Source: an optimization exercise on an open RTL-to-GDS flow (aim: small area and a short achievable clock period). Production flows keep margins and buffers that such runs may drop. RTL that was checked went through simulation tests only; none was proved equivalent to the original. Not every run is shown, and edits may drop behaviour that the tests do not exercise. The RTL of runs 7 to 13 was laid out without a check of its function.

run_1/layer_met1.png
(2 px per um) Supply wires on this layer in gray.
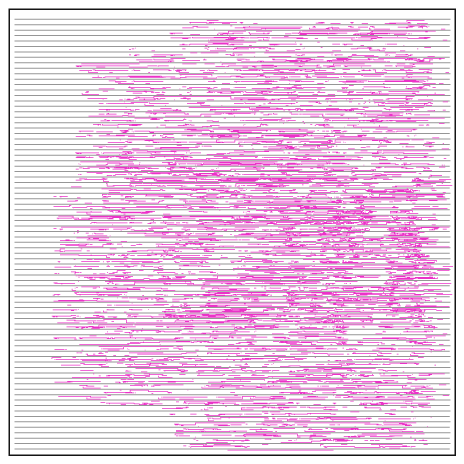
run_1/layer_met2.png
(2 px per um) Cells faint in the background.
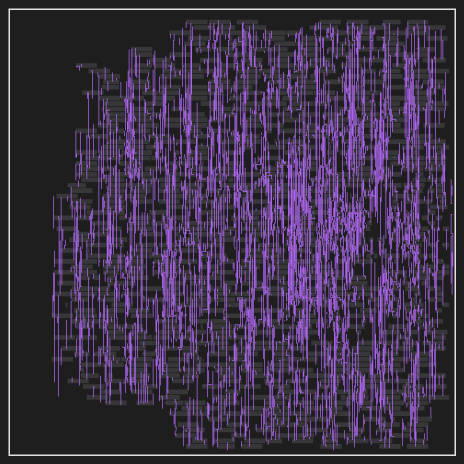
run_1/layer_met3.png
(2 px per um)
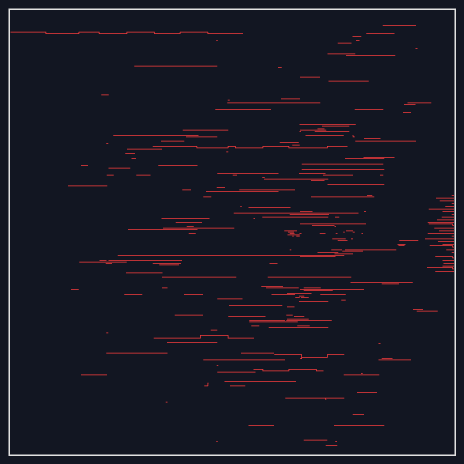
run_1/layer_met4.png
(1.5 px per um) Supply wires on this layer in gray.
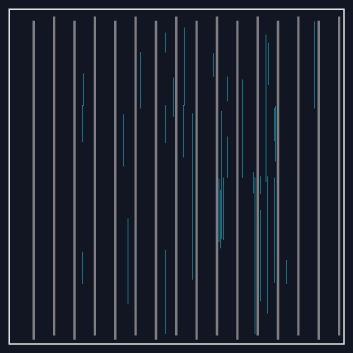
--- flow/config.mk ---
export PLATFORM = sky130hd
export DESIGN_NAME = bist
export DESIGN_NICKNAME = bist
export VERILOG_FILES = /design/flow/design.v
export SDC_FILE = /design/flow/constraint.sdc
export NUM_CORES = 4
export LEC_CHECK = 0
export CAP_MARGIN = 20
export CORE_MARGIN = 2
export CORE_UTILIZATION = 45
export SLEW_MARGIN = 20
--- flow/constraint.sdc ---
create_clock -name core_clock -period 5.0 [get_ports {clk}]
set_input_delay 1.0000 -clock core_clock [delete_from_list [all_inputs] [get_ports {clk}]]
set_output_delay 1.0000 -clock core_clock [all_outputs]
set_load 0.01 [all_outputs]
--- flow/design.v ---
module controller (
    input  logic start,
    input  logic rst,
    input  logic clk,
    input  logic cout,
    output logic NbarT,
    output logic ld
);
    typedef enum logic {RESET, TEST} state_t;
    state_t state;
    always_ff @(posedge clk or posedge rst) begin
        if (rst) state <= RESET;
        else begin
            case (state)
                RESET: if (start) state <= TEST;
                TEST: if (cout) state <= RESET;
            endcase
        end
    end
    assign NbarT = (state == TEST);
    assign ld = (state == RESET);
endmodule
module counter #(parameter length = 10) (
    input  logic clk,
    input  logic ld,
    input  logic u_d,
    input  logic cen,
    input  logic [length-1:0] d_in,
    output logic [length-1:0] q,
    output logic cout
);
    always_ff @(posedge clk) begin
        cout <= 0;  
        if (cen) begin
            if (ld) begin
                q <= d_in;
            end else if (u_d) begin
                if (q == {length{1'b1}}) begin
                    cout <= 1;
                    q <= q;  
                end else begin
                    q <= q + 1;
                end
            end else begin
                if (q == {length{1'b0}}) begin
                    cout <= 1;
                    q <= q;  
                end else begin
                    q <= q - 1;
                end
            end
        end
    end
endmodule
module decoder (
    input  logic [2:0] q,
    output logic [7:0] data_t
);
    always_comb begin
        case (q)
            3'b000: data_t = 8'b10101010;
            3'b001: data_t = 8'b01010101;
            3'b010: data_t = 8'b11110000;
            3'b011: data_t = 8'b00001111;
            3'b100: data_t = 8'b00000000;
            3'b101: data_t = 8'b11111111;
            3'b110: data_t = 8'b00110011;
            default: data_t = 8'b11001100;
        endcase
    end
endmodule
module comparator (
    input  logic [7:0] data_t,
    input  logic [7:0] ramout,
    output logic gt,
    output logic eq,
    output logic lt
);
    always_comb begin
        gt = (data_t > ramout);
        eq = (data_t == ramout);
        lt = (data_t < ramout);
    end
endmodule
module multiplexer #(parameter WIDTH = 8) (
    input  logic [WIDTH-1:0] normal_in,
    input  logic [WIDTH-1:0] bist_in,
    input  logic NbarT,
    output logic [WIDTH-1:0] out
);
    assign out = (NbarT) ? bist_in : normal_in;
endmodule
module sram (
    input  logic clk,
    input  logic cs,
    input  logic rwbar,
    input  logic [5:0] ramaddr,
    input  logic [7:0] ramin,
    output logic [7:0] ramout
);
    logic [7:0] ram [0:63];
    logic [5:0] addr_reg;
    always_ff @(posedge clk) begin
        if (cs) begin
            addr_reg <= ramaddr;
            if (!rwbar) begin
                ram[ramaddr] <= ramin;  
            end
        end
    end
    always_comb begin
        if (cs && rwbar)
            ramout = ram[addr_reg];
        else
            ramout = 8'b0;
    end
endmodule
module bist #(parameter size = 6, length = 8) (
    input  logic clk,
    input  logic rst,
    input  logic start,
    input  logic csin,
    input  logic rwbarin,
    input  logic opr,
    input  logic [size-1:0] address,
    input  logic [length-1:0] datain,
    output logic [length-1:0] dataout,
    output logic fail
);
    logic NbarT, ld;
    logic [9:0] count;
    logic cout;
    logic [7:0] data_t;
    logic [7:0] ramout;
    logic gt, eq, lt;
    logic [size-1:0] addr_mux_out;
    logic [length-1:0] data_mux_out;
    logic rwbar_mux, cs_mux, test_rw;
    logic q6_input;
    controller u_ctrl (.start(start), .rst(rst), .clk(clk), .cout(cout), .NbarT(NbarT), .ld(ld));
    counter #(10) u_cnt (.clk(clk), .ld(ld), .u_d(1'b1), .cen(1'b1), .d_in(10'b0), .q(count), .cout(cout));
    decoder u_dec (.q(count[9:7]), .data_t(data_t));
    comparator u_cmp (.data_t(data_t), .ramout(ramout), .gt(gt), .eq(eq), .lt(lt));
    multiplexer #(6) u_mux_addr (.normal_in(address), .bist_in(count[5:0]), .NbarT(NbarT), .out(addr_mux_out));
    multiplexer #(8) u_mux_data (.normal_in(datain), .bist_in(data_t), .NbarT(NbarT), .out(data_mux_out));
    always_ff @(posedge clk or posedge rst) begin
        if (rst)
            q6_input <= 1'b0;
        else
            q6_input <= count[6];
    end
    assign rwbar_mux = (NbarT) ? count[6] : rwbarin;
    assign cs_mux    = (NbarT) ? 1'b1       : csin;
    assign test_rw   = (NbarT) ? q6_input : rwbarin;
    always_ff @(posedge clk or posedge rst) begin
        if (rst) 
            fail <= 0;
        else if (NbarT && opr && test_rw && ~eq)
            fail <= 1;
        else
            fail <= 0;
    end
    sram u_ram (
        .clk(clk),
        .cs(cs_mux),
        .rwbar(rwbar_mux),
        .ramaddr(addr_mux_out),
        .ramin(data_mux_out),
        .ramout(ramout)
    );
    assign dataout = ramout;
endmodule
--- flow/run.sh ---
#!/bin/bash
# synth_recipe.tcl (not shown) runs the flow's synth.tcl, then flattens the netlist and writes it again
# the make line also repeats each setting of config.mk as NAME=value (left out here)
make -C /OpenROAD-flow-scripts/flow DESIGN_CONFIG=/design/flow/config.mk WORK_HOME=/design/flow/orfs CLKGATE_MAP_FILE= SYNTH_SCRIPT=/design/flow/synth_recipe.tcl finish
==> flow_summary.ini, run 1 <==
[outcome]
status = complete, no violations

[clock_tree]
cts.path.max_buffers = 3
cts_setup_buffers = 0
clk_latency_ps = 600
cts_made_buffers = 55
clock-sinks = 538
clkTransAtPathRegs_ps = 60
root_buffer = clkbuf_16
cts_max_level = 2
cts_tree = built
ctsHoldBuffers = 0
postCtsResizedCells = 0

[final_layout]
final_cell_mix = 518 x edfxtp_1, 142 x mux4_2, 112 x nor2_1
finalInstanceArea_sq_um = 24500
syn_to_final_growth_pct = 14.2
final_cells = 1813
post-route-util = 0.523
final_common_cell = edfxtp_1
drive_above_1_share = 0.245
antenna_cells = 0
largest_reg_flops = 512
nFillCells = 3649
nNetsFinal = 1189

[placed_design]
place_area_sq_um = 22800
dp_cells = 1715
post-dp-hpwl_um = 32100
gp_congestion = 0.872
dp_slack_ps = 574
port_buffers = 28

[critical_path]
worstSetupPathType = flip-flop to output port
crit_slowest_cell = dfxtp_4
r2r_slack_ps = 1460
reg2reg_depth = 6
worstSetupEndpointType = output port
r2r_end = u_ram.ram[45][7]$_DFFE_PP_
path_max_fanout = 20
cpPeakStageDelay_ps = 510
reg2reg_from = u_ctrl.state$_DFF_PP0_
start_kind = flip-flop
path_cells = buf_12, buf_12, mux4_2, mux2i_1, a2111oi_0, a41oi_2, inv_2, clkdlybuf4s50_1
worst-path-buf-inv = 4
arrival_ps = 3630
cp.required_ps = 4000
cpMostUsedCell = buf_12
crit_cells = 8
crit_family = buffers and inverters
setup.worst_path.end = dataout[6]

[detailed_routing]
drcViolationCount = 0
wire_per_inst_um = 27.7
final_antenna_net_count = 0
via_count = 10688
route.final.wire_length_um = 50300
via_per_inst = 5.90
dr.pass1.iters = 5
drtIter0Drc = 1115

[synthesis]
synth_fp_nets = 1099
synth_area_sq_um = 21400
synthArstFlopShare = 0.00558
yosys_warnings = 6
synth_edf_count = 518
synthSimpleGateAreaFrac = 0.0415
synth-adder-area-share = 0.00117
synth_top_family_by_area = multiplexers
synth_xor_area_frac = 0.00490
yosysUniqueCellTypes = 60
ys_seq_elements = 538
avgSynthCellArea_sq_um = 19.9
seq_area_frac_synth = 0.745
synth_top_flop_cell = edfxtp_1
synth.area.mux_share = 0.169
synthCells = 1077
synth_compound_area_frac = 0.0221

[floorplan]
die_area_sq_um = 49400
start_util = 0.458
ios = 29
dieWidth_um = 222
fp.coreArea_sq_um = 46800
die_height_um = 222
rows = 79

[global_routing]
grt_start_max_net_pins = 65
antenna_found_initial = 0
grt_first_pass_wirelength_um = 74300
grt_pass1_vias = 10793
grt_overflow = 0
grt_usage = 0.208

[timing]
worst_slew_pin_slew_ps = 1030
fin_crit_sh = 0.927
whs_ps = 442
tns_ps = 0
skew_ps = 19.0
slew_violations = 0
setup_viol = 0
relSlewSlack = 0.313
fmax_ghz = 0.216
layout_setup_ws_ps = 366
hold_viol = 0
fin_crit_ps = 4630
rsz0062_at_grt = no

[run]
max-cap-violations = 0

[hold_path]
min_path_type = flip-flop to flip-flop
Notes on layer_met1.png above:
wire length on this layer: 21.9 mm
main direction: horizontal

Notes on layer_met2.png above:
wire length on this layer: 24.0 mm
main direction: vertical

Notes on layer_met3.png above:
longest straight run: 113 um
wire length on this layer: 2990 um
nets with wire on the layer: 136

Notes on layer_met4.png above:
wire length on this layer: 1460 um
main direction: vertical
nets with wire on the layer: 19
share of all routed wire: 2.9%
longest straight run: 111 um

==> run 1: cell type report <==
cell class	instances	area, sq um	area share
sequential	538	16000	0.653
multi-input combinational	475	5180	0.212
clock buffer	65	1410	0.0578
timing repair buffer	80	818	0.0334
tap	607	759	0.0310
clock inverter	31	253	0.0103
inverter	17	63.8	0.00261
==> run 1: routing by layer <==
layer	vias to the layer above	global-route usage	routed length, um
met5	-	0	0
met4	0	0.0621	1460
met3	79	0.0389	2990
met2	377	0.329	24000
met1	5654	0.297	21900
li1	4578	-	-
==> run 1: worst min path at each step <==
| stage | startpoint | end | cells after the start |
|---|---|---|---|
| 6_report | u_cnt.cout$_SDFF_PN0_ | u_ctrl.state$_DFF_PP0_ | 1 |
| 5_1_grt | u_cnt.q[6]$_SDFFE_PN0N_ | q6_input$_DFF_PP0_ | 0 |
| 4_1_cts | u_cnt.q[6]$_SDFFE_PN0N_ | q6_input$_DFF_PP0_ | 0 |
| 3_5_place_dp | u_cnt.cout$_SDFF_PN0_ | u_ctrl.state$_DFF_PP0_ | 1 |
| 3_3_place_gp | u_cnt.q[6]$_SDFFE_PN0N_ | q6_input$_DFF_PP0_ | 0 |
| 2_1_floorplan | u_cnt.q[6]$_SDFFE_PN0N_ | q6_input$_DFF_PP0_ | 0 |
==> run 1: synth_stat cells, types with 2 or more instances <==
library cell	instances	area (sq um)
mux2_2	6	67.6
nor3_1	3	15.0
and3_1	5	31.3
o22a_1	2	17.5
o2bb2ai_1	2	17.5
edfxtp_1	518	15600
nor2_1	112	420
or2_2	3	18.8
mux4_2	142	3200
o21ai_0	10	50.1
dfrtp_1	3	75.1
o21ai_1	2	10.0
clkinv_1	3	11.3
nor4_1	3	18.8
mux2i_1	35	350
o22ai_1	6	37.5
nand3b_1	3	22.5
dfxtp_1	17	340
nand4_1	3	18.8
o211ai_1	4	30.0
nand3_1	15	75.1
ha_1	2	25.0
xnor2_1	6	52.6
inv_2	3	11.3
xor2_1	6	52.6
buf_4	13	97.6
buf_6	5	56.3
a211oi_1	4	30.0
a21oi_1	17	85.1
a22oi_1	4	30.0
buf_2	10	50.1
clkbuf_1	12	45.0
inv_1	11	41.3
buf_1	6	22.5
nand2_1	51	191
nand2b_1	2	12.5
a31oi_1	5	31.3
==> run 2, diff against run 1 <==
==> flow/design.v (replaced) <==
module bist #(parameter size = 6, length = 8) (
    input  logic clk,
    input  logic rst,
    input  logic start,
    input  logic csin,
    input  logic rwbarin,
    input  logic opr,
    input  logic [size-1:0] address,
    input  logic [length-1:0] datain,
    output logic [length-1:0] dataout,
    output logic fail
);
    logic        test;       
    logic [9:0]  cnt;        
    logic        cout;       
    logic        h;          
    logic [7:0]  rdata_q;    
    logic [7:0]  mem [0:63];
    logic [7:0] pat;
    always_comb begin
        case (cnt[9:7])
            3'd0: pat = 8'hAA;
            3'd1: pat = 8'h55;
            3'd2: pat = 8'hF0;
            3'd3: pat = 8'h0F;
            3'd4: pat = 8'h00;
            3'd5: pat = 8'hFF;
            3'd6: pat = 8'h33;
            default: pat = 8'hCC;
        endcase
    end
    logic       cs, rw;
    logic [5:0] a;
    logic [7:0] d;
    assign cs = test | csin;
    assign rw = test ? cnt[6] : rwbarin;
    assign a  = test ? cnt[5:0] : address;
    assign d  = test ? pat : datain;
    logic [7:0]  dhi, dlo;
    logic [63:0] sel, wen;
    logic        wr;
    assign wr = cs & ~rw;
    always_comb begin
        for (int i = 0; i < 8; i++) begin
            dhi[i] = (a[5:3] == i[2:0]);
            dlo[i] = (a[2:0] == i[2:0]);
        end
        for (int i = 0; i < 64; i++) begin
            sel[i] = dhi[i/8] & dlo[i%8];
            wen[i] = dhi[i/8] & wr & dlo[i%8];
        end
    end
    logic [7:0] rsel;
    always_comb begin
        rsel = 8'b0;
        for (int i = 0; i < 64; i++)
            rsel = rsel | (mem[i] & {8{sel[i]}});
    end
    always_ff @(posedge clk) begin
        for (int i = 0; i < 64; i++)
            if (wen[i]) mem[i] <= d;
    end
    always_ff @(posedge clk) begin
        if (cs) rdata_q <= rw ? rsel : d;
    end
    assign dataout = (cs & rw) ? rdata_q : 8'b0;
    always_ff @(posedge clk or posedge rst) begin
        if (rst) test <= 1'b0;
        else if (!test) test <= start;
        else if (cout) test <= 1'b0;
    end
    always_ff @(posedge clk) begin
        if (!test) begin
            cnt  <= 10'd0;
            cout <= 1'b0;
        end else begin
            cout <= &cnt;
            if (!(&cnt)) cnt <= cnt + 10'd1;
        end
    end
    always_ff @(posedge clk or posedge rst) begin
        if (rst) begin
            h    <= 1'b0;
            fail <= 1'b0;
        end else begin
            h    <= cnt[6];
            fail <= test & opr & h & (pat != dataout);
        end
    end
endmodule
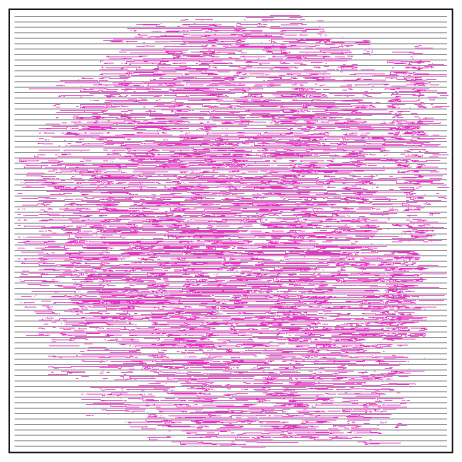
run_2/layer_met1.png
(2 px per um) Supply wires on this layer in gray.
share of all routed wire: 36%
nets with wire on the layer: 1418
wire length on this layer: 31.0 mm
longest straight run: 73.1 um
main direction: horizontal

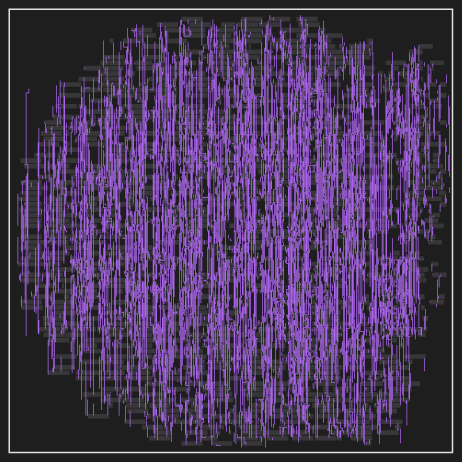
run_2/layer_met2.png
(2 px per um) Cells faint in the background.
main direction: vertical
share of all routed wire: 43%
wire length on this layer: 36.6 mm

==> flow_summary.ini, run 2 <==
[clock_tree]
clk_latency_ps = 620
cts.path.max_buffers = 3
clock-sinks = 534
clkTransAtPathRegs_ps = 70
ctsHoldBuffers = 0
cts_setup_buffers = 0
postCtsResizedCells = 0
root_buffer = clkbuf_16
cts_max_level = 2
cts_tree = built
cts_made_buffers = 54

[final_layout]
antenna_cells = 0
finalInstanceArea_sq_um = 24700
syn_to_final_growth_pct = 16.8
multi_input_area_sq_um = 4860
nNetsFinal = 1492
nFillCells = 3808
drive_above_1_share = 0.171
regMostFlops = mem
layout.area.seq_sq_um = 15900
final_common_cell = edfxtp_1
largest_reg_flops = 512
final_cell_mix = 520 x edfxtp_1, 136 x buf_4, 89 x a22oi_1

[synthesis]
synthArstFlopShare = 0.00562
ys_seq_elements = 534
yosys.area.top_type_share = 0.738
synth_top_flop_cell = edfxtp_1
synthCells = 1335
yosys_warnings = 2
avgSynthCellArea_sq_um = 15.8
yosysUniqueCellTypes = 67
yosys-top-cells-count = 520 x edfxtp_1, 89 x a22oi_1, 72 x nand2_1
synth_area_sq_um = 21200
seq_area_frac_synth = 0.752
synth_fp_nets = 1357
synth.most_common_cell = edfxtp_1
yosysTopAreaCell = edfxtp_1
synth_edf_count = 520
synth_area_leaders = edfxtp_1 74%, a22oi_1 3.2%, a221oi_1 1.4%

[timing]
relSlewSlack = 0.176
tns_ps = 0
hold_viol = 0
fmax_ghz = 0.238
skew_ps = 25.4
fin_crit_ps = 4210
fin_crit_sh = 0.842
slew_violations = 0
layout_setup_ws_ps = 791
worst_slew_pin_slew_ps = 1230
setup_viol = 0
rsz0062_at_grt = no

[critical_path]
path_max_fanout = 21
cp.required_ps = 5330
worstSetupEndpointType = flip-flop
start_kind = input pin
worstSetupPathType = input pin to flip-flop
arrival_ps = 4540

[run]
max-cap-violations = 0

[placed_design]
place_area_sq_um = 23000
gp_congestion = 1.03
port_buffers = 28
dp_slack_ps = 395
post-dp-hpwl_um = 59100

[global_routing]
grt_first_pass_wirelength_um = 117000
grt_overflow = 0
grt_usage = 0.347
grt_start_max_net_pins = 66
antenna_found_initial = 3
grt_pass1_vias = 14149

[hold_path]
min_path_type = flip-flop to flip-flop

[detailed_routing]
via_per_inst = 7.01
drcViolationCount = 0
drtIter0Drc = 3081
dr.pass1.iters = 9
final_antenna_net_count = 0
via_count = 14868
wire_per_inst_um = 40.4

[floorplan]
start_util = 0.455
dieWidth_um = 221
die_height_um = 221
ios = 29
fp.coreArea_sq_um = 46500

[outcome]
status = complete, no violations
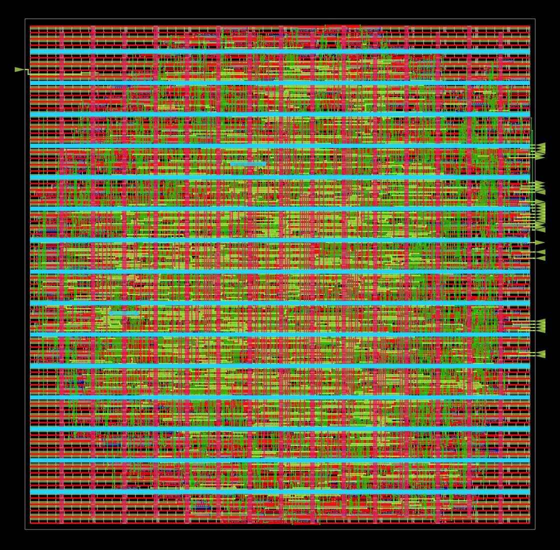
run_2/layout.png
routed wire length: 85600 um
Die ar.: 48800 sq um
# rows: 79

-- run 2: changes by cell type after synthesis, moves of 33 or more --
cell	previous run	this run
a32oi_1	1	35
nand4_1	3	49
a22oi_1	4	89
mux4_2	142	0
a221oi_1	0	35
mux2i_1	35	2
clkbuf_1	12	54
nor2_1	112	70
-- run 2: cell families (layout without fill, tap and decap cells) --
group | Yosys count | after routing | synth area share
mux | 5 | 5 | 0.00254
simple gates | 355 | 355 | 0.0905
xor+xnor | 16 | 16 | 0.00662
flops | 534 | 534 | 0.752
buf+inv | 104 | 284 | 0.0219
compound gates | 319 | 319 | 0.125
fa+ha+maj | 2 | 2 | 0.00118
-- run 2: cell type report --
class	instances	area share
clock inverter	40	0.0142
multi-input combinational	697	0.197
timing repair buffer	169	0.0567
tap	607	0.0307
sequential	534	0.644
clock buffer	61	0.0557
inverter	14	0.00213
-- run 2: final timing paths --
kind | startpoint | to | slack, ps | cells past startpoint
max in group asynchronous | rst | test$_DFF_PP0_ | 4300 | 2
worst min register to register | cout$_SDFF_PN0_ | test$_DFF_PP0_ | 400 | 1
worst max register to register | test$_DFF_PP0_ | mem[27][5]$_DFFE_PP_ | 900 | 6
worst min-delay path | cout$_SDFF_PN0_ | test$_DFF_PP0_ | 400 | 1
min in group asynchronous | rst | test$_DFF_PP0_ | 560 | 2
worst max-delay path | address[2] | rdata_q[4]$_DFFE_PN_ | 790 | 9
-- run 2: worst max-delay path: stages --
cell             delay, ps
clkdlybuf4s50_1        540
or3_1                  250
nand2_1                360
buf_4                  370
and3_1                 360
a32oi_1                400
nand4_1                280
nor4_2                 770
a31oi_1                180
-- run 2: metal layers --
layer	global-route usage	part of all wire
met5	0	0.00028
met4	0.210	0.072
met3	0.0916	0.14
met2	0.504	0.43
met1	0.470	0.36
-- run 2: per-stage QoR --
step | utilization | hold slack, ps | std cells
6_report | 0.532 | 403 | 2122
4_1_cts | 0.532 | 407 | 2122
5_1_grt | 0.532 | 441 | 2122
3_5_place_dp | 0.495 | 410 | 2021
3_3_place_gp | 0.495 | 390 | 2021
2_1_floorplan | - | 367 | 1335
==> run 3, diff against run 2 <==
--- a/flow/design.v
+++ b/flow/design.v
@@ -16,4 +16,3 @@
     logic        h;          
-    logic [7:0]  rdata_q;    
-    logic [7:0]  mem [0:63];
+    logic [63:0][7:0] mem;
     logic [7:0] pat;
@@ -31,3 +30,3 @@
     end
-    logic       cs, rw;
+    logic       cs, rw, wr;
     logic [5:0] a;
@@ -36,32 +35,56 @@
     assign rw = test ? cnt[6] : rwbarin;
+    assign wr = cs & ~rw;
     assign a  = test ? cnt[5:0] : address;
     assign d  = test ? pat : datain;
-    logic [7:0]  dhi, dlo;
-    logic [63:0] sel, wen;
-    logic        wr;
-    assign wr = cs & ~rw;
+    logic [7:0] lo, hir, hiw;
     always_comb begin
         for (int i = 0; i < 8; i++) begin
-            dhi[i] = (a[5:3] == i[2:0]);
-            dlo[i] = (a[2:0] == i[2:0]);
-        end
-        for (int i = 0; i < 64; i++) begin
-            sel[i] = dhi[i/8] & dlo[i%8];
-            wen[i] = dhi[i/8] & wr & dlo[i%8];
+            lo[i]  = (a[2:0] == i[2:0]);
+            hir[i] = (a[5:3] == i[2:0]) & rw;
+            hiw[i] = (a[5:3] == i[2:0]) & wr;
         end
     end
-    logic [7:0] rsel;
-    always_comb begin
-        rsel = 8'b0;
-        for (int i = 0; i < 64; i++)
-            rsel = rsel | (mem[i] & {8{sel[i]}});
+    genvar g, j, b;
+    generate
+        for (g = 0; g < 8; g++) begin : g_grp
+            for (j = 0; j < 8; j++) begin : g_row
+                logic we, wen;
+                logic [7:0] nxt;
+                cell_nand2 u_wen (.a(hiw[g]), .b(lo[j]), .y(wen));
+                cell_inv   u_we  (.a(wen), .y(we));
+                for (b = 0; b < 8; b++) begin : g_bit
+                    cell_ao22 u_hold (.a1(mem[8*g+j][b]), .a2(wen), .b1(d[b]), .b2(we), .y(nxt[b]));
+                end
+                always_ff @(posedge clk) mem[8*g+j] <= nxt;
+            end
+        end
+    endgenerate
+    logic [7:0][7:0] grp;    
+    logic [7:0] rsel, rdn_d, rdata_n;
+    logic [7:0] wd;
+    assign wd = d & {8{~rw}};
+    generate
+        for (b = 0; b < 8; b++) begin : g_rbit
+            for (g = 0; g < 8; g++) begin : g_rgrp
+                logic [7:0] col;
+                for (j = 0; j < 8; j++) begin : g_col
+                    assign col[j] = mem[8*g+j][b];
+                end
+                cell_ao8 u_g (.s(lo), .q(col), .y(grp[b][g]));
+            end
+            cell_ao8  u_s (.s(hir), .q(grp[b]), .y(rsel[b]));
+            cell_nor2 u_n (.a(rsel[b]), .b(wd[b]), .y(rdn_d[b]));
+        end
+    endgenerate
+    always_ff @(posedge clk) begin
+        if (cs) rdata_n <= rdn_d;
     end
-    always_ff @(posedge clk) begin
-        for (int i = 0; i < 64; i++)
-            if (wen[i]) mem[i] <= d;
-    end
-    always_ff @(posedge clk) begin
-        if (cs) rdata_q <= rw ? rsel : d;
-    end
-    assign dataout = (cs & rw) ? rdata_q : 8'b0;
+    logic [7:0] rq_idle, rq_test;
+    assign rq_idle = ~rdata_n & {8{~test}};
+    assign rq_test = ~rdata_n & {8{test & cnt[6]}};
+    generate
+        for (b = 0; b < 8; b++) begin : g_out
+            cell_a31o u_o (.a1(rq_idle[b]), .a2(csin), .a3(rwbarin), .b1(rq_test[b]), .y(dataout[b]));
+        end
+    endgenerate
     always_ff @(posedge clk or posedge rst) begin
@@ -80,2 +103,4 @@
     end
+    logic mism;
+    assign mism = cnt[6] ? (pat != ~rdata_n) : (pat != 8'h00);
     always_ff @(posedge clk or posedge rst) begin
@@ -86,3 +111,3 @@
             h    <= cnt[6];
-            fail <= test & opr & h & (pat != dataout);
+            fail <= test & opr & h & mism;
         end
@@ -90 +115,19 @@
 endmodule
+module cell_inv (input logic a, output logic y);
+    assign y = ~a;
+endmodule
+module cell_nand2 (input logic a, b, output logic y);
+    assign y = ~(a & b);
+endmodule
+module cell_nor2 (input logic a, b, output logic y);
+    assign y = ~(a | b);
+endmodule
+module cell_ao22 (input logic a1, a2, b1, b2, output logic y);
+    assign y = (a1 & a2) | (b1 & b2);
+endmodule
+module cell_ao8 (input logic [7:0] s, q, output logic y);
+    assign y = |(s & q);
+endmodule
+module cell_a31o (input logic a1, a2, a3, b1, output logic y);
+    assign y = (a1 & a2 & a3) | b1;
+endmodule
--- a/flow/config.mk
+++ b/flow/config.mk
@@ -10,2 +10,5 @@
 export CORE_UTILIZATION = 45
+export CTS_BUF_LIST = sky130_fd_sc_hd__clkbuf_4 sky130_fd_sc_hd__clkbuf_8
+export SETUP_SLACK_MARGIN = 3.0
 export SLEW_MARGIN = 20
+export SYNTH_HIERARCHICAL = 1
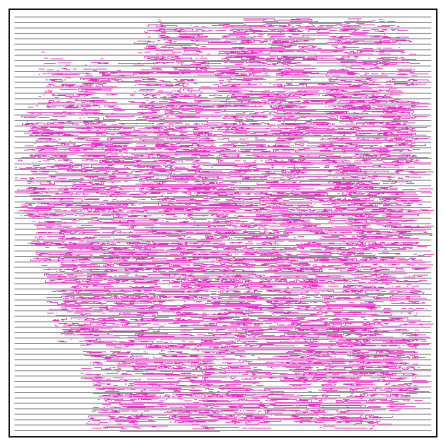
run_3/layer_met1.png
(2 px per um) Supply wires on this layer in gray.
longest straight run: 53.4 um
main direction: horizontal
wire length on this layer: 32.7 mm

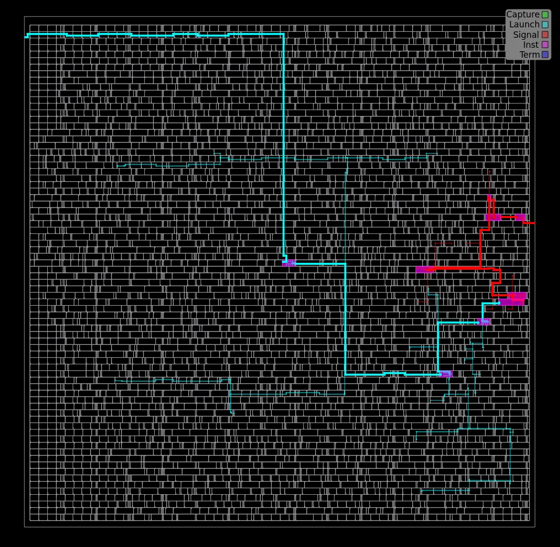
run_3/worst_path.png
Final Util: 0.678
final cell count without fillers: 2799
fin crit period: 2830 ps
Setup WS post-layout: 2170 ps
setup_tns: 0 ps

==> flow_summary.ini, run 3 <==
[clock_tree]
cts.path.max_buffers = 3
clkTransAtPathRegs_ps = 60
clock-sinks = 534
cts_tree = built
cts_max_level = 3
cts_made_buffers = 89

[synthesis]
yosysUniqueCellTypes = 55
synth.most_common_cell = dfxtp_1
ys_seq_elements = 534
yosys.area.top_type_share = 0.533
synthCells = 1756
synth_fp_nets = 1778
synthArstFlopShare = 0.00562
avgSynthCellArea_sq_um = 11.2
seq_area_frac_synth = 0.549
yosys_warnings = 7
synth_edf_count = 8
yosysTopAreaCell = dfxtp_1

[floorplan]
ios = 29
fp.coreArea_sq_um = 43100
die_height_um = 213
rows = 76
dieWidth_um = 213

[placed_design]
port_buffers = 28
dp_slack_ps = 938
gp_congestion = 0.855

[final_layout]
layout.area.seq_sq_um = 10800
regMostFlops = mem
multi_input_area_sq_um = 11500
nNetsFinal = 2173
syn_to_final_growth_pct = 48.6

[critical_path]
crit_cells = 5
path_cells = buf_12, nand2_8, nor2_1, a31o_4, buf_6
worstSetupEndpointType = output port
path_max_fanout = 6
crit_slowest_cell = dfrtp_4
cpPeakStageDelay_ps = 510
crit_family = flip-flops
worstSetupPathType = flip-flop to output port

[timing]
worst_slew_pin_slew_ps = 1220
fmax_ghz = 0.354
fin_crit_sh = 0.565
setup_viol = 0
hold_viol = 0
skew_ps = 33.1
rsz0062_at_grt = yes
slew_violations = 0
relSlewSlack = 0.190

[global_routing]
busiest_layer = met2
grt_overflow = 0
use_met3 = 0.0694
grt_pass1_vias = 17285
antenna_found_initial = 1
grt_usage = 0.324
grtUsageMet1 = 0.452
grt_start_max_net_pins = 37
grt_first_pass_wirelength_um = 110000

[detailed_routing]
met2_length_um = 35200
wire_per_inst_um = 28.2
dr.pass1.iters = 6
wl_met3_um = 7760
via_count = 18718
drcViolationCount = 0
final_antenna_net_count = 0
top_layer = met5
drtIter0Drc = 2143
wl_met1_um = 32700

[run]
max-cap-violations = 0

[hold_path]
min_path_type = flip-flop to flip-flop

[outcome]
status = complete, no violations
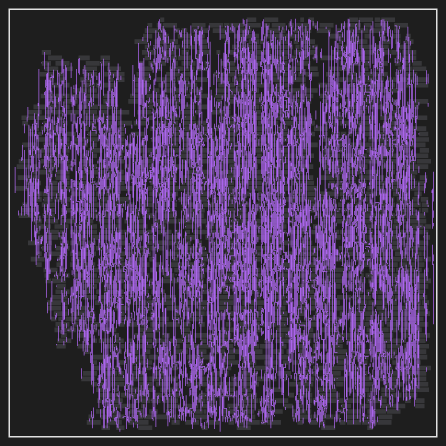
run_3/layer_met2.png
(2 px per um) Cells faint in the background.
nets with wire on the layer: 1991
share of all routed wire: 45%
main direction: vertical
longest straight run: 69.2 um
wire length on this layer: 35.2 mm

==> run 3: layout make-up <==
cell class | instances | area share
inverter | 74 | 0.0172
clock buffer | 139 | 0.0593
multi-input combinational | 1178 | 0.394
tap | 585 | 0.0251
timing repair buffer | 274 | 0.132
sequential | 534 | 0.370
clock inverter | 15 | 0.00343
==> run 3: worst register-to-register path, stage by stage, from the launching register on <==
cell,delay (ps)
dfrtp_4,510
buf_8,150
buf_12,120
mux2i_4,180
buf_6,160
buf_4,120
nor2_4,50
buf_12,180
a22oi_1,440
nand4_1,260
a22oi_2,240
nand4_1,120
nor2_1,140
==> run 3: per-module statistics from Yosys (local to each module, per instance) <==
module	area [sq um]	times used	cells	flip-flops and latches
cell_a31o	8.76	8	1	0
cell_ao22	8.76	512	1	0
cell_nor2	3.75	8	1	0
bist	12000	1	740	534
cell_nand2	3.75	64	1	0
cell_ao8	36.3	72	5	0
cell_inv	3.75	64	1	0
==> run 3: per-stage QoR <==
step | instances | hold slack [ps] | cell area, sq um
2_1_floorplan | 1756 | 329 | 20100
3_3_place_gp | 2396 | 389 | 21400
3_5_place_dp | 2396 | 402 | 21400
4_1_cts | 2687 | 411 | 26800
5_1_grt | 2799 | 480 | 29200
6_report | 2799 | 420 | 29200
==> run 3: worst paths after layout <==
kind,to,from,slack [ps]
max,dataout[1],test$_DFF_PP0_,2170
min,test$_DFF_PP0_,cout$_SDFF_PN0_,420
max reg2reg,rdata_n[6]$_DFFE_PN_,test$_DFF_PP0_,2210
min reg2reg,test$_DFF_PP0_,cout$_SDFF_PN0_,420
max in group asynchronous,test$_DFF_PP0_,rst,4340
min in group asynchronous,h$_DFF_PP0_,rst,490
==> run 3: cell families (layout without fill, tap and decap cells) <==
group	count (synthesis)	count (layout)	synth area share
DFF	534	534	0.549
and+or+nand+nor	261	299	0.0665
buffers and inverters	89	502	0.0181
adders and majority gates	2	2	0.00127
AOI/OAI and AO/OA	849	853	0.355
xor gates and xnor gates	10	10	0.00446
muxes	11	14	0.00586
==> run 3: timing repair <==
item,in CTS,in global routing
setup endpoints to repair,538,531
buffers inserted,105,68
pin swaps,108,132
hold buffers,0,0
cloned,32,44
gates resized for setup,526,240
==> run 4, diff against run 3 <==
--- a/flow/config.mk
+++ b/flow/config.mk
@@ -11,3 +11,3 @@
 export CTS_BUF_LIST = sky130_fd_sc_hd__clkbuf_4 sky130_fd_sc_hd__clkbuf_8
-export SETUP_SLACK_MARGIN = 3.0
+export SETUP_SLACK_MARGIN = 2.5
 export SLEW_MARGIN = 20
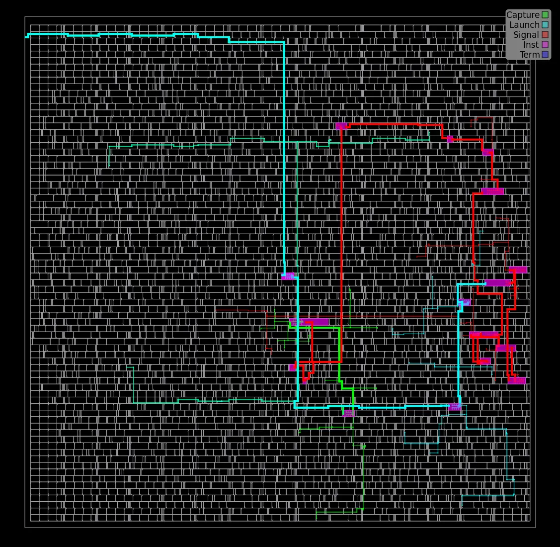
run_4/worst_path.png
Final Util: 0.618
Setup WS post-layout: 2040 ps
final cell count without fillers: 2697

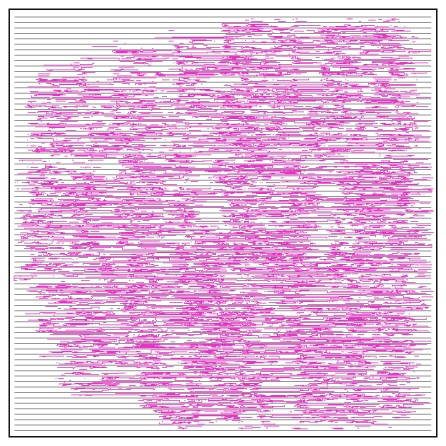
run_4/layer_met1.png
(2 px per um) Supply wires on this layer in gray.
nets with wire on the layer: 1997
main direction: horizontal
wire length on this layer: 31.4 mm

==> flow_summary.ini, run 4 <==
[final_layout]
syn_to_final_growth_pct = 35.4
final_cell_mix = 519 x dfxtp_1, 512 x a22o_1, 193 x a22oi_1
layout.area.seq_sq_um = 10800
nFillCells = 3495
nFlopsAndLatches = 534
largest_reg_flops = 512
multi_input_cells = 1151
drive_above_1_share = 0.307
area_dominant_class = sequential cells
nonClkBufAreaFrac = 0.0943
multi_input_area_share = 0.389
inverters = 74
seq_share = 0.406
antenna_cells = 0
multi_input_area_sq_um = 10300
final_common_cell = dfxtp_1
nonClockBufferCount = 200
nNetsFinal = 2070
regMostFlops = mem
clock_buffers = 135
clkCellAreaFrac = 0.0688

[synthesis]
synthCells = 1756
synth_area_sq_um = 19700
synthArstFlopShare = 0.00562
synth_compound_area_frac = 0.355
synth_area_leaders = dfxtp_1 53%, a22o_1 23%, a22oi_1 11%
avgSynthCellArea_sq_um = 11.2
synth_fp_nets = 1778
synth_xor_area_frac = 0.00446
synth-adder-area-share = 0.00127
ys_seq_elements = 534
synth_top_flop_cell = dfxtp_1
yosys.area.top_type_share = 0.533
synth.area.mux_share = 0.00586
synth_top_family_by_area = compound AO/OA/AOI/OAI gates
yosysUniqueCellTypes = 55
seq_area_frac_synth = 0.549
synth_edf_count = 8
yosysTopAreaCell = dfxtp_1
synth.most_common_cell = dfxtp_1
yosys-top-cells-count = 523 x dfxtp_1, 512 x a22o_1, 288 x a22oi_1
synthSimpleGateAreaFrac = 0.0665
yosys_warnings = 7

[outcome]
status = complete, no violations

[clock_tree]
cts_max_level = 3
clock-sinks = 534
root_buffer = clkbuf_8
cts_setup_buffers = 50
cts.path.max_buffers = 3
ctsHoldBuffers = 0
clkTransAtPathRegs_ps = 70
postCtsResizedCells = 266
clk_latency_ps = 670
cts_tree = built
cts_made_buffers = 87

[placed_design]
gp_congestion = 0.888
dp_cells = 2390
port_buffers = 28
post-dp-hpwl_um = 40900

[floorplan]
fp.coreArea_sq_um = 43100
rows = 76
tap_cells = 585
die_area_sq_um = 45400
die_height_um = 213
dieWidth_um = 213
ios = 29
start_util = 0.456

[detailed_routing]
drcViolationCount = 0
dr.pass1.iters = 5
drtIter0Drc = 1758
final_antenna_net_count = 0
via_count = 17835
route.final.wire_length_um = 73700
wire_per_inst_um = 27.3
via_per_inst = 6.61

[run]
max-cap-violations = 0

[timing]
hold_viol = 0
fin_crit_sh = 0.593
relSlewSlack = 0.345
skew_ps = 30.0
worst_slew_pin_slew_ps = 974
fin_crit_ps = 2960
rsz0062_at_grt = yes
setup_viol = 0
tns_ps = 0
fmax_ghz = 0.337
slew_violations = 0

[global_routing]
grt_first_pass_wirelength_um = 105000
antenna_found_initial = 0
grt_usage = 0.306
grt_pass1_vias = 16795
grt_overflow = 0
grt_start_max_net_pins = 52

[critical_path]
reg2reg_from = test$_DFF_PP0_
cp.required_ps = 5500
r2r_slack_ps = 2040
cp-startpoint = test$_DFF_PP0_
arrival_ps = 3460
path_max_fanout = 7
worstSetupEndpointType = flip-flop
worstSetupPathType = flip-flop to flip-flop
start_kind = flip-flop

[hold_path]
min_path_type = flip-flop to flip-flop
min_from = cout$_SDFF_PN0_
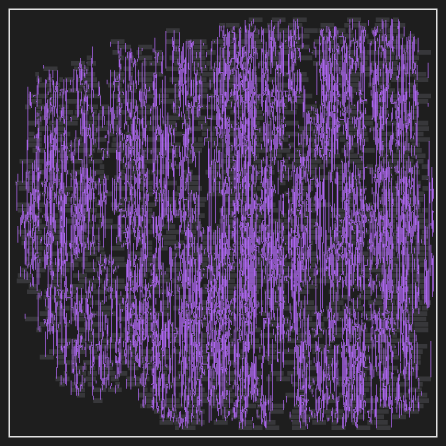
run_4/layer_met2.png
(2 px per um) Cells faint in the background.
nets with wire on the layer: 1890
main direction: vertical
wire length on this layer: 32.4 mm

[run 4: cell count changes in the layout (fill, tap and decap cells not counted), moves of 8 or more]
cell / delta
buf_6: -32
a22oi_2: -40
inv_6: -15
nor2_1: +8
buf_8: -13
nand2_2: +12
buf_16: -20
a31o_1: +8
a22oi_1: +40
a31o_4: -8
inv_2: +19
nand2_8: -43
[run 4: layer usage]
layer | track usage | part of all wire | up-vias
li1 | - | - | 7856
met1 | 0.418 | 0.43 | 8941
met2 | 0.461 | 0.44 | 839
met3 | 0.0684 | 0.083 | 199
met4 | 0.144 | 0.052 | 0
met5 | 0 | 0 | -
[run 4: Yosys stat by module (local to each module, per instance), a selection]
module	cells inside	area (sq um)	flip-flops and latches	copies in the design
cell_ao22	1	8.76	0	512
cell_nor2	1	3.75	0	8
cell_a31o	1	8.76	0	8
bist	740	12000	534	1
cell_nand2	1	3.75	0	64
cell_ao8	5	36.3	0	72
[run 4: stage by stage]
stage | worst slack, ps | instance area, sq um | hold slack (ps) | util
floorplan | 2020 | 20000 | 329 | -
global route | 1960 | 26600 | 473 | 0.618
finish | 2040 | 26600 | 470 | 0.618
CTS | 2190 | 24600 | 402 | 0.571
global placement | 802 | 21300 | 389 | 0.494
detailed placement | 817 | 21300 | 393 | 0.495
[run 4: kinds of logic after synthesis]
logic type / Yosys count
xor+xnor: 10
mux: 11
flops: 534
simple gates: 261
fa+ha+maj: 2
buf+inv: 89
compound gates: 849
[run 4: worst max-delay path: stages, from the launching register on]
cell and delay (ps):
dfrtp_4 570, buf_12 170, buf_12 120, mux2i_4 270, buf_6 160, nor2_4 90, buf_12 160, clkbuf_16 150
a22oi_2 160, nand4_1 200, a22oi_2 400, nand4_1 150, nor2_1 180
[run 4: path summary, 6_finish.rpt]
kind,endpoint,depth (start not counted)
setup / recovery,rdata_n[7]$_DFFE_PN_,12
hold / removal,test$_DFF_PP0_,1
setup reg to reg,rdata_n[7]$_DFFE_PN_,12
hold reg to reg,test$_DFF_PP0_,1
max in group asynchronous,test$_DFF_PP0_,2
min in group asynchronous,test$_DFF_PP0_,2
==> run 5, diff against run 4 <==
--- a/flow/design.v
+++ b/flow/design.v
@@ -30,2 +30,6 @@
     end
+    logic       idle_a;      
+    logic       idle_o;      
+    logic       trd;         
+    logic       twr;         
     logic       cs, rw, wr;
@@ -34,5 +38,5 @@
     assign cs = test | csin;
-    assign rw = test ? cnt[6] : rwbarin;
-    assign wr = cs & ~rw;
-    assign a  = test ? cnt[5:0] : address;
+    assign rw = trd | (idle_a & rwbarin);
+    assign wr = twr | (idle_a & csin & ~rwbarin);
+    assign a  = idle_a ? address : cnt[5:0];
     assign d  = test ? pat : datain;
@@ -82,4 +86,4 @@
     logic [7:0] rq_idle, rq_test;
-    assign rq_idle = ~rdata_n & {8{~test}};
-    assign rq_test = ~rdata_n & {8{test & cnt[6]}};
+    assign rq_idle = ~rdata_n & {8{idle_o}};
+    assign rq_test = ~rdata_n & {8{trd}};
     generate
@@ -89,7 +93,19 @@
     endgenerate
+    logic       test_nx;
+    logic [9:0] cnt_nx;
+    assign test_nx = test ? ~cout : start;
+    assign cnt_nx  = !test ? 10'd0 : (&cnt) ? cnt : cnt + 10'd1;
     always_ff @(posedge clk or posedge rst) begin
-        if (rst) test <= 1'b0;
-        else if (!test) test <= start;
-        else if (cout) test <= 1'b0;
+        if (rst) begin
+            test <= 1'b0;
+            trd  <= 1'b0;
+            twr  <= 1'b0;
+        end else begin
+            test <= test_nx;
+            trd  <= test_nx & cnt_nx[6];
+            twr  <= test_nx & ~cnt_nx[6];
+        end
     end
+    cell_dffs u_idle_a (.clk(clk), .set(rst), .d(~test_nx), .q(idle_a));
+    cell_dffs u_idle_o (.clk(clk), .set(rst), .d(~test_nx), .q(idle_o));
     always_ff @(posedge clk) begin
@@ -133 +149,7 @@
 endmodule
+module cell_dffs (input logic clk, set, d, output logic q);
+    always_ff @(posedge clk or posedge set) begin
+        if (set) q <= 1'b1;
+        else     q <= d;
+    end
+endmodule
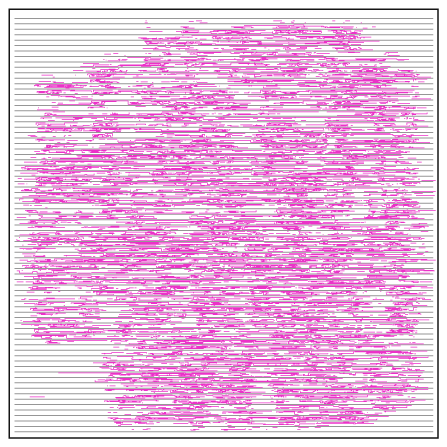
run_5/layer_met1.png
(2 px per um) Supply wires on this layer in gray.
longest straight run: 83.7 um
nets with wire on the layer: 1925
main direction: horizontal

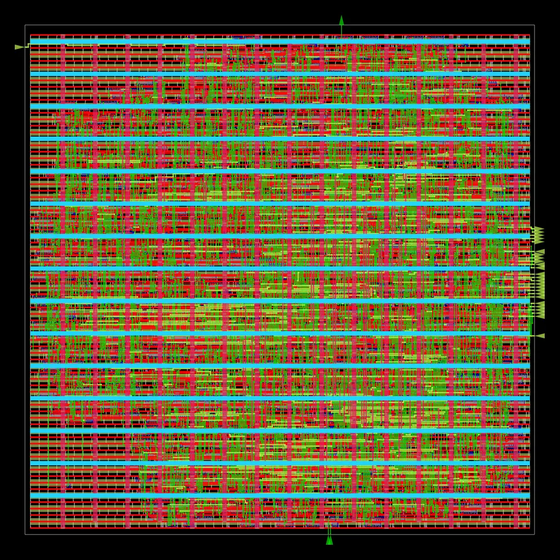
run_5/layout.png
IO Pins: 29
final cell count without fillers: 2622
fin area: 24800 sq um
routed wire length: 72100 um
Die ar.: 45600 sq um

==> flow_summary.ini, run 5 <==
[synthesis]
synth_fp_nets = 1776
seq_area_frac_synth = 0.551
synthCells = 1754
avgSynthCellArea_sq_um = 11.3
ys_seq_elements = 538
synthSimpleGateAreaFrac = 0.0647
synth_compound_area_frac = 0.355
yosysTopAreaCell = dfxtp_1
yosys_warnings = 8
synth_top_flop_cell = dfxtp_1
yosys.area.top_type_share = 0.529
synth_top_family_by_area = compound AO/OA/AOI/OAI gates
synth_area_leaders = dfxtp_1 53%, a22o_1 23%, a22oi_1 11%
synth.area.mux_share = 0.00342
yosys-top-cells-count = 523 x dfxtp_1, 512 x a22o_1, 288 x a22oi_1
synth_area_sq_um = 19800
synth_xor_area_frac = 0.00658
synth-adder-area-share = 0.00127

[critical_path]
reg2reg_from = u_idle_a.q$_DFF_PP1_
path_max_fanout = 17
cp-startpoint = u_idle_a.q$_DFF_PP1_
cp.required_ps = 5520
arrival_ps = 3440
start_kind = flip-flop

[final_layout]
final_common_cell = dfxtp_1
final_cell_mix = 521 x dfxtp_1, 512 x a22o_1, 227 x a22oi_1
regMostFlops = mem
nNetsFinal = 1994
largest_reg_flops = 512
syn_to_final_growth_pct = 25.4

[floorplan]
start_util = 0.457
die_height_um = 214
rows = 76
fp.coreArea_sq_um = 43300
dieWidth_um = 214

[timing]
rsz0062_at_grt = yes
setup_viol = 0
slew_violations = 0
layout_setup_ws_ps = 2070
relSlewSlack = 0.225
tns_ps = 0
skew_ps = 15.2
fin_crit_sh = 0.585
hold_viol = 0
worst_slew_pin_slew_ps = 1160
fmax_ghz = 0.342
fin_crit_ps = 2930

[detailed_routing]
dr.pass1.iters = 6
final_antenna_net_count = 0
wire_per_inst_um = 27.5
via_per_inst = 6.63
drcViolationCount = 0

[placed_design]
post-dp-hpwl_um = 40200
dp_slack_ps = 798
gp_congestion = 0.907

[clock_tree]
cts.path.max_buffers = 3
clk_latency_ps = 660
ctsHoldBuffers = 0
cts_tree = built
root_buffer = clkbuf_8
clock-sinks = 538
cts_max_level = 3

[global_routing]
grt_start_max_net_pins = 66
grt_usage = 0.304
grt_first_pass_wirelength_um = 105000
grt_pass1_vias = 16594
grt_overflow = 0
antenna_found_initial = 1

[run]
max-cap-violations = 0

[outcome]
status = complete, no violations

[hold_path]
min_path_type = flip-flop to flip-flop
min_from = cnt[6]$_DFF_P_
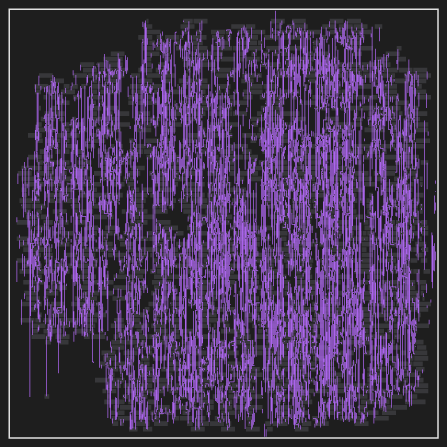
run_5/layer_met2.png
(2 px per um) Cells faint in the background.
main direction: vertical
share of all routed wire: 44%
wire length on this layer: 31.7 mm
nets with wire on the layer: 1793
longest straight run: 90.4 um

run 5: metal layers:
metal / GRT usage / wire length [um] / vias to the layer above
met3: 0.0707 / 6490 / 143
met2: 0.464 / 31700 / 805
met4: 0.115 / 2590 / 0
li1: - / - / 7654
met1: 0.419 / 31400 / 8783
met5: 0 / 0 / -
run 5: Yosys stat by module, one instance, submodules excluded:
module      area [sq um]  cells inside
cell_inv            3.75             1
bist               12000           734
cell_nand2          3.75             1
cell_dffs           30.0             2
cell_ao22           8.76             1
cell_nor2           3.75             1
cell_a31o           8.76             1
cell_ao8            36.3             5
run 5: worst max-delay path, cell delays in order (launching register included):
cell and delay [ps]:
dfstp_4 690, buf_12 120, mux2i_4 330, buf_6 150, nor2_4 70, buf_12 180
a22oi_1 190, nand4_1 300, a22oi_2 420, nand4_1 170, nor2_1 140
run 5: per-stage QoR:
stage,std cells,instance area [sq um],util,hold WS (ps)
floorplan,1754,20000,-,390
global placement,2385,21300,0.491,440
detailed placement,2385,21300,0.491,444
CTS,2591,24100,0.556,458
global route,2622,24800,0.573,490
finish,2622,24800,0.573,463
run 5: area by class of cell:
cell class / count / area (sq um) / area share
tap: 585 / 732 / 0.0295
clock inverter: 12 / 120 / 0.00484
timing repair buffer: 135 / 1590 / 0.0640
antenna: 1 / 2.50 / 0.000101
multi-input combinational: 1133 / 9430 / 0.380
clock buffer: 140 / 1700 / 0.0684
sequential: 538 / 10900 / 0.439
inverter: 78 / 330 / 0.0133
run 5: timing repair:
item                                    in CTS  in global routing
gates resized for setup                    153                121
endpoints found under the setup margin     521                391
pin swaps                                   44                 41
cloned                                      12                  9
buffers inserted                            42                 21
run 5: worst paths after layout:
check                                       end  slack (ps)  cells after the start
max                        rdata_n[5]$_DFFE_PP_        2070                     10
min                                 h$_DFF_PP0_         460                      0
max reg2reg                rdata_n[5]$_DFFE_PP_        2070                     10
min reg2reg                         h$_DFF_PP0_         460                      0
max in group asynchronous        test$_DFF_PP0_        4180                      2
min in group asynchronous         trd$_DFF_PP0_         630                      2
==> run 6, diff against run 5 <==
--- a/flow/config.mk
+++ b/flow/config.mk
@@ -11,3 +11,3 @@
 export CTS_BUF_LIST = sky130_fd_sc_hd__clkbuf_4 sky130_fd_sc_hd__clkbuf_8
-export SETUP_SLACK_MARGIN = 2.5
+export SETUP_SLACK_MARGIN = 2.0
 export SLEW_MARGIN = 20
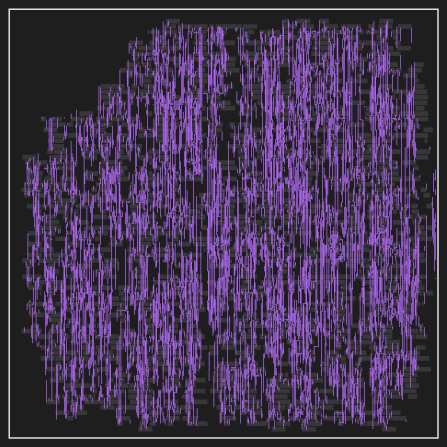
run_6/layer_met2.png
(2 px per um) Cells faint in the background.
longest straight run: 81.3 um
main direction: vertical
nets with wire on the layer: 1696
wire length on this layer: 28.0 mm
share of all routed wire: 44%

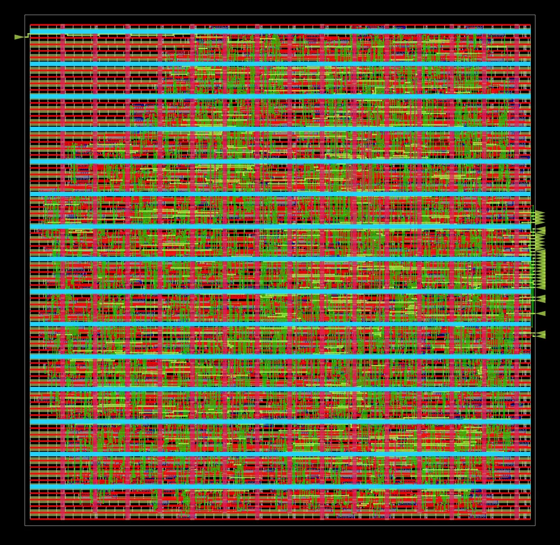
run_6/layout.png
fin area: 23400 sq um
# rows: 76
DIE HEIGHT: 214 um
Die Wd: 214 um
final cell count without fillers: 2566

==> flow_summary.ini, run 6 <==
[detailed_routing]
drcViolationCount = 0
via_count = 16688
route.final.wire_length_um = 64200
wire_per_inst_um = 25.0
final_antenna_net_count = 0
via_per_inst = 6.50
drtIter0Drc = 1714

[timing]
worst_slew_pin_slew_ps = 1190
fin_crit_sh = 0.603
fmax_ghz = 0.332
relSlewSlack = 0.208
setup_viol = 0
rsz0062_at_grt = yes
skew_ps = 36.9
slew_violations = 0

[hold_path]
min_path_type = flip-flop to flip-flop

[synthesis]
synth-adder-area-share = 0.00127
seq_area_frac_synth = 0.551
ys_seq_elements = 538
synthSimpleGateAreaFrac = 0.0647
avgSynthCellArea_sq_um = 11.3
synth_area_sq_um = 19800
yosys-top-cells-count = 523 x dfxtp_1, 512 x a22o_1, 288 x a22oi_1
yosysUniqueCellTypes = 50
synth.most_common_cell = dfxtp_1
synth_edf_count = 8
synth_xor_area_frac = 0.00658
synth.area.mux_share = 0.00342
synth_top_flop_cell = dfxtp_1
synth_area_leaders = dfxtp_1 53%, a22o_1 23%, a22oi_1 11%
yosys.area.top_type_share = 0.529
synth_fp_nets = 1776
yosysTopAreaCell = dfxtp_1
synth_compound_area_frac = 0.355
synth_top_family_by_area = compound AO/OA/AOI/OAI gates
synthCells = 1754

[final_layout]
multi_input_area_sq_um = 8800
drive_above_1_share = 0.131
nNetsFinal = 1936
largest_reg_flops = 512
final_common_cell = dfxtp_1
final_cell_mix = 523 x dfxtp_1, 512 x a22o_1, 276 x a22oi_1
nFillCells = 3813
antenna_cells = 0
layout.area.seq_sq_um = 10900
syn_to_final_growth_pct = 18.4
regMostFlops = mem

[placed_design]
port_buffers = 28
gp_congestion = 0.840
dp_cells = 2389
post-dp-hpwl_um = 40300

[clock_tree]
clkTransAtPathRegs_ps = 60
cts.path.max_buffers = 3
cts_made_buffers = 88
ctsHoldBuffers = 0
cts_max_level = 3
clock-sinks = 538
root_buffer = clkbuf_8

[critical_path]
path_max_fanout = 54
cp.required_ps = 5520
arrival_ps = 3530
worstSetupPathType = input pin to flip-flop
worstSetupEndpointType = flip-flop
start_kind = input pin

[global_routing]
grt_start_max_net_pins = 66
grt_pass1_vias = 15845
grt_overflow = 0
grt_usage = 0.279

[outcome]
status = complete, no violations

[floorplan]
fp.coreArea_sq_um = 43300
start_util = 0.457
ios = 29
die_area_sq_um = 45600

[run]
max-cap-violations = 0
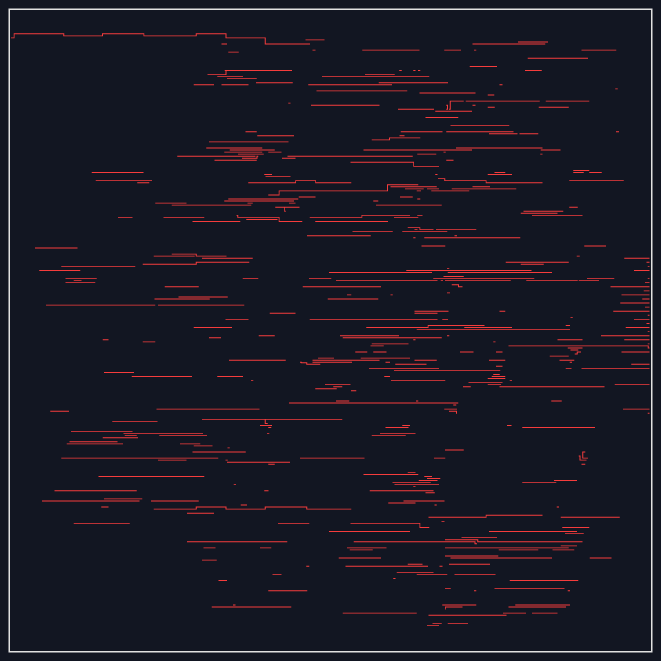
run_6/layer_met3.png
(3 px per um)
wire length on this layer: 4710 um
main direction: horizontal
longest straight run: 56.1 um

[run 6: changes by cell type in the layout (fill, tap and decap cells not counted), moves of 23 or more]
cell     previous run  this run
a22oi_1           227       276
buf_4              60        37
nand2_1            24        75
inv_2              43         0
inv_1              19        77
a22oi_2            61        12
nand2_2            38         0
[run 6: metrics by stage]
step | hold slack (ps) | setup WS (ps) | area [sq um]
floorplan | 390 | 1980 | 19900
global placement | 434 | 962 | 21200
detailed placement | 444 | 1010 | 21200
CTS | 452 | 1840 | 23300
global route | 467 | 1960 | 23400
finish | 448 | 1990 | 23400
[run 6: path summary, 6_finish.rpt]
path	start	end	cells past startpoint	slack, ps
min in group asynchronous	rst	fail$_DFF_PP0_	2	640
worst min register to register	cnt[6]$_DFF_P_	h$_DFF_PP0_	0	450
worst max-delay path	address[0]	rdata_n[4]$_DFFE_PP_	10	1990
worst max register to register	u_idle_a.q$_DFF_PP1_	mem[491]$_DFF_P_	8	2030
worst min-delay path	cnt[6]$_DFF_P_	h$_DFF_PP0_	0	450
max in group asynchronous	rst	test$_DFF_PP0_	2	4160
[run 6: area by class of cell]
class	count	share of cell area
multi-input cells	1131	0.376
flip-flops and latches	538	0.465
clock buffers	139	0.0761
clock inverters	18	0.00577
inverters	78	0.0125
well taps	585	0.0313
repair buffers	77	0.0333
[run 6: worst max-delay path, cell delays in order]
cell and delay (ps):
clkdlybuf4s50_1 590, inv_1 110, a31oi_4 270, nor2_4 150, buf_12 220, a22oi_1 320
nand4_1 200, a22oi_1 320, nand4_1 200, nor2_1 120
[run 6: what timing repair did]
action | CTS | global route
endpoints found under the hold margin | 0 | 0
buffers inserted | 9 | 6
cloned | 5 | 0
pin swaps | 6 | 4
endpoints found under the setup margin | 299 | 185
gates resized for setup | 26 | 13
[run 6: Yosys stat by module (local to each module, per instance), a selection]
module / cells / copies in the design
cell_ao8: 5 / 72
cell_ao22: 1 / 512
cell_inv: 1 / 64
cell_a31o: 1 / 8
bist: 734 / 1
cell_nor2: 1 / 8
[run 6: metal layers]
metal / share of wire / track usage
met1: 0.46 / 0.404
met2: 0.44 / 0.416
met5: 0 / 0
met4: 0.029 / 0.103
met3: 0.073 / 0.0501
==> run 7, diff against run 6 <==
--- a/flow/design.v
+++ b/flow/design.v
@@ -30,4 +30,4 @@
     end
-    logic       idle_a;      
-    logic       idle_o;      
+    logic       test_a;      
+    logic       test_o;      
     logic       trd;         
@@ -38,5 +38,5 @@
     assign cs = test | csin;
-    assign rw = trd | (idle_a & rwbarin);
-    assign wr = twr | (idle_a & csin & ~rwbarin);
-    assign a  = idle_a ? address : cnt[5:0];
+    assign rw = trd | (~test_a & rwbarin);
+    assign wr = twr | (~test_a & csin & ~rwbarin);
+    assign a  = test_a ? cnt[5:0] : address;
     assign d  = test ? pat : datain;
@@ -86,3 +86,3 @@
     logic [7:0] rq_idle, rq_test;
-    assign rq_idle = ~rdata_n & {8{idle_o}};
+    assign rq_idle = ~rdata_n & {8{~test_o}};
     assign rq_test = ~rdata_n & {8{trd}};
@@ -108,4 +108,4 @@
     end
-    cell_dffs u_idle_a (.clk(clk), .set(rst), .d(~test_nx), .q(idle_a));
-    cell_dffs u_idle_o (.clk(clk), .set(rst), .d(~test_nx), .q(idle_o));
+    cell_dffr u_test_a (.clk(clk), .rst(rst), .d(test_nx), .q(test_a));
+    cell_dffr u_test_o (.clk(clk), .rst(rst), .d(test_nx), .q(test_o));
     always_ff @(posedge clk) begin
@@ -149,5 +149,5 @@
 endmodule
-module cell_dffs (input logic clk, set, d, output logic q);
-    always_ff @(posedge clk or posedge set) begin
-        if (set) q <= 1'b1;
+module cell_dffr (input logic clk, rst, d, output logic q);
+    always_ff @(posedge clk or posedge rst) begin
+        if (rst) q <= 1'b0;
         else     q <= d;
==> flow/flow/run.sh (new file) <==
#!/bin/bash
# Layout flow: the standard ORFS flow (standard.sh), with the port
# buffers made of buf_4 cells instead of the default delay-buffer cells.
set -euo pipefail
bash standard.sh 'BUFFER_PORTS_ARGS=-buffer_cell sky130_fd_sc_hd__buf_4' ${EXTRA_MAKE_ARGS:-} RECOVER_POWER=100 finish > flow_make.log 2>&1
==> flow/standard.sh (new file) <==
#!/bin/bash
# synth_recipe.tcl (not shown) runs the flow's synth.tcl, then flattens the netlist and writes it again
# the make line also repeats each setting of config.mk as NAME=value (left out here)
make -C /OpenROAD-flow-scripts/flow DESIGN_CONFIG=/design/flow/config.mk WORK_HOME=/design/flow/orfs CLKGATE_MAP_FILE= SYNTH_SCRIPT=/design/flow/synth_recipe.tcl "${@:-finish}"
removed: flow/run.sh
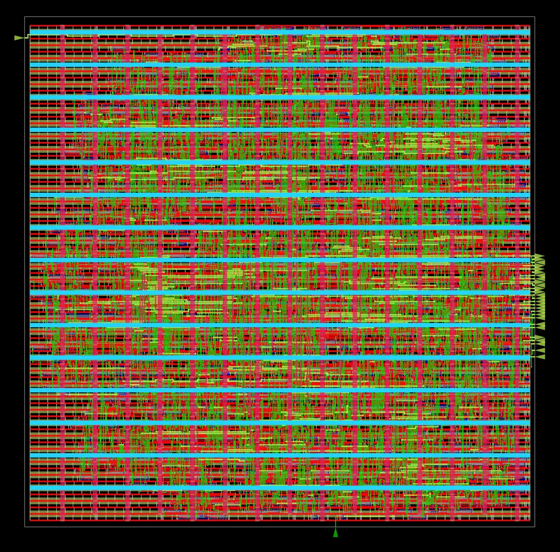
run_7/layout.png
DIE HEIGHT: 213 um
routed wire length: 64300 um
Die Wd: 213 um

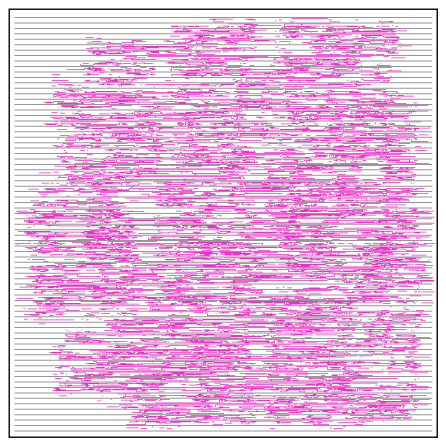
run_7/layer_met1.png
(2 px per um) Supply wires on this layer in gray.
nets with wire on the layer: 1865
share of all routed wire: 46%

==> flow_summary.ini, run 7 <==
[critical_path]
start_kind = flip-flop
arrival_ps = 4250
cpPeakStageDelay_ps = 1010
path_max_fanout = 45
cp-startpoint = u_test_a.q$_DFF_PP0_
crit_slowest_cell = and3_1
worst-path-buf-inv = 2
worstSetupEndpointType = flip-flop
worstSetupPathType = flip-flop to flip-flop

[synthesis]
synthArstFlopShare = 0.0130
avgSynthCellArea_sq_um = 11.2
yosys-top-cells-count = 523 x dfxtp_1, 512 x a22o_1, 288 x a22oi_1
synthCells = 1752
synth_area_leaders = dfxtp_1 53%, a22o_1 23%, a22oi_1 11%
yosysUniqueCellTypes = 48
synth.most_common_cell = dfxtp_1
synth_fp_nets = 1774
seq_area_frac_synth = 0.553
yosys.area.top_type_share = 0.532
synth_area_sq_um = 19700
synth_top_flop_cell = dfxtp_1
ys_seq_elements = 538
yosys_warnings = 8
yosysTopAreaCell = dfxtp_1
synth_edf_count = 8

[clock_tree]
clk_latency_ps = 660
cts.path.max_buffers = 3
root_buffer = clkbuf_8
cts_setup_buffers = 8
clock-sinks = 538
cts_max_level = 3
postCtsResizedCells = 8
clkTransAtPathRegs_ps = 70
cts_made_buffers = 89
ctsHoldBuffers = 0

[floorplan]
start_util = 0.456
rows = 76
ios = 29
die_area_sq_um = 45500

[global_routing]
grtUsageMet1 = 0.397
grt_overflow = 0
grt_start_max_net_pins = 73
grt_pass1_vias = 15956
grt_first_pass_wirelength_um = 97000
grt_usage = 0.277

[final_layout]
syn_to_final_growth_pct = 17.3
final_cell_mix = 523 x dfxtp_1, 512 x a22o_1, 287 x a22oi_1
drive_above_1_share = 0.120
nFillCells = 3906
largest_reg_flops = 512
final_cells = 2564
layout.area.seq_sq_um = 10900
antenna_cells = 0
multi_input_area_sq_um = 8600
nNetsFinal = 1928
final_common_cell = dfxtp_1

[timing]
rsz0062_at_grt = no
fmax_ghz = 0.261
relSlewSlack = -0.159
tns_ps = 0
whs_ps = 174
slew_violations = 14
setup_viol = 0
fin_crit_ps = 3830
fin_crit_sh = 0.767
hold_viol = 0

[detailed_routing]
dr.pass1.iters = 6
via_count = 16778
via_per_inst = 6.54
drcViolationCount = 0
drtIter0Drc = 1780

[placed_design]
dp_cells = 2383
gp_congestion = 0.871
post-dp-hpwl_um = 39800
port_buffers = 28

[run]
max-cap-violations = 1

[outcome]
so_faults = capacitance limit, slew limit
status = failed layout checks

[hold_path]
min_path_type = input pin to asynchronous set/reset pin
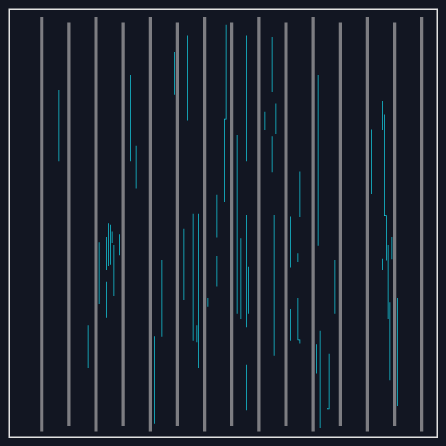
run_7/layer_met4.png
(2 px per um) Supply wires on this layer in gray.
share of all routed wire: 2.7%
main direction: vertical
wire length on this layer: 1710 um

run 7: Yosys stat by module, one instance, submodules excluded, excerpt:
module | flip-flops and latches | cell area (sq um) | cells inside | times used
cell_nand2 | 0 | 3.75 | 1 | 64
cell_dffr | 1 | 28.8 | 2 | 2
cell_inv | 0 | 3.75 | 1 | 64
cell_ao22 | 0 | 8.76 | 1 | 512
cell_a31o | 0 | 8.76 | 1 | 8
cell_nor2 | 0 | 3.75 | 1 | 8
cell_ao8 | 0 | 36.3 | 5 | 72
run 7: final timing paths:
check                                        to  slack, ps  cells past startpoint
setup / recovery           rdata_n[0]$_DFFE_PP_       1170                      9
hold / removal             u_test_o.q$_DFF_PP0_        170                      2
setup reg to reg           rdata_n[0]$_DFFE_PP_       1170                      9
hold reg to reg                     h$_DFF_PP0_        430                      0
max in group asynchronous        fail$_DFF_PP0_       4580                      2
min in group core_clock             h$_DFF_PP0_        430                      0
run 7: per-stage QoR:
stage / instance area (sq um) / util / setup slack (ps)
final: 23100 / 0.535 / 1170
after detailed placement: 21100 / 0.490 / 1210
after floorplan: 19900 / - / 1530
after global placement: 21100 / 0.490 / 1240
after global routing: 23100 / 0.535 / 1050
after CTS: 23300 / 0.541 / 2000
run 7: layer usage:
metal / vias to the layer above / part of all wire
li1: 7496 / -
met1: 8430 / 0.46
met2: 725 / 0.44
met3: 127 / 0.073
met4: 0 / 0.027
met5: - / 0
run 7: cell type report:
type                       instances  area share
sequential                       538       0.471
clock buffer                     156      0.0843
inverter                          76      0.0124
clock inverter                     8     0.00406
tap                              585      0.0317
timing repair buffer              71      0.0241
multi-input combinational       1130       0.372
run 7: kinds of logic after synthesis:
group,after synthesis,synth area share
AOI/OAI and AO/OA,847,0.353
buffers and inverters,87,0.0177
muxes,7,0.00368
and+or+nand+nor,259,0.0665
xor gates and xnor gates,12,0.00534
adders and majority gates,2,0.00127
DFF,538,0.553
==> run 8, diff against run 7 <==
==> flow/flow/run.sh (replaced) <==
#!/bin/bash
# Layout flow: the standard ORFS flow (standard.sh), with the port
# buffers made of buf_4 cells instead of the default delay-buffer cells.
set -euo pipefail
bash standard.sh 'BUFFER_PORTS_ARGS=-buffer_cell sky130_fd_sc_hd__buf_4' ${EXTRA_MAKE_ARGS:-} finish > flow_make.log 2>&1
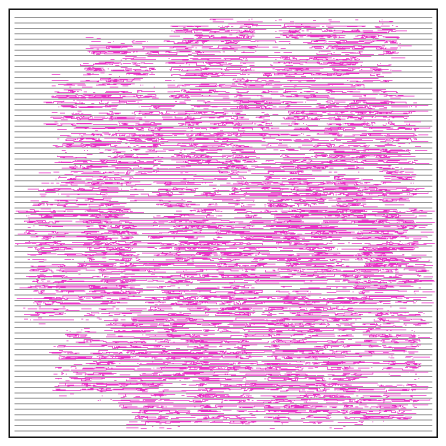
run_8/layer_met1.png
(2 px per um) Supply wires on this layer in gray.
wire length on this layer: 29.3 mm
main direction: horizontal
longest straight run: 84.6 um

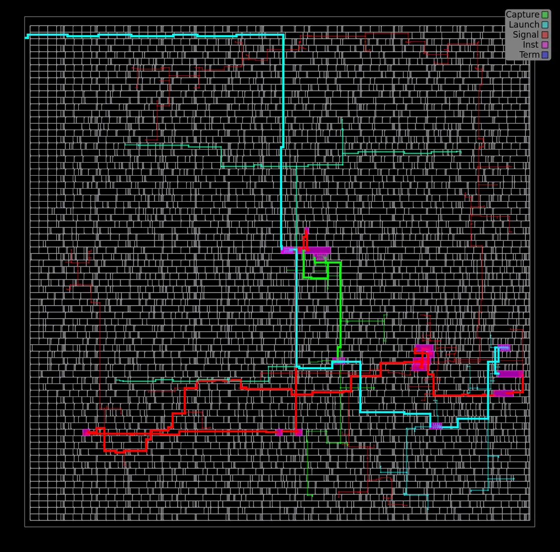
run_8/worst_path.png
fin crit period: 2950 ps
final cell count without fillers: 2564
Final Util: 0.543
Setup WS post-layout: 2050 ps

==> flow_summary.ini, run 8 <==
[floorplan]
fp.coreArea_sq_um = 43200
die_area_sq_um = 45500
dieWidth_um = 213
rows = 76
start_util = 0.456

[clock_tree]
clock-sinks = 538
ctsHoldBuffers = 0
root_buffer = clkbuf_8
clk_latency_ps = 660
cts.path.max_buffers = 3
cts_made_buffers = 89
cts_tree = built
cts_max_level = 3
clkTransAtPathRegs_ps = 60

[synthesis]
synth_edf_count = 8
ys_seq_elements = 538
synth_top_flop_cell = dfxtp_1
synth_area_sq_um = 19700
synthArstFlopShare = 0.0130
synth_fp_nets = 1774
yosysTopAreaCell = dfxtp_1
seq_area_frac_synth = 0.553
avgSynthCellArea_sq_um = 11.2
synth_area_leaders = dfxtp_1 53%, a22o_1 23%, a22oi_1 11%
synthCells = 1752
yosys_warnings = 8
yosys.area.top_type_share = 0.532

[final_layout]
antenna_cells = 0
final_common_cell = dfxtp_1
layout.area.seq_sq_um = 10900
drive_above_1_share = 0.163
syn_to_final_growth_pct = 19.0
finalInstanceArea_sq_um = 23400
nFillCells = 3856

[outcome]
status = complete, no violations

[detailed_routing]
wire_per_inst_um = 25.1
drtIter0Drc = 1773
drcViolationCount = 0
via_count = 16770
via_per_inst = 6.54
route.final.wire_length_um = 64500

[timing]
tns_ps = 0
fin_crit_sh = 0.590
skew_ps = 23.8
hold_viol = 0
rsz0062_at_grt = no
fmax_ghz = 0.339
relSlewSlack = 0.273
setup_viol = 0
worst_slew_pin_slew_ps = 1090

[global_routing]
grt_usage = 0.277
grt_start_max_net_pins = 73
grt_first_pass_wirelength_um = 97000
antenna_found_initial = 0
grt_pass1_vias = 15956
grt_overflow = 0

[critical_path]
r2r_end = rdata_n[3]$_DFFE_PP_
reg2reg_from = u_test_a.q$_DFF_PP0_
worstSetupEndpointType = flip-flop
r2r_slack_ps = 2050
setup.worst_path.end = rdata_n[3]$_DFFE_PP_
cp.required_ps = 5520
start_kind = flip-flop
reg2reg_depth = 10
worstSetupPathType = flip-flop to flip-flop
path_max_fanout = 72

[placed_design]
place_area_sq_um = 21100
gp_congestion = 0.871
port_buffers = 28
post-dp-hpwl_um = 39800

[hold_path]
min_path_type = input pin to asynchronous set/reset pin

[run]
max-cap-violations = 0
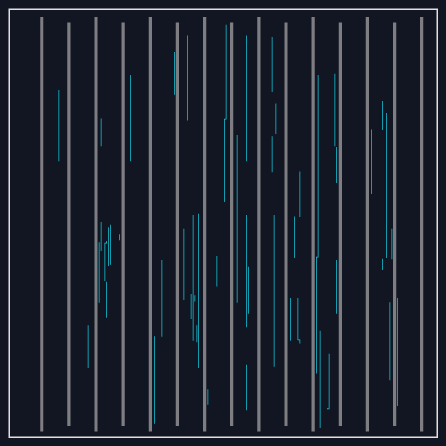
run_8/layer_met4.png
(2 px per um) Supply wires on this layer in gray.
nets with wire on the layer: 37
main direction: vertical
longest straight run: 90.8 um
share of all routed wire: 2.6%
wire length on this layer: 1700 um

==> run 8: cell counts after synthesis <==
Identical to the previous run, type by type.
==> run 8: stage by stage <==
stage | std cells | hold WS, ps
2_1_floorplan | 1752 | 377
3_3_place_gp | 2383 | 419
3_5_place_dp | 2383 | 422
4_1_cts | 2557 | 150
5_1_grt | 2564 | 165
6_report | 2564 | 187
==> run 8: cell families (layout without fill, tap and decap cells) <==
kind of cell | count (synthesis) | after routing | synth area share
adders and majority gates | 2 | 2 | 0.00127
muxes | 7 | 7 | 0.00368
buffers and inverters | 87 | 311 | 0.0177
AOI/OAI and AO/OA | 847 | 849 | 0.353
DFF | 538 | 538 | 0.553
and+or+nand+nor | 259 | 260 | 0.0665
xor gates and xnor gates | 12 | 12 | 0.00534
==> run 8: worst max-delay path: stages (launching register included) <==
cell	delay, ps
dfrtp_4	580
mux2i_4	400
buf_4	190
buf_12	120
nor3_4	40
buf_12	220
a22oi_1	450
nand4_1	150
a22oi_1	340
nand4_1	150
nor2_1	110
==> run 8: routing by layer <==
| layer | track usage | share of wire |
|---|---|---|
| met1 | 0.397 | 0.46 |
| met2 | 0.423 | 0.45 |
| met3 | 0.0481 | 0.072 |
| met4 | 0.0903 | 0.026 |
| met5 | 0 | 0 |
==> run 8: what timing repair did <==
item,4_1_cts,5_1_grt
gates resized for setup,8,8
setup endpoints to repair,320,184
pin swaps,3,2
hold endpoints to repair,0,0
gates cloned,2,2
buffers inserted,8,5
==> run 8: modules after synthesis, one instance, submodules excluded, excerpt <==
module / cell area (sq um) / cells / copies in the design / flops+latches
cell_inv: 3.75 / 1 / 64 / 0
cell_ao22: 8.76 / 1 / 512 / 0
cell_a31o: 8.76 / 1 / 8 / 0
cell_nor2: 3.75 / 1 / 8 / 0
bist: 12000 / 732 / 1 / 536
cell_ao8: 36.3 / 5 / 72 / 0
cell_nand2: 3.75 / 1 / 64 / 0
==> run 8: cell type report <==
cell class,count,share of cell area
Sequential cell,538,0.465
Timing Repair Buffer,71,0.0286
Tap cell,585,0.0312
Multi-Input combinational cell,1130,0.376
Clock inverter,8,0.00400
Inverter,76,0.0123
Clock buffer,156,0.0831
==> run 9, diff against run 8 <==
--- a/flow/config.mk
+++ b/flow/config.mk
@@ -10,3 +10,5 @@
 export CORE_UTILIZATION = 45
-export CTS_BUF_LIST = sky130_fd_sc_hd__clkbuf_4 sky130_fd_sc_hd__clkbuf_8
+export CTS_BUF_LIST = sky130_fd_sc_hd__clkbuf_16
+export CTS_CLUSTER_DIAMETER = 80
+export CTS_CLUSTER_SIZE = 30
 export SETUP_SLACK_MARGIN = 2.0
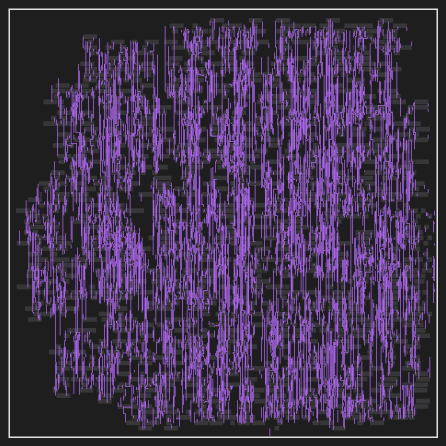
run_9/layer_met2.png
(2 px per um) Cells faint in the background.
longest straight run: 77.5 um
main direction: vertical
nets with wire on the layer: 1663

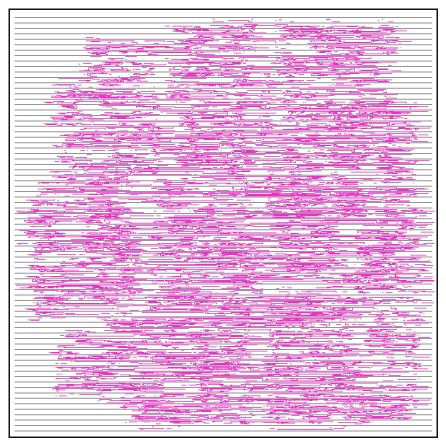
run_9/layer_met1.png
(2 px per um) Supply wires on this layer in gray.
nets with wire on the layer: 1797
wire length on this layer: 29.6 mm
share of all routed wire: 47%

==> flow_summary.ini, run 9 <==
[critical_path]
setup.worst_path.end = rdata_n[3]$_DFFE_PP_
worstSetupEndpointType = flip-flop
cp.required_ps = 5460
crit_slowest_cell = dfrtp_4
cp-startpoint = u_test_a.q$_DFF_PP0_
r2r_end = rdata_n[3]$_DFFE_PP_
reg2reg_depth = 10
start_kind = flip-flop
reg2reg_from = u_test_a.q$_DFF_PP0_
r2r_slack_ps = 2090
cpPeakStageDelay_ps = 590
crit_cells = 10
worst-path-buf-inv = 3
crit_family = compound AO/OA/AOI/OAI gates
arrival_ps = 3370
worstSetupPathType = flip-flop to flip-flop
path_max_fanout = 72
path_cells = mux2i_4, buf_4, buf_12, nor3_4, buf_12, a22oi_1, nand4_1, a22oi_1, nand4_1, nor2_1

[synthesis]
yosys-top-cells-count = 523 x dfxtp_1, 512 x a22o_1, 288 x a22oi_1
synth_area_sq_um = 19700
avgSynthCellArea_sq_um = 11.2
synth_area_leaders = dfxtp_1 53%, a22o_1 23%, a22oi_1 11%
yosysUniqueCellTypes = 48
yosys.area.top_type_share = 0.532
yosys_warnings = 8
seq_area_frac_synth = 0.553
synth_edf_count = 8
synthArstFlopShare = 0.0130
yosysTopAreaCell = dfxtp_1
synth.most_common_cell = dfxtp_1
ys_seq_elements = 538
synth_fp_nets = 1774
synthCells = 1752
synth_top_flop_cell = dfxtp_1

[outcome]
status = complete, no violations

[clock_tree]
root_buffer = clkbuf_16
clkTransAtPathRegs_ps = 110
clk_latency_ps = 610
cts_max_level = 1
cts_tree = built
clock-sinks = 538
cts_made_buffers = 26
cts.path.max_buffers = 3

[detailed_routing]
final_antenna_net_count = 0
route.final.wire_length_um = 62700
dr.pass1.iters = 6
wire_per_inst_um = 25.7
via_count = 16142
drcViolationCount = 0
drtIter0Drc = 1703
via_per_inst = 6.61

[timing]
hold_viol = 0
setup_viol = 0
worst_slew_pin_slew_ps = 1080
whs_ps = 239
tns_ps = 0
rsz0062_at_grt = yes
skew_ps = 25.5
slew_violations = 0
layout_setup_ws_ps = 2090
fin_crit_sh = 0.582
fmax_ghz = 0.344
fin_crit_ps = 2910
relSlewSlack = 0.279

[floorplan]
die_height_um = 213
dieWidth_um = 213
ios = 29
start_util = 0.456
rows = 76
die_area_sq_um = 45500
fp.coreArea_sq_um = 43200

[final_layout]
post-route-util = 0.516
finalInstanceArea_sq_um = 22300
regMostFlops = mem
drive_above_1_share = 0.108
syn_to_final_growth_pct = 13.1
nNetsFinal = 1864
final_cell_mix = 523 x dfxtp_1, 512 x a22o_1, 287 x a22oi_1
largest_reg_flops = 512
final_cells = 2443
final_common_cell = dfxtp_1
antenna_cells = 0

[run]
max-cap-violations = 0

[placed_design]
post-dp-hpwl_um = 39800
port_buffers = 28
dp_slack_ps = 1210
dp_cells = 2383
place_area_sq_um = 21100
gp_congestion = 0.871

[global_routing]
antenna_found_initial = 0
grt_first_pass_wirelength_um = 94800
grt_start_max_net_pins = 73
grt_pass1_vias = 15184
grt_overflow = 0
grt_usage = 0.268

[hold_path]
min_path_type = input pin to asynchronous set/reset pin
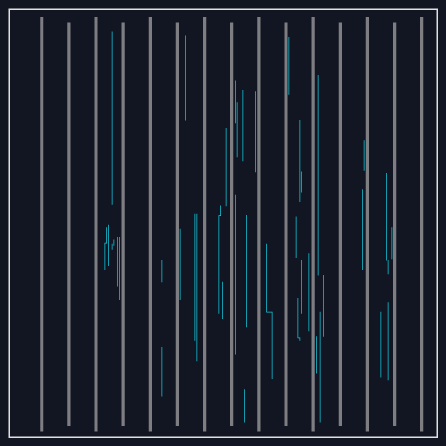
run_9/layer_met4.png
(2 px per um) Supply wires on this layer in gray.
nets with wire on the layer: 30
wire length on this layer: 1480 um

==> run 9: changes by cell type in the layout (fill, tap and decap cells not counted), moves of 2 or more <==
| cell | change |
|---|---|
| inv_8 | +2 |
| clkinv_8 | +3 |
| clkbuf_16 | +27 |
| bufinv_16 | -2 |
| clkbuf_4 | -32 |
| inv_12 | +4 |
| clkbuf_8 | -124 |
| inv_1 | +2 |
| buf_4 | -2 |
| clkinv_2 | -4 |
| inv_6 | +3 |
==> run 9: area by class of cell <==
cell class	instances	area, sq um
Fill cell	3937	20900
Sequential cell	538	10900
Multi-Input combinational cell	1130	8820
Tap cell	585	732
Timing Repair Buffer	70	679
Clock buffer	27	676
Inverter	76	289
Clock inverter	17	193
==> run 9: metal layers <==
metal	share of wire	GRT usage	vias to the layer above
met1	0.47	0.404	8118
met4	0.024	0.0654	0
li1	-	-	7331
met3	0.062	0.0266	90
met2	0.44	0.412	603
met5	0	0	-
==> run 9: Yosys stat by module, one instance, submodules excluded <==
module      flops+latches  cells  times used  cell area [sq um]
bist                  536    732           1              12000
cell_ao8                0      5          72               36.3
cell_dffr               1      2           2               28.8
cell_a31o               0      1           8               8.76
cell_ao22               0      1         512               8.76
cell_inv                0      1          64               3.75
cell_nand2              0      1          64               3.75
cell_nor2               0      1           8               3.75
==> run 9: kinds of logic (layout without fill, tap and decap cells) <==
| kind of cell | after synthesis | after routing | share of synthesized area |
|---|---|---|---|
| flip-flops | 538 | 538 | 0.553 |
| XOR/XNOR | 12 | 12 | 0.00534 |
| AND/OR/NAND/NOR | 259 | 260 | 0.0665 |
| multiplexers | 7 | 7 | 0.00368 |
| AO/OA/AOI/OAI | 847 | 849 | 0.353 |
| buffers and inverters | 87 | 190 | 0.0177 |
| adder cells (fa/ha/maj) | 2 | 2 | 0.00127 |
==> run 9: what timing repair did <==
action / 4_1_cts / 5_1_grt
hold buffers: 0 / 0
setup endpoints to repair: 331 / 187
buffers inserted: 11 / 1
gates cloned: 2 / 2
pin swaps: 3 / 1
gates resized for setup: 9 / 11
==> run 10, diff against run 9 <==
--- a/flow/config.mk
+++ b/flow/config.mk
@@ -10,5 +10,5 @@
 export CORE_UTILIZATION = 45
-export CTS_BUF_LIST = sky130_fd_sc_hd__clkbuf_16
-export CTS_CLUSTER_DIAMETER = 80
-export CTS_CLUSTER_SIZE = 30
+export CTS_BUF_LIST = sky130_fd_sc_hd__clkbuf_8 sky130_fd_sc_hd__clkbuf_16
+export CTS_CLUSTER_DIAMETER = 60
+export CTS_CLUSTER_SIZE = 20
 export SETUP_SLACK_MARGIN = 2.0
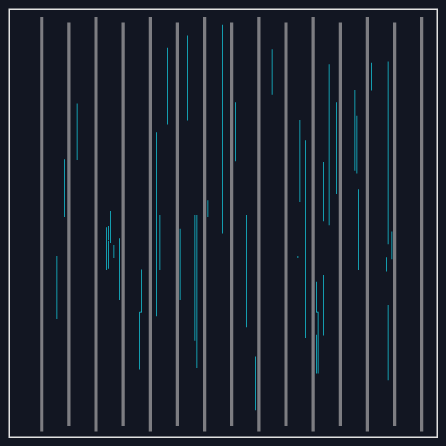
run_10/layer_met4.png
(2 px per um) Supply wires on this layer in gray.
wire length on this layer: 1510 um
nets with wire on the layer: 28
longest straight run: 104 um

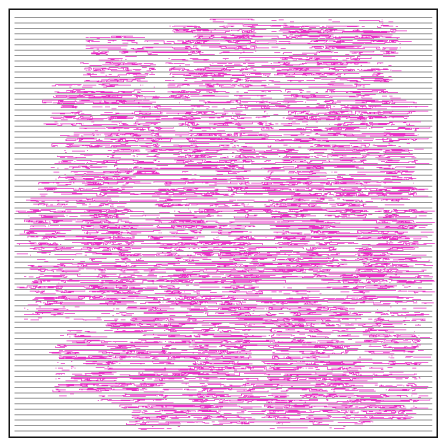
run_10/layer_met1.png
(2 px per um) Supply wires on this layer in gray.
main direction: horizontal
longest straight run: 63.0 um
wire length on this layer: 29.3 mm
nets with wire on the layer: 1816
share of all routed wire: 46%

==> flow_summary.ini, run 10 <==
[outcome]
status = complete, no violations

[synthesis]
synthArstFlopShare = 0.0130
yosys_warnings = 8
synthCells = 1752
synth_area_sq_um = 19700
yosysTopAreaCell = dfxtp_1
ys_seq_elements = 538
avgSynthCellArea_sq_um = 11.2
yosysUniqueCellTypes = 48
seq_area_frac_synth = 0.553
synth_area_leaders = dfxtp_1 53%, a22o_1 23%, a22oi_1 11%
synth_top_flop_cell = dfxtp_1
yosys.area.top_type_share = 0.532
synth_fp_nets = 1774
synth.most_common_cell = dfxtp_1
synth_edf_count = 8
yosys-top-cells-count = 523 x dfxtp_1, 512 x a22o_1, 288 x a22oi_1

[timing]
slew_violations = 0
fin_crit_sh = 0.590
worst_slew_pin_slew_ps = 1100
fin_crit_ps = 2950
skew_ps = 12.3
fmax_ghz = 0.339
hold_viol = 0
whs_ps = 269
relSlewSlack = 0.266
setup_viol = 0
rsz0062_at_grt = yes
tns_ps = 0

[clock_tree]
cts.path.max_buffers = 3
cts_setup_buffers = 8
cts_max_level = 2
ctsHoldBuffers = 0
cts_tree = built
clk_latency_ps = 580
root_buffer = clkbuf_16
postCtsResizedCells = 6
clkTransAtPathRegs_ps = 80
cts_made_buffers = 40
clock-sinks = 538

[critical_path]
r2r_end = mem[34]$_DFF_P_
worstSetupEndpointType = flip-flop
worstSetupPathType = input pin to flip-flop
path_max_fanout = 10
start_kind = input pin
arrival_ps = 3470
reg2reg_depth = 5
r2r_slack_ps = 2080
reg2reg_from = u_test_a.q$_DFF_PP0_
cp.required_ps = 5510

[detailed_routing]
via_count = 16356
drtIter0Drc = 1800
final_antenna_net_count = 0
wire_per_inst_um = 25.6
dr.pass1.iters = 6
via_per_inst = 6.63
drcViolationCount = 0
route.final.wire_length_um = 63300

[final_layout]
final_common_cell = dfxtp_1
largest_reg_flops = 512
regMostFlops = mem
drive_above_1_share = 0.117
syn_to_final_growth_pct = 15.6
antenna_cells = 0
layout.area.seq_sq_um = 10900
multi_input_area_sq_um = 8790
nFillCells = 3892
finalInstanceArea_sq_um = 22800
final_cell_mix = 522 x dfxtp_1, 512 x a22o_1, 288 x a22oi_1
nNetsFinal = 1877

[floorplan]
die_height_um = 213
dieWidth_um = 213
rows = 76
ios = 29
die_area_sq_um = 45500
fp.coreArea_sq_um = 43200
start_util = 0.456

[placed_design]
place_area_sq_um = 21100
post-dp-hpwl_um = 39800
gp_congestion = 0.871
port_buffers = 28

[global_routing]
grt_overflow = 0
grt_start_max_net_pins = 73
grt_first_pass_wirelength_um = 95400
antenna_found_initial = 0
grt_usage = 0.273
grt_pass1_vias = 15343

[hold_path]
min_path_type = input pin to asynchronous set/reset pin

[run]
max-cap-violations = 0
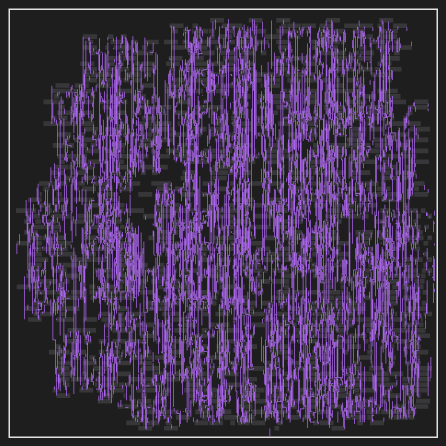
run_10/layer_met2.png
(2 px per um) Cells faint in the background.
wire length on this layer: 28.2 mm
longest straight run: 86.7 um
nets with wire on the layer: 1669
main direction: vertical

-- run 10: modules after synthesis (local to each module, per instance) --
module	copies in the design	area, sq um
bist	1	12000
cell_a31o	8	8.76
cell_ao22	512	8.76
cell_ao8	72	36.3
cell_dffr	2	28.8
cell_inv	64	3.75
cell_nand2	64	3.75
cell_nor2	8	3.75
-- run 10: kinds of logic after synthesis --
kind of cell,Yosys count,synth area share
DFF,538,0.553
buffers and inverters,87,0.0177
xor gates and xnor gates,12,0.00534
muxes,7,0.00368
and+or+nand+nor,259,0.0665
AOI/OAI and AO/OA,847,0.353
adders and majority gates,2,0.00127
-- run 10: layout make-up --
| type | count | area share |
|---|---|---|
| Sequential cell | 538 | 0.478 |
| Multi-Input combinational cell | 1129 | 0.386 |
| Clock buffer | 43 | 0.0473 |
| Tap cell | 585 | 0.0321 |
| Timing Repair Buffer | 70 | 0.0293 |
| Clock inverter | 27 | 0.0143 |
| Inverter | 76 | 0.0127 |
-- run 10: critical path, stage by stage --
cell,delay (ps)
buf_4,150
inv_1,60
a21oi_1,70
o32a_1,470
nor2_1,760
nand2_1,420
inv_1,340
a22o_1,190
-- run 10: per-layer routing --
metal | wire length [um] | global-route usage | share of wire | vias up
li1 | - | - | - | 7370
met1 | 29300 | 0.402 | 0.46 | 8238
met2 | 28200 | 0.418 | 0.45 | 652
met3 | 4300 | 0.0335 | 0.068 | 96
met4 | 1510 | 0.0778 | 0.024 | 0
met5 | 0 | 0 | 0 | -
-- run 10: per-stage QoR --
| step | std cells | util | setup slack (ps) |
|---|---|---|---|
| after floorplan | 1752 | - | 1530 |
| after global placement | 2383 | 0.490 | 1240 |
| after detailed placement | 2383 | 0.490 | 1210 |
| after CTS | 2463 | 0.525 | 2010 |
| after global routing | 2468 | 0.527 | 1930 |
| final | 2468 | 0.527 | 2050 |
-- run 10: how the worst max path moves through the flow --
stage	endpoint	start	slack [ps]	depth (start not counted)
after floorplan	mem[111]$_DFF_P_	address[1]	1530	4
after global placement	rdata_n[2]$_DFFE_PP_	address[0]	1240	10
after detailed placement	rdata_n[4]$_DFFE_PP_	address[0]	1210	10
after CTS	rdata_n[5]$_DFFE_PP_	u_test_a.q$_DFF_PP0_	2010	8
after global routing	mem[33]$_DFF_P_	rwbarin	1930	8
final	mem[34]$_DFF_P_	rwbarin	2050	8
==> run 11, diff against run 10 <==
--- a/flow/design.v
+++ b/flow/design.v
@@ -17,2 +17,3 @@
     logic [63:0][7:0] mem;
+    genvar g, j, b;
     logic [7:0] pat;
@@ -30,3 +31,4 @@
     end
-    logic       test_a;      
+    logic       test_l;      
+    logic       test_h;      
     logic       test_o;      
@@ -34,10 +36,8 @@
     logic       twr;         
-    logic       cs, rw, wr;
-    logic [5:0] a;
+    logic       cs, nrw;
     logic [7:0] d;
-    assign cs = test | csin;
-    assign rw = trd | (~test_a & rwbarin);
-    assign wr = twr | (~test_a & csin & ~rwbarin);
-    assign a  = test_a ? cnt[5:0] : address;
-    assign d  = test ? pat : datain;
+    assign cs  = test | csin;
+    assign nrw = twr | (~test_h & ~rwbarin);
+    assign d   = test ? pat : datain;
+    logic [7:0] alo, ahir, ahiw, tlo, thir, thiw;
     logic [7:0] lo, hir, hiw;
@@ -45,8 +45,21 @@
         for (int i = 0; i < 8; i++) begin
-            lo[i]  = (a[2:0] == i[2:0]);
-            hir[i] = (a[5:3] == i[2:0]) & rw;
-            hiw[i] = (a[5:3] == i[2:0]) & wr;
+            alo[i]  = (address[2:0] == i[2:0]);
+            ahir[i] = (address[5:3] == i[2:0]) & rwbarin;
+            ahiw[i] = (address[5:3] == i[2:0]) & csin & ~rwbarin;
+            tlo[i]  = (cnt[2:0] == i[2:0]);
+            thir[i] = (cnt[5:3] == i[2:0]) & cnt[6];
+            thiw[i] = (cnt[5:3] == i[2:0]) & ~cnt[6];
         end
     end
-    genvar g, j, b;
+    logic [7:0] tlo_x, thir_x, thiw_x;
+    assign tlo_x  = tlo  | {8{~test}};
+    assign thir_x = thir | {8{~test}};
+    assign thiw_x = thiw | {8{~test}};
+    generate
+        for (g = 0; g < 8; g++) begin : g_dec
+            cell_o21a u_lo  (.a1(alo[g]),  .a2(test_l), .b1(tlo_x[g]),  .y(lo[g]));
+            cell_o21a u_hir (.a1(ahir[g]), .a2(test_h), .b1(thir_x[g]), .y(hir[g]));
+            cell_o21a u_hiw (.a1(ahiw[g]), .a2(test_h), .b1(thiw_x[g]), .y(hiw[g]));
+        end
+    endgenerate
     generate
@@ -68,3 +81,3 @@
     logic [7:0] wd;
-    assign wd = d & {8{~rw}};
+    assign wd = d & {8{nrw}};
     generate
@@ -108,3 +121,4 @@
     end
-    cell_dffr u_test_a (.clk(clk), .rst(rst), .d(test_nx), .q(test_a));
+    cell_dffr u_test_l (.clk(clk), .rst(rst), .d(test_nx), .q(test_l));
+    cell_dffr u_test_h (.clk(clk), .rst(rst), .d(test_nx), .q(test_h));
     cell_dffr u_test_o (.clk(clk), .rst(rst), .d(test_nx), .q(test_o));
@@ -155 +169,4 @@
 endmodule
+module cell_o21a (input logic a1, a2, b1, output logic y);
+    assign y = (a1 | a2) & b1;
+endmodule
--- a/flow/config.mk
+++ b/flow/config.mk
@@ -9,6 +9,7 @@
 export CORE_MARGIN = 2
-export CORE_UTILIZATION = 45
-export CTS_BUF_LIST = sky130_fd_sc_hd__clkbuf_8 sky130_fd_sc_hd__clkbuf_16
-export CTS_CLUSTER_DIAMETER = 60
-export CTS_CLUSTER_SIZE = 20
+export CORE_UTILIZATION = 60
+export CTS_BUF_LIST = sky130_fd_sc_hd__clkbuf_16
+export CTS_CLUSTER_DIAMETER = 80
+export CTS_CLUSTER_SIZE = 30
+export PLACE_DENSITY = 0.72
 export SETUP_SLACK_MARGIN = 2.0
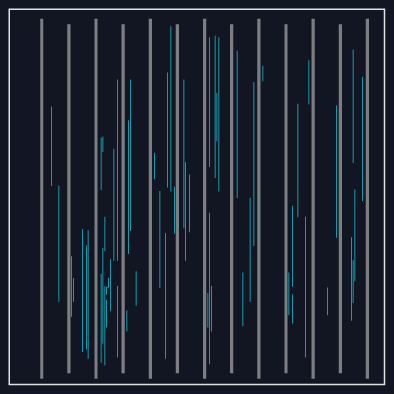
run_11/layer_met4.png
(2 px per um) Supply wires on this layer in gray.
share of all routed wire: 4.1%
main direction: vertical
wire length on this layer: 2460 um
nets with wire on the layer: 40
longest straight run: 90.4 um

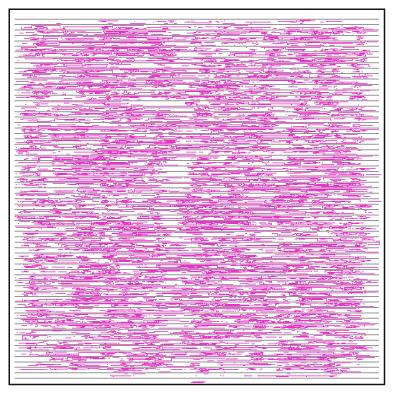
run_11/layer_met1.png
(2 px per um) Supply wires on this layer in gray.
main direction: horizontal
share of all routed wire: 44%
longest straight run: 81.9 um
nets with wire on the layer: 1828

==> flow_summary.ini, run 11 <==
[timing]
setup_viol = 0
tns_ps = 0
hold_viol = 0
fmax_ghz = 0.342
slew_violations = 0
relSlewSlack = 0.218
layout_setup_ws_ps = 2080
skew_ps = 10.3
worst_slew_pin_slew_ps = 1170
rsz0062_at_grt = no
fin_crit_ps = 2920

[critical_path]
worstSetupPathType = flip-flop to flip-flop
arrival_ps = 3350
cp.required_ps = 5430
worstSetupEndpointType = flip-flop
reg2reg_depth = 9

[synthesis]
synthSimpleGateAreaFrac = 0.0660
synth.area.mux_share = 0.00168
synth_top_family_by_area = compound AO/OA/AOI/OAI gates
yosysUniqueCellTypes = 50
yosys.area.top_type_share = 0.522
synth-adder-area-share = 0.00437
synth.most_common_cell = dfxtp_1
synth_xor_area_frac = 0.00568
synth_fp_nets = 1827
yosysTopAreaCell = dfxtp_1
yosys-top-cells-count = 523 x dfxtp_1, 512 x a22o_1, 288 x a22oi_1
synth_top_flop_cell = dfxtp_1
avgSynthCellArea_sq_um = 11.1
yosys_warnings = 8
synth_edf_count = 8
synth_compound_area_frac = 0.360
synth_area_leaders = dfxtp_1 52%, a22o_1 22%, a22oi_1 11%

[clock_tree]
clock-sinks = 539
cts_made_buffers = 22
cts_max_level = 1
clkTransAtPathRegs_ps = 110
cts_tree = built
clk_latency_ps = 570

[floorplan]
fp.coreArea_sq_um = 32700
rows = 66
dieWidth_um = 187
die_height_um = 187
ios = 29
start_util = 0.613

[global_routing]
grtUsageMet1 = 0.474
grt_usage = 0.328
use_met2 = 0.503
grt_start_max_net_pins = 73
grt_overflow = 0
grt_first_pass_wirelength_um = 91300
antenna_found_initial = 1
busiest_layer = met2
use_met3 = 0.0447

[placed_design]
port_buffers = 28
gp_congestion = 0.951
dp_slack_ps = 1440
post-dp-hpwl_um = 38900

[detailed_routing]
via_per_inst = 7.07
dr.pass1.iters = 6
wl_met1_um = 26200
final_antenna_net_count = 0
top_layer = met4
met2_length_um = 26500
drcViolationCount = 0
route.final.wire_length_um = 59600
via_count = 16353
drtIter0Drc = 2035

[run]
max-cap-violations = 0

[outcome]
status = complete, no violations

[final_layout]
regMostFlops = mem
post-route-util = 0.666
largest_reg_flops = 512
syn_to_final_growth_pct = 8.60
drive_above_1_share = 0.0636
antenna_cells = 0
nFillCells = 2620
final_cell_mix = 522 x dfxtp_1, 512 x a22o_1, 277 x a22oi_1

[hold_path]
min_path_type = input pin to asynchronous set/reset pin
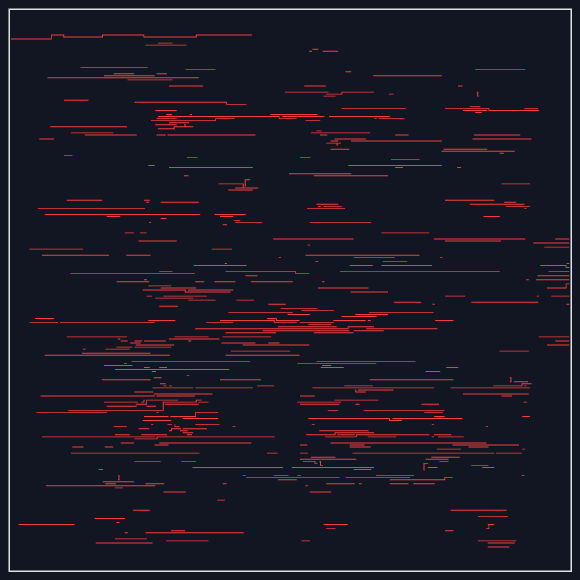
run_11/layer_met3.png
(3 px per um)
longest straight run: 52.9 um
nets with wire on the layer: 219
wire length on this layer: 4480 um
share of all routed wire: 7.5%
main direction: horizontal

## run 11: changes by cell type in the layout (fill, tap and decap cells not counted), moves of 12 or more
cell       delta
inv_1        +33
inv_2        -31
clkbuf_16    -20
o21ai_0      +20
nand2_1      +17
nand2_4      -16
o21a_1       +15
buf_4        -12
## run 11: timing repair
item	4_1_cts	5_1_grt
setup buffers	0	1
pin swaps	1	0
resized for setup	12	11
setup endpoints to repair	95	100
cloned	1	0
hold buffers	0	0
## run 11: area by class of cell
type,count,area (sq um),share of cell area
clock buffers,24,601,0.0276
clock inverters,6,40.0,0.00184
inverters,80,300,0.0138
multi-input cells,1170,8950,0.411
flip-flops and latches,539,10900,0.501
well taps,442,553,0.0254
repair buffers,52,424,0.0195
## run 11: path summary, 6_finish.rpt
check	endpoint	start	slack (ps)
hold reg to reg	mem[207]$_DFF_P_	mem[207]$_DFF_P_	490
min in group core_clock	mem[207]$_DFF_P_	mem[207]$_DFF_P_	490
hold / removal	u_test_l.q$_DFF_PP0_	rst	290
setup reg to reg	rdata_n[2]$_DFFE_PP_	test$_DFF_PP0_	2080
max in group asynchronous	test$_DFF_PP0_	rst	4430
setup / recovery	rdata_n[2]$_DFFE_PP_	test$_DFF_PP0_	2080
## run 11: worst max-delay path, stage by stage, from the launching register on
cell and delay, ps:
dfrtp_4 540, buf_4 300, o21ai_0 130, o21a_2 130
buf_4 340, a22oi_1 420, nand4_1 270, a22oi_2 370
nand4_1 140, nor2_1 100
## run 11: per-stage QoR
step	cell area, sq um	cells	hold WS [ps]
after floorplan	20100	1800	329
after detailed placement	21000	2281	471
after global routing	21800	2313	274
final	21800	2313	286
after CTS	21700	2312	277
after global placement	21000	2281	466
## run 11: per-module statistics from Yosys, one instance, submodules excluded
module,cells,area [sq um],flip-flops and latches,times used
cell_inv,1,3.75,0,64
cell_ao8,5,36.3,0,72
bist,754,12100,536,1
cell_nor2,1,3.75,0,8
cell_o21a,1,7.51,0,24
cell_a31o,1,8.76,0,8
cell_ao22,1,8.76,0,512
cell_dffr,2,28.8,1,3
cell_nand2,1,3.75,0,64
==> run 12, diff against run 11 <==
--- a/flow/config.mk
+++ b/flow/config.mk
@@ -9,3 +9,3 @@
 export CORE_MARGIN = 2
-export CORE_UTILIZATION = 60
+export CORE_UTILIZATION = 45
 export CTS_BUF_LIST = sky130_fd_sc_hd__clkbuf_16
@@ -13,3 +13,2 @@
 export CTS_CLUSTER_SIZE = 30
-export PLACE_DENSITY = 0.72
 export SETUP_SLACK_MARGIN = 2.0
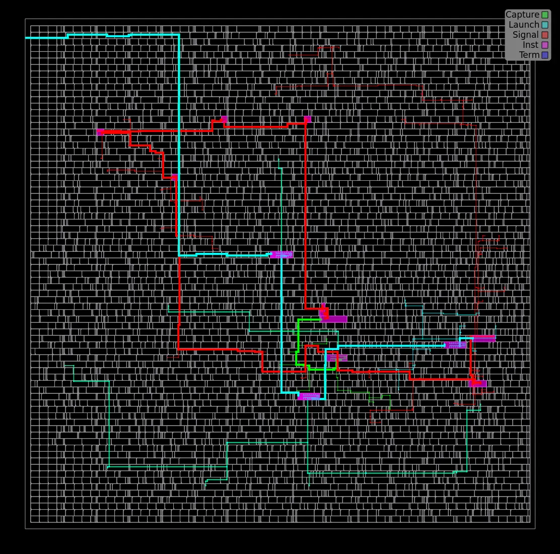
run_12/worst_path.png
Final Util: 0.507
Setup WS post-layout: 2050 ps

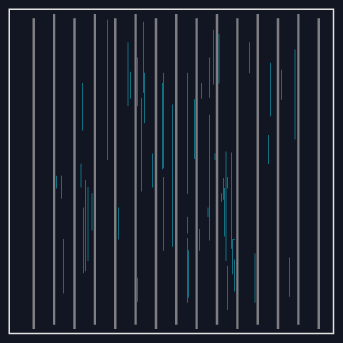
run_12/layer_met4.png
(1.5 px per um) Supply wires on this layer in gray.
wire length on this layer: 1830 um
main direction: vertical
nets with wire on the layer: 39
longest straight run: 94.5 um

==> flow_summary.ini, run 12 <==
[timing]
relSlewSlack = 0.261
fin_crit_sh = 0.590
hold_viol = 0
fmax_ghz = 0.339
worst_slew_pin_slew_ps = 1110
slew_violations = 0
setup_viol = 0
rsz0062_at_grt = no
skew_ps = 22.8
tns_ps = 0

[global_routing]
use_met2 = 0.373
grt_overflow = 0
grt_start_max_net_pins = 73
antenna_found_initial = 0
grt_first_pass_wirelength_um = 94300
grtUsageMet1 = 0.392
use_met3 = 0.0473
grt_usage = 0.259
busiest_layer = met1
grt_pass1_vias = 15141

[critical_path]
worst-path-buf-inv = 1
worstSetupEndpointType = flip-flop
r2r_slack_ps = 2050
reg2reg_from = test$_DFF_PP0_
crit_slowest_cell = dfrtp_2
crit_family = compound AO/OA/AOI/OAI gates
worstSetupPathType = flip-flop to flip-flop
arrival_ps = 3420
crit_cells = 8
r2r_end = rdata_n[5]$_DFFE_PP_
start_kind = flip-flop
path_cells = o21ai_0, o21a_4, buf_4, a22oi_1, nand4_1, a22oi_1, nand4_1, nor2_1
path_max_fanout = 43

[clock_tree]
clk_latency_ps = 610
cts.path.max_buffers = 3
cts_made_buffers = 28
cts_tree = built
cts_max_level = 1
cts_setup_buffers = 0
postCtsResizedCells = 2
clock-sinks = 539
ctsHoldBuffers = 0
clkTransAtPathRegs_ps = 110

[detailed_routing]
wire_per_inst_um = 25.7
via_count = 16522
top_layer = met4
wl_met1_um = 29500
met2_length_um = 26900
via_per_inst = 6.64
final_antenna_net_count = 0
drtIter0Drc = 1984

[synthesis]
avgSynthCellArea_sq_um = 11.1
ys_seq_elements = 539
yosys_warnings = 8
yosysTopAreaCell = dfxtp_1
synth_edf_count = 8
synthArstFlopShare = 0.0148
yosys.area.top_type_share = 0.522
seq_area_frac_synth = 0.544
yosys-top-cells-count = 523 x dfxtp_1, 512 x a22o_1, 288 x a22oi_1
synth.most_common_cell = dfxtp_1
synth_fp_nets = 1827
synth_top_flop_cell = dfxtp_1

[final_layout]
largest_reg_flops = 512
drive_above_1_share = 0.0717
final_cell_mix = 522 x dfxtp_1, 512 x a22o_1, 286 x a22oi_1
finalInstanceArea_sq_um = 22400
syn_to_final_growth_pct = 11.5
final_common_cell = dfxtp_1

[run]
max-cap-violations = 0

[placed_design]
post-dp-hpwl_um = 40200
gp_congestion = 0.891
place_area_sq_um = 21200
port_buffers = 28

[floorplan]
ios = 29
fp.coreArea_sq_um = 44100

[outcome]
status = complete, no violations

[hold_path]
min_path_type = input pin to asynchronous set/reset pin
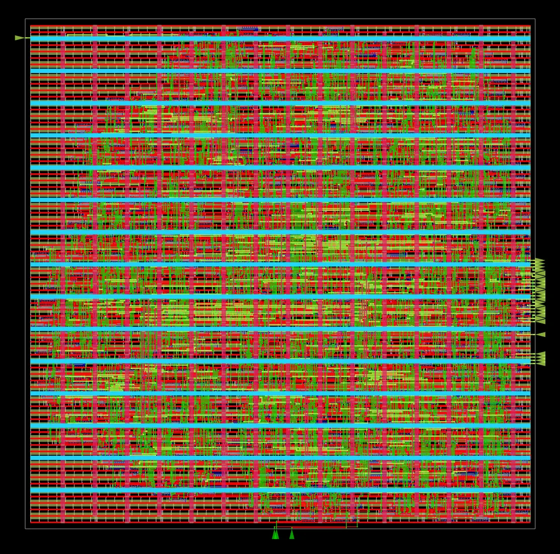
run_12/layout.png
DIE HEIGHT: 215 um
# rows: 77
Die Wd: 215 um
routed wire length: 64000 um
Die ar.: 46300 sq um

[run 12: cell count changes in the layout (fill, tap and decap cells not counted), moves of 2 or more]
cell,before,now
inv_12,0,3
a22oi_2,11,2
bufinv_16,0,2
buf_6,4,2
clkbuf_16,24,29
buf_4,46,51
inv_6,1,3
o21a_4,5,7
a22oi_1,277,286
clkinv_8,0,6
inv_8,0,3
[run 12: worst max path at each step]
stage                           endpoint                 from  slack (ps)
finish              rdata_n[5]$_DFFE_PP_       test$_DFF_PP0_        2050
global route        rdata_n[5]$_DFFE_PP_       test$_DFF_PP0_        2010
CTS                 rdata_n[4]$_DFFE_PP_  cnt[0]$_SDFFE_PN0N_        2010
detailed placement  rdata_n[6]$_DFFE_PP_           address[1]        1530
global placement    rdata_n[4]$_DFFE_PP_           address[2]        1500
floorplan           rdata_n[1]$_DFFE_PP_            datain[1]        2120
[run 12: worst reg2reg max path, cell delays in order, from the launching register on]
cell and delay, ps:
dfrtp_2 700, o21ai_0 210, o21a_4 350, buf_4 310, a22oi_1 360, nand4_1 220
a22oi_1 430, nand4_1 140, nor2_1 120
[run 12: layout make-up]
cell class | instances | area, sq um | share of cell area
timing repair buffer | 54 | 425 | 0.0190
multi-input combinational | 1171 | 8930 | 0.399
clock buffer | 29 | 726 | 0.0325
clock inverter | 23 | 320 | 0.0143
tap | 592 | 741 | 0.0331
inverter | 80 | 304 | 0.0136
sequential | 539 | 10900 | 0.488
[run 12: Yosys stat by module (local to each module, per instance), excerpt]
module	copies in the design	flops+latches	cells	area, sq um
cell_o21a	24	0	1	7.51
cell_a31o	8	0	1	8.76
cell_inv	64	0	1	3.75
cell_dffr	3	1	2	28.8
cell_nor2	8	0	1	3.75
bist	1	536	754	12100
cell_ao22	512	0	1	8.76
cell_nand2	64	0	1	3.75
[run 12: kinds of logic after synthesis]
kind of cell | Yosys count | share of synthesized area
compound gates | 886 | 0.360
xor+xnor | 13 | 0.00568
fa+ha+maj | 7 | 0.00437
buf+inv | 92 | 0.0187
flops | 539 | 0.544
mux | 3 | 0.00168
simple gates | 260 | 0.0660
[run 12: through the flow]
step           hold slack (ps)  cells  worst slack (ps)  utilization
2_1_floorplan              329   1800              2120            -
3_3_place_gp               466   2434              1500        0.481
3_5_place_dp               471   2434              1530        0.481
4_1_cts                    211   2486              2010        0.505
5_1_grt                    216   2488              2010        0.507
6_report                   237   2488              2050        0.507
==> run 13, diff against run 12 <==
--- a/flow/design.v
+++ b/flow/design.v
@@ -31,4 +31,2 @@
     end
-    logic       test_l;      
-    logic       test_h;      
     logic       test_o;      
@@ -39,3 +37,3 @@
     assign cs  = test | csin;
-    assign nrw = twr | (~test_h & ~rwbarin);
+    assign nrw = twr | (~test_o & ~rwbarin);
     assign d   = test ? pat : datain;
@@ -53,11 +51,14 @@
     end
-    logic [7:0] tlo_x, thir_x, thiw_x;
-    assign tlo_x  = tlo  | {8{~test}};
-    assign thir_x = thir | {8{~test}};
-    assign thiw_x = thiw | {8{~test}};
+    logic t_lo, n_lo, t_hr, n_hr, t_hw, n_hw;
+    cell_dffr u_t_lo (.clk(clk), .rst(rst), .d(test_nx),  .q(t_lo));
+    cell_dffs u_n_lo (.clk(clk), .set(rst), .d(~test_nx), .q(n_lo));
+    cell_dffr u_t_hr (.clk(clk), .rst(rst), .d(test_nx),  .q(t_hr));
+    cell_dffs u_n_hr (.clk(clk), .set(rst), .d(~test_nx), .q(n_hr));
+    cell_dffr u_t_hw (.clk(clk), .rst(rst), .d(test_nx),  .q(t_hw));
+    cell_dffs u_n_hw (.clk(clk), .set(rst), .d(~test_nx), .q(n_hw));
     generate
         for (g = 0; g < 8; g++) begin : g_dec
-            cell_o21a u_lo  (.a1(alo[g]),  .a2(test_l), .b1(tlo_x[g]),  .y(lo[g]));
-            cell_o21a u_hir (.a1(ahir[g]), .a2(test_h), .b1(thir_x[g]), .y(hir[g]));
-            cell_o21a u_hiw (.a1(ahiw[g]), .a2(test_h), .b1(thiw_x[g]), .y(hiw[g]));
+            cell_ao22 u_lo  (.a1(alo[g]),  .a2(n_lo), .b1(tlo[g]),  .b2(t_lo), .y(lo[g]));
+            cell_ao22 u_hir (.a1(ahir[g]), .a2(n_hr), .b1(thir[g]), .b2(t_hr), .y(hir[g]));
+            cell_ao22 u_hiw (.a1(ahiw[g]), .a2(n_hw), .b1(thiw[g]), .b2(t_hw), .y(hiw[g]));
         end
@@ -121,4 +122,2 @@
     end
-    cell_dffr u_test_l (.clk(clk), .rst(rst), .d(test_nx), .q(test_l));
-    cell_dffr u_test_h (.clk(clk), .rst(rst), .d(test_nx), .q(test_h));
     cell_dffr u_test_o (.clk(clk), .rst(rst), .d(test_nx), .q(test_o));
@@ -169,4 +168,7 @@
 endmodule
-module cell_o21a (input logic a1, a2, b1, output logic y);
-    assign y = (a1 | a2) & b1;
+module cell_dffs (input logic clk, set, d, output logic q);
+    always_ff @(posedge clk or posedge set) begin
+        if (set) q <= 1'b1;
+        else     q <= d;
+    end
 endmodule
--- a/flow/config.mk
+++ b/flow/config.mk
@@ -9,3 +9,3 @@
 export CORE_MARGIN = 2
-export CORE_UTILIZATION = 45
+export CORE_UTILIZATION = 60
 export CTS_BUF_LIST = sky130_fd_sc_hd__clkbuf_16
@@ -13,2 +13,3 @@
 export CTS_CLUSTER_SIZE = 30
+export PLACE_DENSITY = 0.72
 export SETUP_SLACK_MARGIN = 2.0
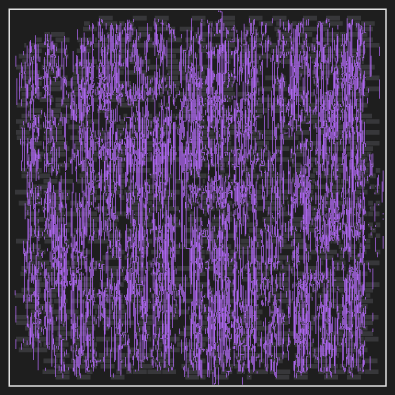
run_13/layer_met2.png
(2 px per um) Cells faint in the background.
share of all routed wire: 44%
longest straight run: 72.1 um
nets with wire on the layer: 1689
main direction: vertical
wire length on this layer: 26.9 mm

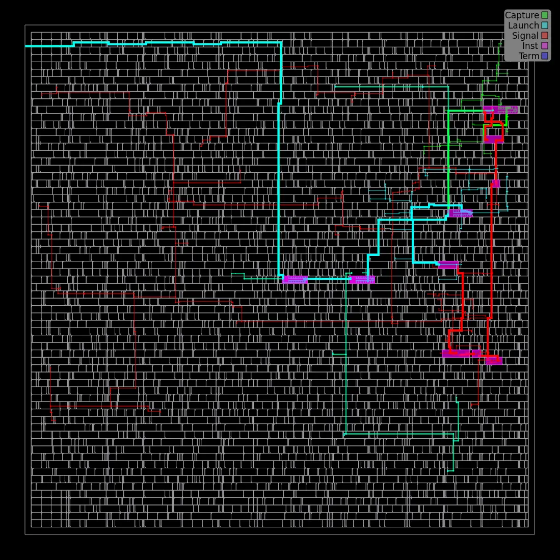
run_13/worst_path.png
final cell count without fillers: 2327
fin crit period: 2940 ps
Final Util: 0.660
Setup WS post-layout: 2060 ps

==> flow_summary.ini, run 13 <==
[detailed_routing]
wire_per_inst_um = 26.4
via_per_inst = 7.16
dr.pass1.iters = 7
final_antenna_net_count = 0
via_count = 16672
drcViolationCount = 0
drtIter0Drc = 2052

[clock_tree]
ctsHoldBuffers = 0
cts.path.max_buffers = 3
clk_latency_ps = 590
cts_max_level = 1
cts_made_buffers = 24
clkTransAtPathRegs_ps = 110
cts_setup_buffers = 0
clock-sinks = 543
root_buffer = clkbuf_16
cts_tree = built

[synthesis]
ys_seq_elements = 543
synth_top_flop_cell = dfxtp_1
synthArstFlopShare = 0.0221
avgSynthCellArea_sq_um = 11.2
synth_area_sq_um = 20200
yosys_warnings = 9
yosys.area.top_type_share = 0.517
yosys-top-cells-count = 536 x a22o_1, 523 x dfxtp_1, 288 x a22oi_1
synth_area_leaders = dfxtp_1 52%, a22o_1 23%, a22oi_1 11%
synth_edf_count = 8
synth.most_common_cell = a22o_1
yosysUniqueCellTypes = 53
synthCells = 1803
yosysTopAreaCell = dfxtp_1
seq_area_frac_synth = 0.544
synth_fp_nets = 1830

[global_routing]
grt_pass1_vias = 15596
grt_usage = 0.336
grt_start_max_net_pins = 66
antenna_found_initial = 1
grt_overflow = 0
grt_first_pass_wirelength_um = 94000

[outcome]
status = complete, no violations

[final_layout]
regMostFlops = mem
largest_reg_flops = 512
nNetsFinal = 1894
final_cell_mix = 528 x a22o_1, 523 x dfxtp_1, 280 x a22oi_1
drive_above_1_share = 0.0666
final_common_cell = a22o_1
syn_to_final_growth_pct = 8.82

[timing]
fmax_ghz = 0.340
worst_slew_pin_slew_ps = 1100
rsz0062_at_grt = yes
setup_viol = 0
relSlewSlack = 0.266
slew_violations = 0
hold_viol = 0
tns_ps = 0

[critical_path]
worstSetupEndpointType = flip-flop
worstSetupPathType = flip-flop to flip-flop
cp-startpoint = cnt[7]$_SDFFE_PN0N_
arrival_ps = 3440
r2r_end = mem[161]$_DFF_P_
crit_slowest_cell = a21oi_4
reg2reg_depth = 5
start_kind = flip-flop
path_max_fanout = 24
cpPeakStageDelay_ps = 870
cp.required_ps = 5500
r2r_slack_ps = 2060

[placed_design]
dp_slack_ps = 1340
post-dp-hpwl_um = 39500
gp_congestion = 0.934
port_buffers = 28

[hold_path]
min_path_type = input pin to asynchronous set/reset pin

[floorplan]
dieWidth_um = 188
fp.coreArea_sq_um = 33400
die_height_um = 188
start_util = 0.607
ios = 29

[run]
max-cap-violations = 0
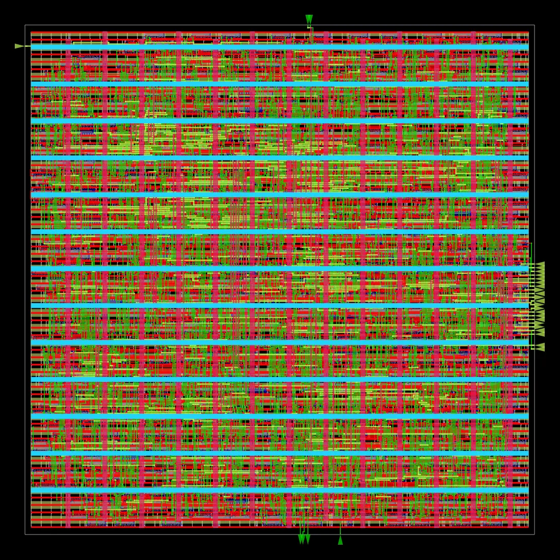
run_13/layout.png
# rows: 67
fin area: 22000 sq um
Die ar.: 35200 sq um
routed wire length: 61300 um

## run 13: kinds of logic after synthesis
family          share of synthesized area
simple gates                       0.0704
flops                               0.544
compound gates                      0.351
buf+inv                            0.0214
mux                               0.00167
xor+xnor                          0.00655
fa+ha+maj                         0.00433
## run 13: worst max-delay path, delay by kind of cell, from the launching register on
family | cells | cell delay, ps
XOR/XNOR | 2 | 420
buffers and inverters | 1 | 510
AO/OA/AOI/OAI | 2 | 1070
flip-flops | 1 | 860
## run 13: Yosys stat by module, one instance, submodules excluded, a selection
module      copies in the design  area, sq um  flip-flops and latches
cell_nor2                      8         3.75                       0
cell_a31o                      8         8.76                       0
cell_inv                      64         3.75                       0
cell_nand2                    64         3.75                       0
cell_ao8                      72         36.3                       0
cell_ao22                    536         8.76                       0
## run 13: what timing repair did
item | in CTS | in global routing
pin swaps | 0 | 1
endpoints found under the setup margin | 8 | 32
gates resized for setup | 9 | 7
gates cloned | 0 | 2
## run 13: area by class of cell
| class | instances | area, sq um |
|---|---|---|
| Antenna cell | 1 | 2.50 |
| Clock buffer | 25 | 626 |
| Clock inverter | 12 | 151 |
| Fill cell | 2722 | 11300 |
| Inverter | 82 | 308 |
| Multi-Input combinational cell | 1166 | 8980 |
| Sequential cell | 543 | 11000 |
| Tap cell | 448 | 561 |
| Timing Repair Buffer | 50 | 379 |
## run 13: through the flow
stage          area [sq um]  utilization  cells  hold WS (ps)
6_report              22000        0.660   2327           331
5_1_grt               22000        0.660   2327           330
4_1_cts               22000        0.658   2324           319
3_5_place_dp          21100        0.633   2287           471
3_3_place_gp          21100        0.633   2287           466
2_1_floorplan         20300            -   1803           413
## run 13: layer usage
metal	global-route usage	wire, um	vias to the layer above
met5	0	0	-
li1	-	-	7448
met2	0.518	26900	867
met3	0.0517	5260	152
met1	0.482	26700	8205
met4	0.118	2510	0

afterwards: timing with drivers on the ports:
The results above use ideal ports. As a check the final layouts listed here were re-extracted and re-timed, cells and wires unchanged.
Step 1 assumes that a clkbuf_16 drives the clock port and a buf_2 every other input.
Step 2 also shifts input and output timing later by t, the mid clock arrival at the registers, as if the neighbouring blocks saw the same clock.
a / b / c = ideal / step 1 / step 2; a / b = the first two.
run | t (ns) | setup WS [ns] | clock arrival spread, ns | slew at the worst register clock pin (ns) | pins driven straight from the clock port
run 1 | 0.647 | 0.366 / 0.309 / 0.504 | 0.020 / 0.020 | 0.06 / 0.06 | 1
run 2 | 0.667 | 0.791 / 0.819 / 0.152 | 0.026 / 0.026 | 0.07 / 0.07 | 1
run 3 | 0.720 | 2.174 / 2.121 / 1.664 | 0.036 / 0.036 | 0.07 / 0.07 | 1
run 4 | 0.703 | 2.036 / 2.036 / 1.460 | 0.033 / 0.033 | 0.07 / 0.07 | 1
run 5 | 0.708 | 2.074 / 2.074 / 1.448 | 0.019 / 0.020 | 0.07 / 0.07 | 1
run 6 | 0.720 | 1.987 / 2.000 / 1.280 | 0.037 / 0.037 | 0.07 / 0.07 | 1
run 7 | 0.701 | 1.167 / 1.167 / 0.973 | 0.023 / 0.024 | 0.07 / 0.07 | 1
run 8 | 0.704 | 2.052 / 2.052 / 1.613 | 0.027 / 0.027 | 0.07 / 0.07 | 1
run 9 | 0.647 | 2.090 / 2.090 / 1.670 | 0.029 / 0.029 | 0.12 / 0.12 | 1
run 10 | 0.631 | 2.048 / 2.078 / 1.449 | 0.015 / 0.015 | 0.08 / 0.08 | 1
run 11 | 0.617 | 2.078 / 2.078 / 1.688 | 0.014 / 0.014 | 0.11 / 0.11 | 1
run 12 | 0.653 | 2.048 / 2.048 / 1.558 | 0.022 / 0.023 | 0.11 / 0.11 | 1
run 13 | 0.622 | 2.057 / 2.057 / 1.572 | 0.044 / 0.044 | 0.12 / 0.12 | 1
The setup slack of run 6, which loses most, moves by +0.013 ns with the drivers and by -0.707 ns with both steps.
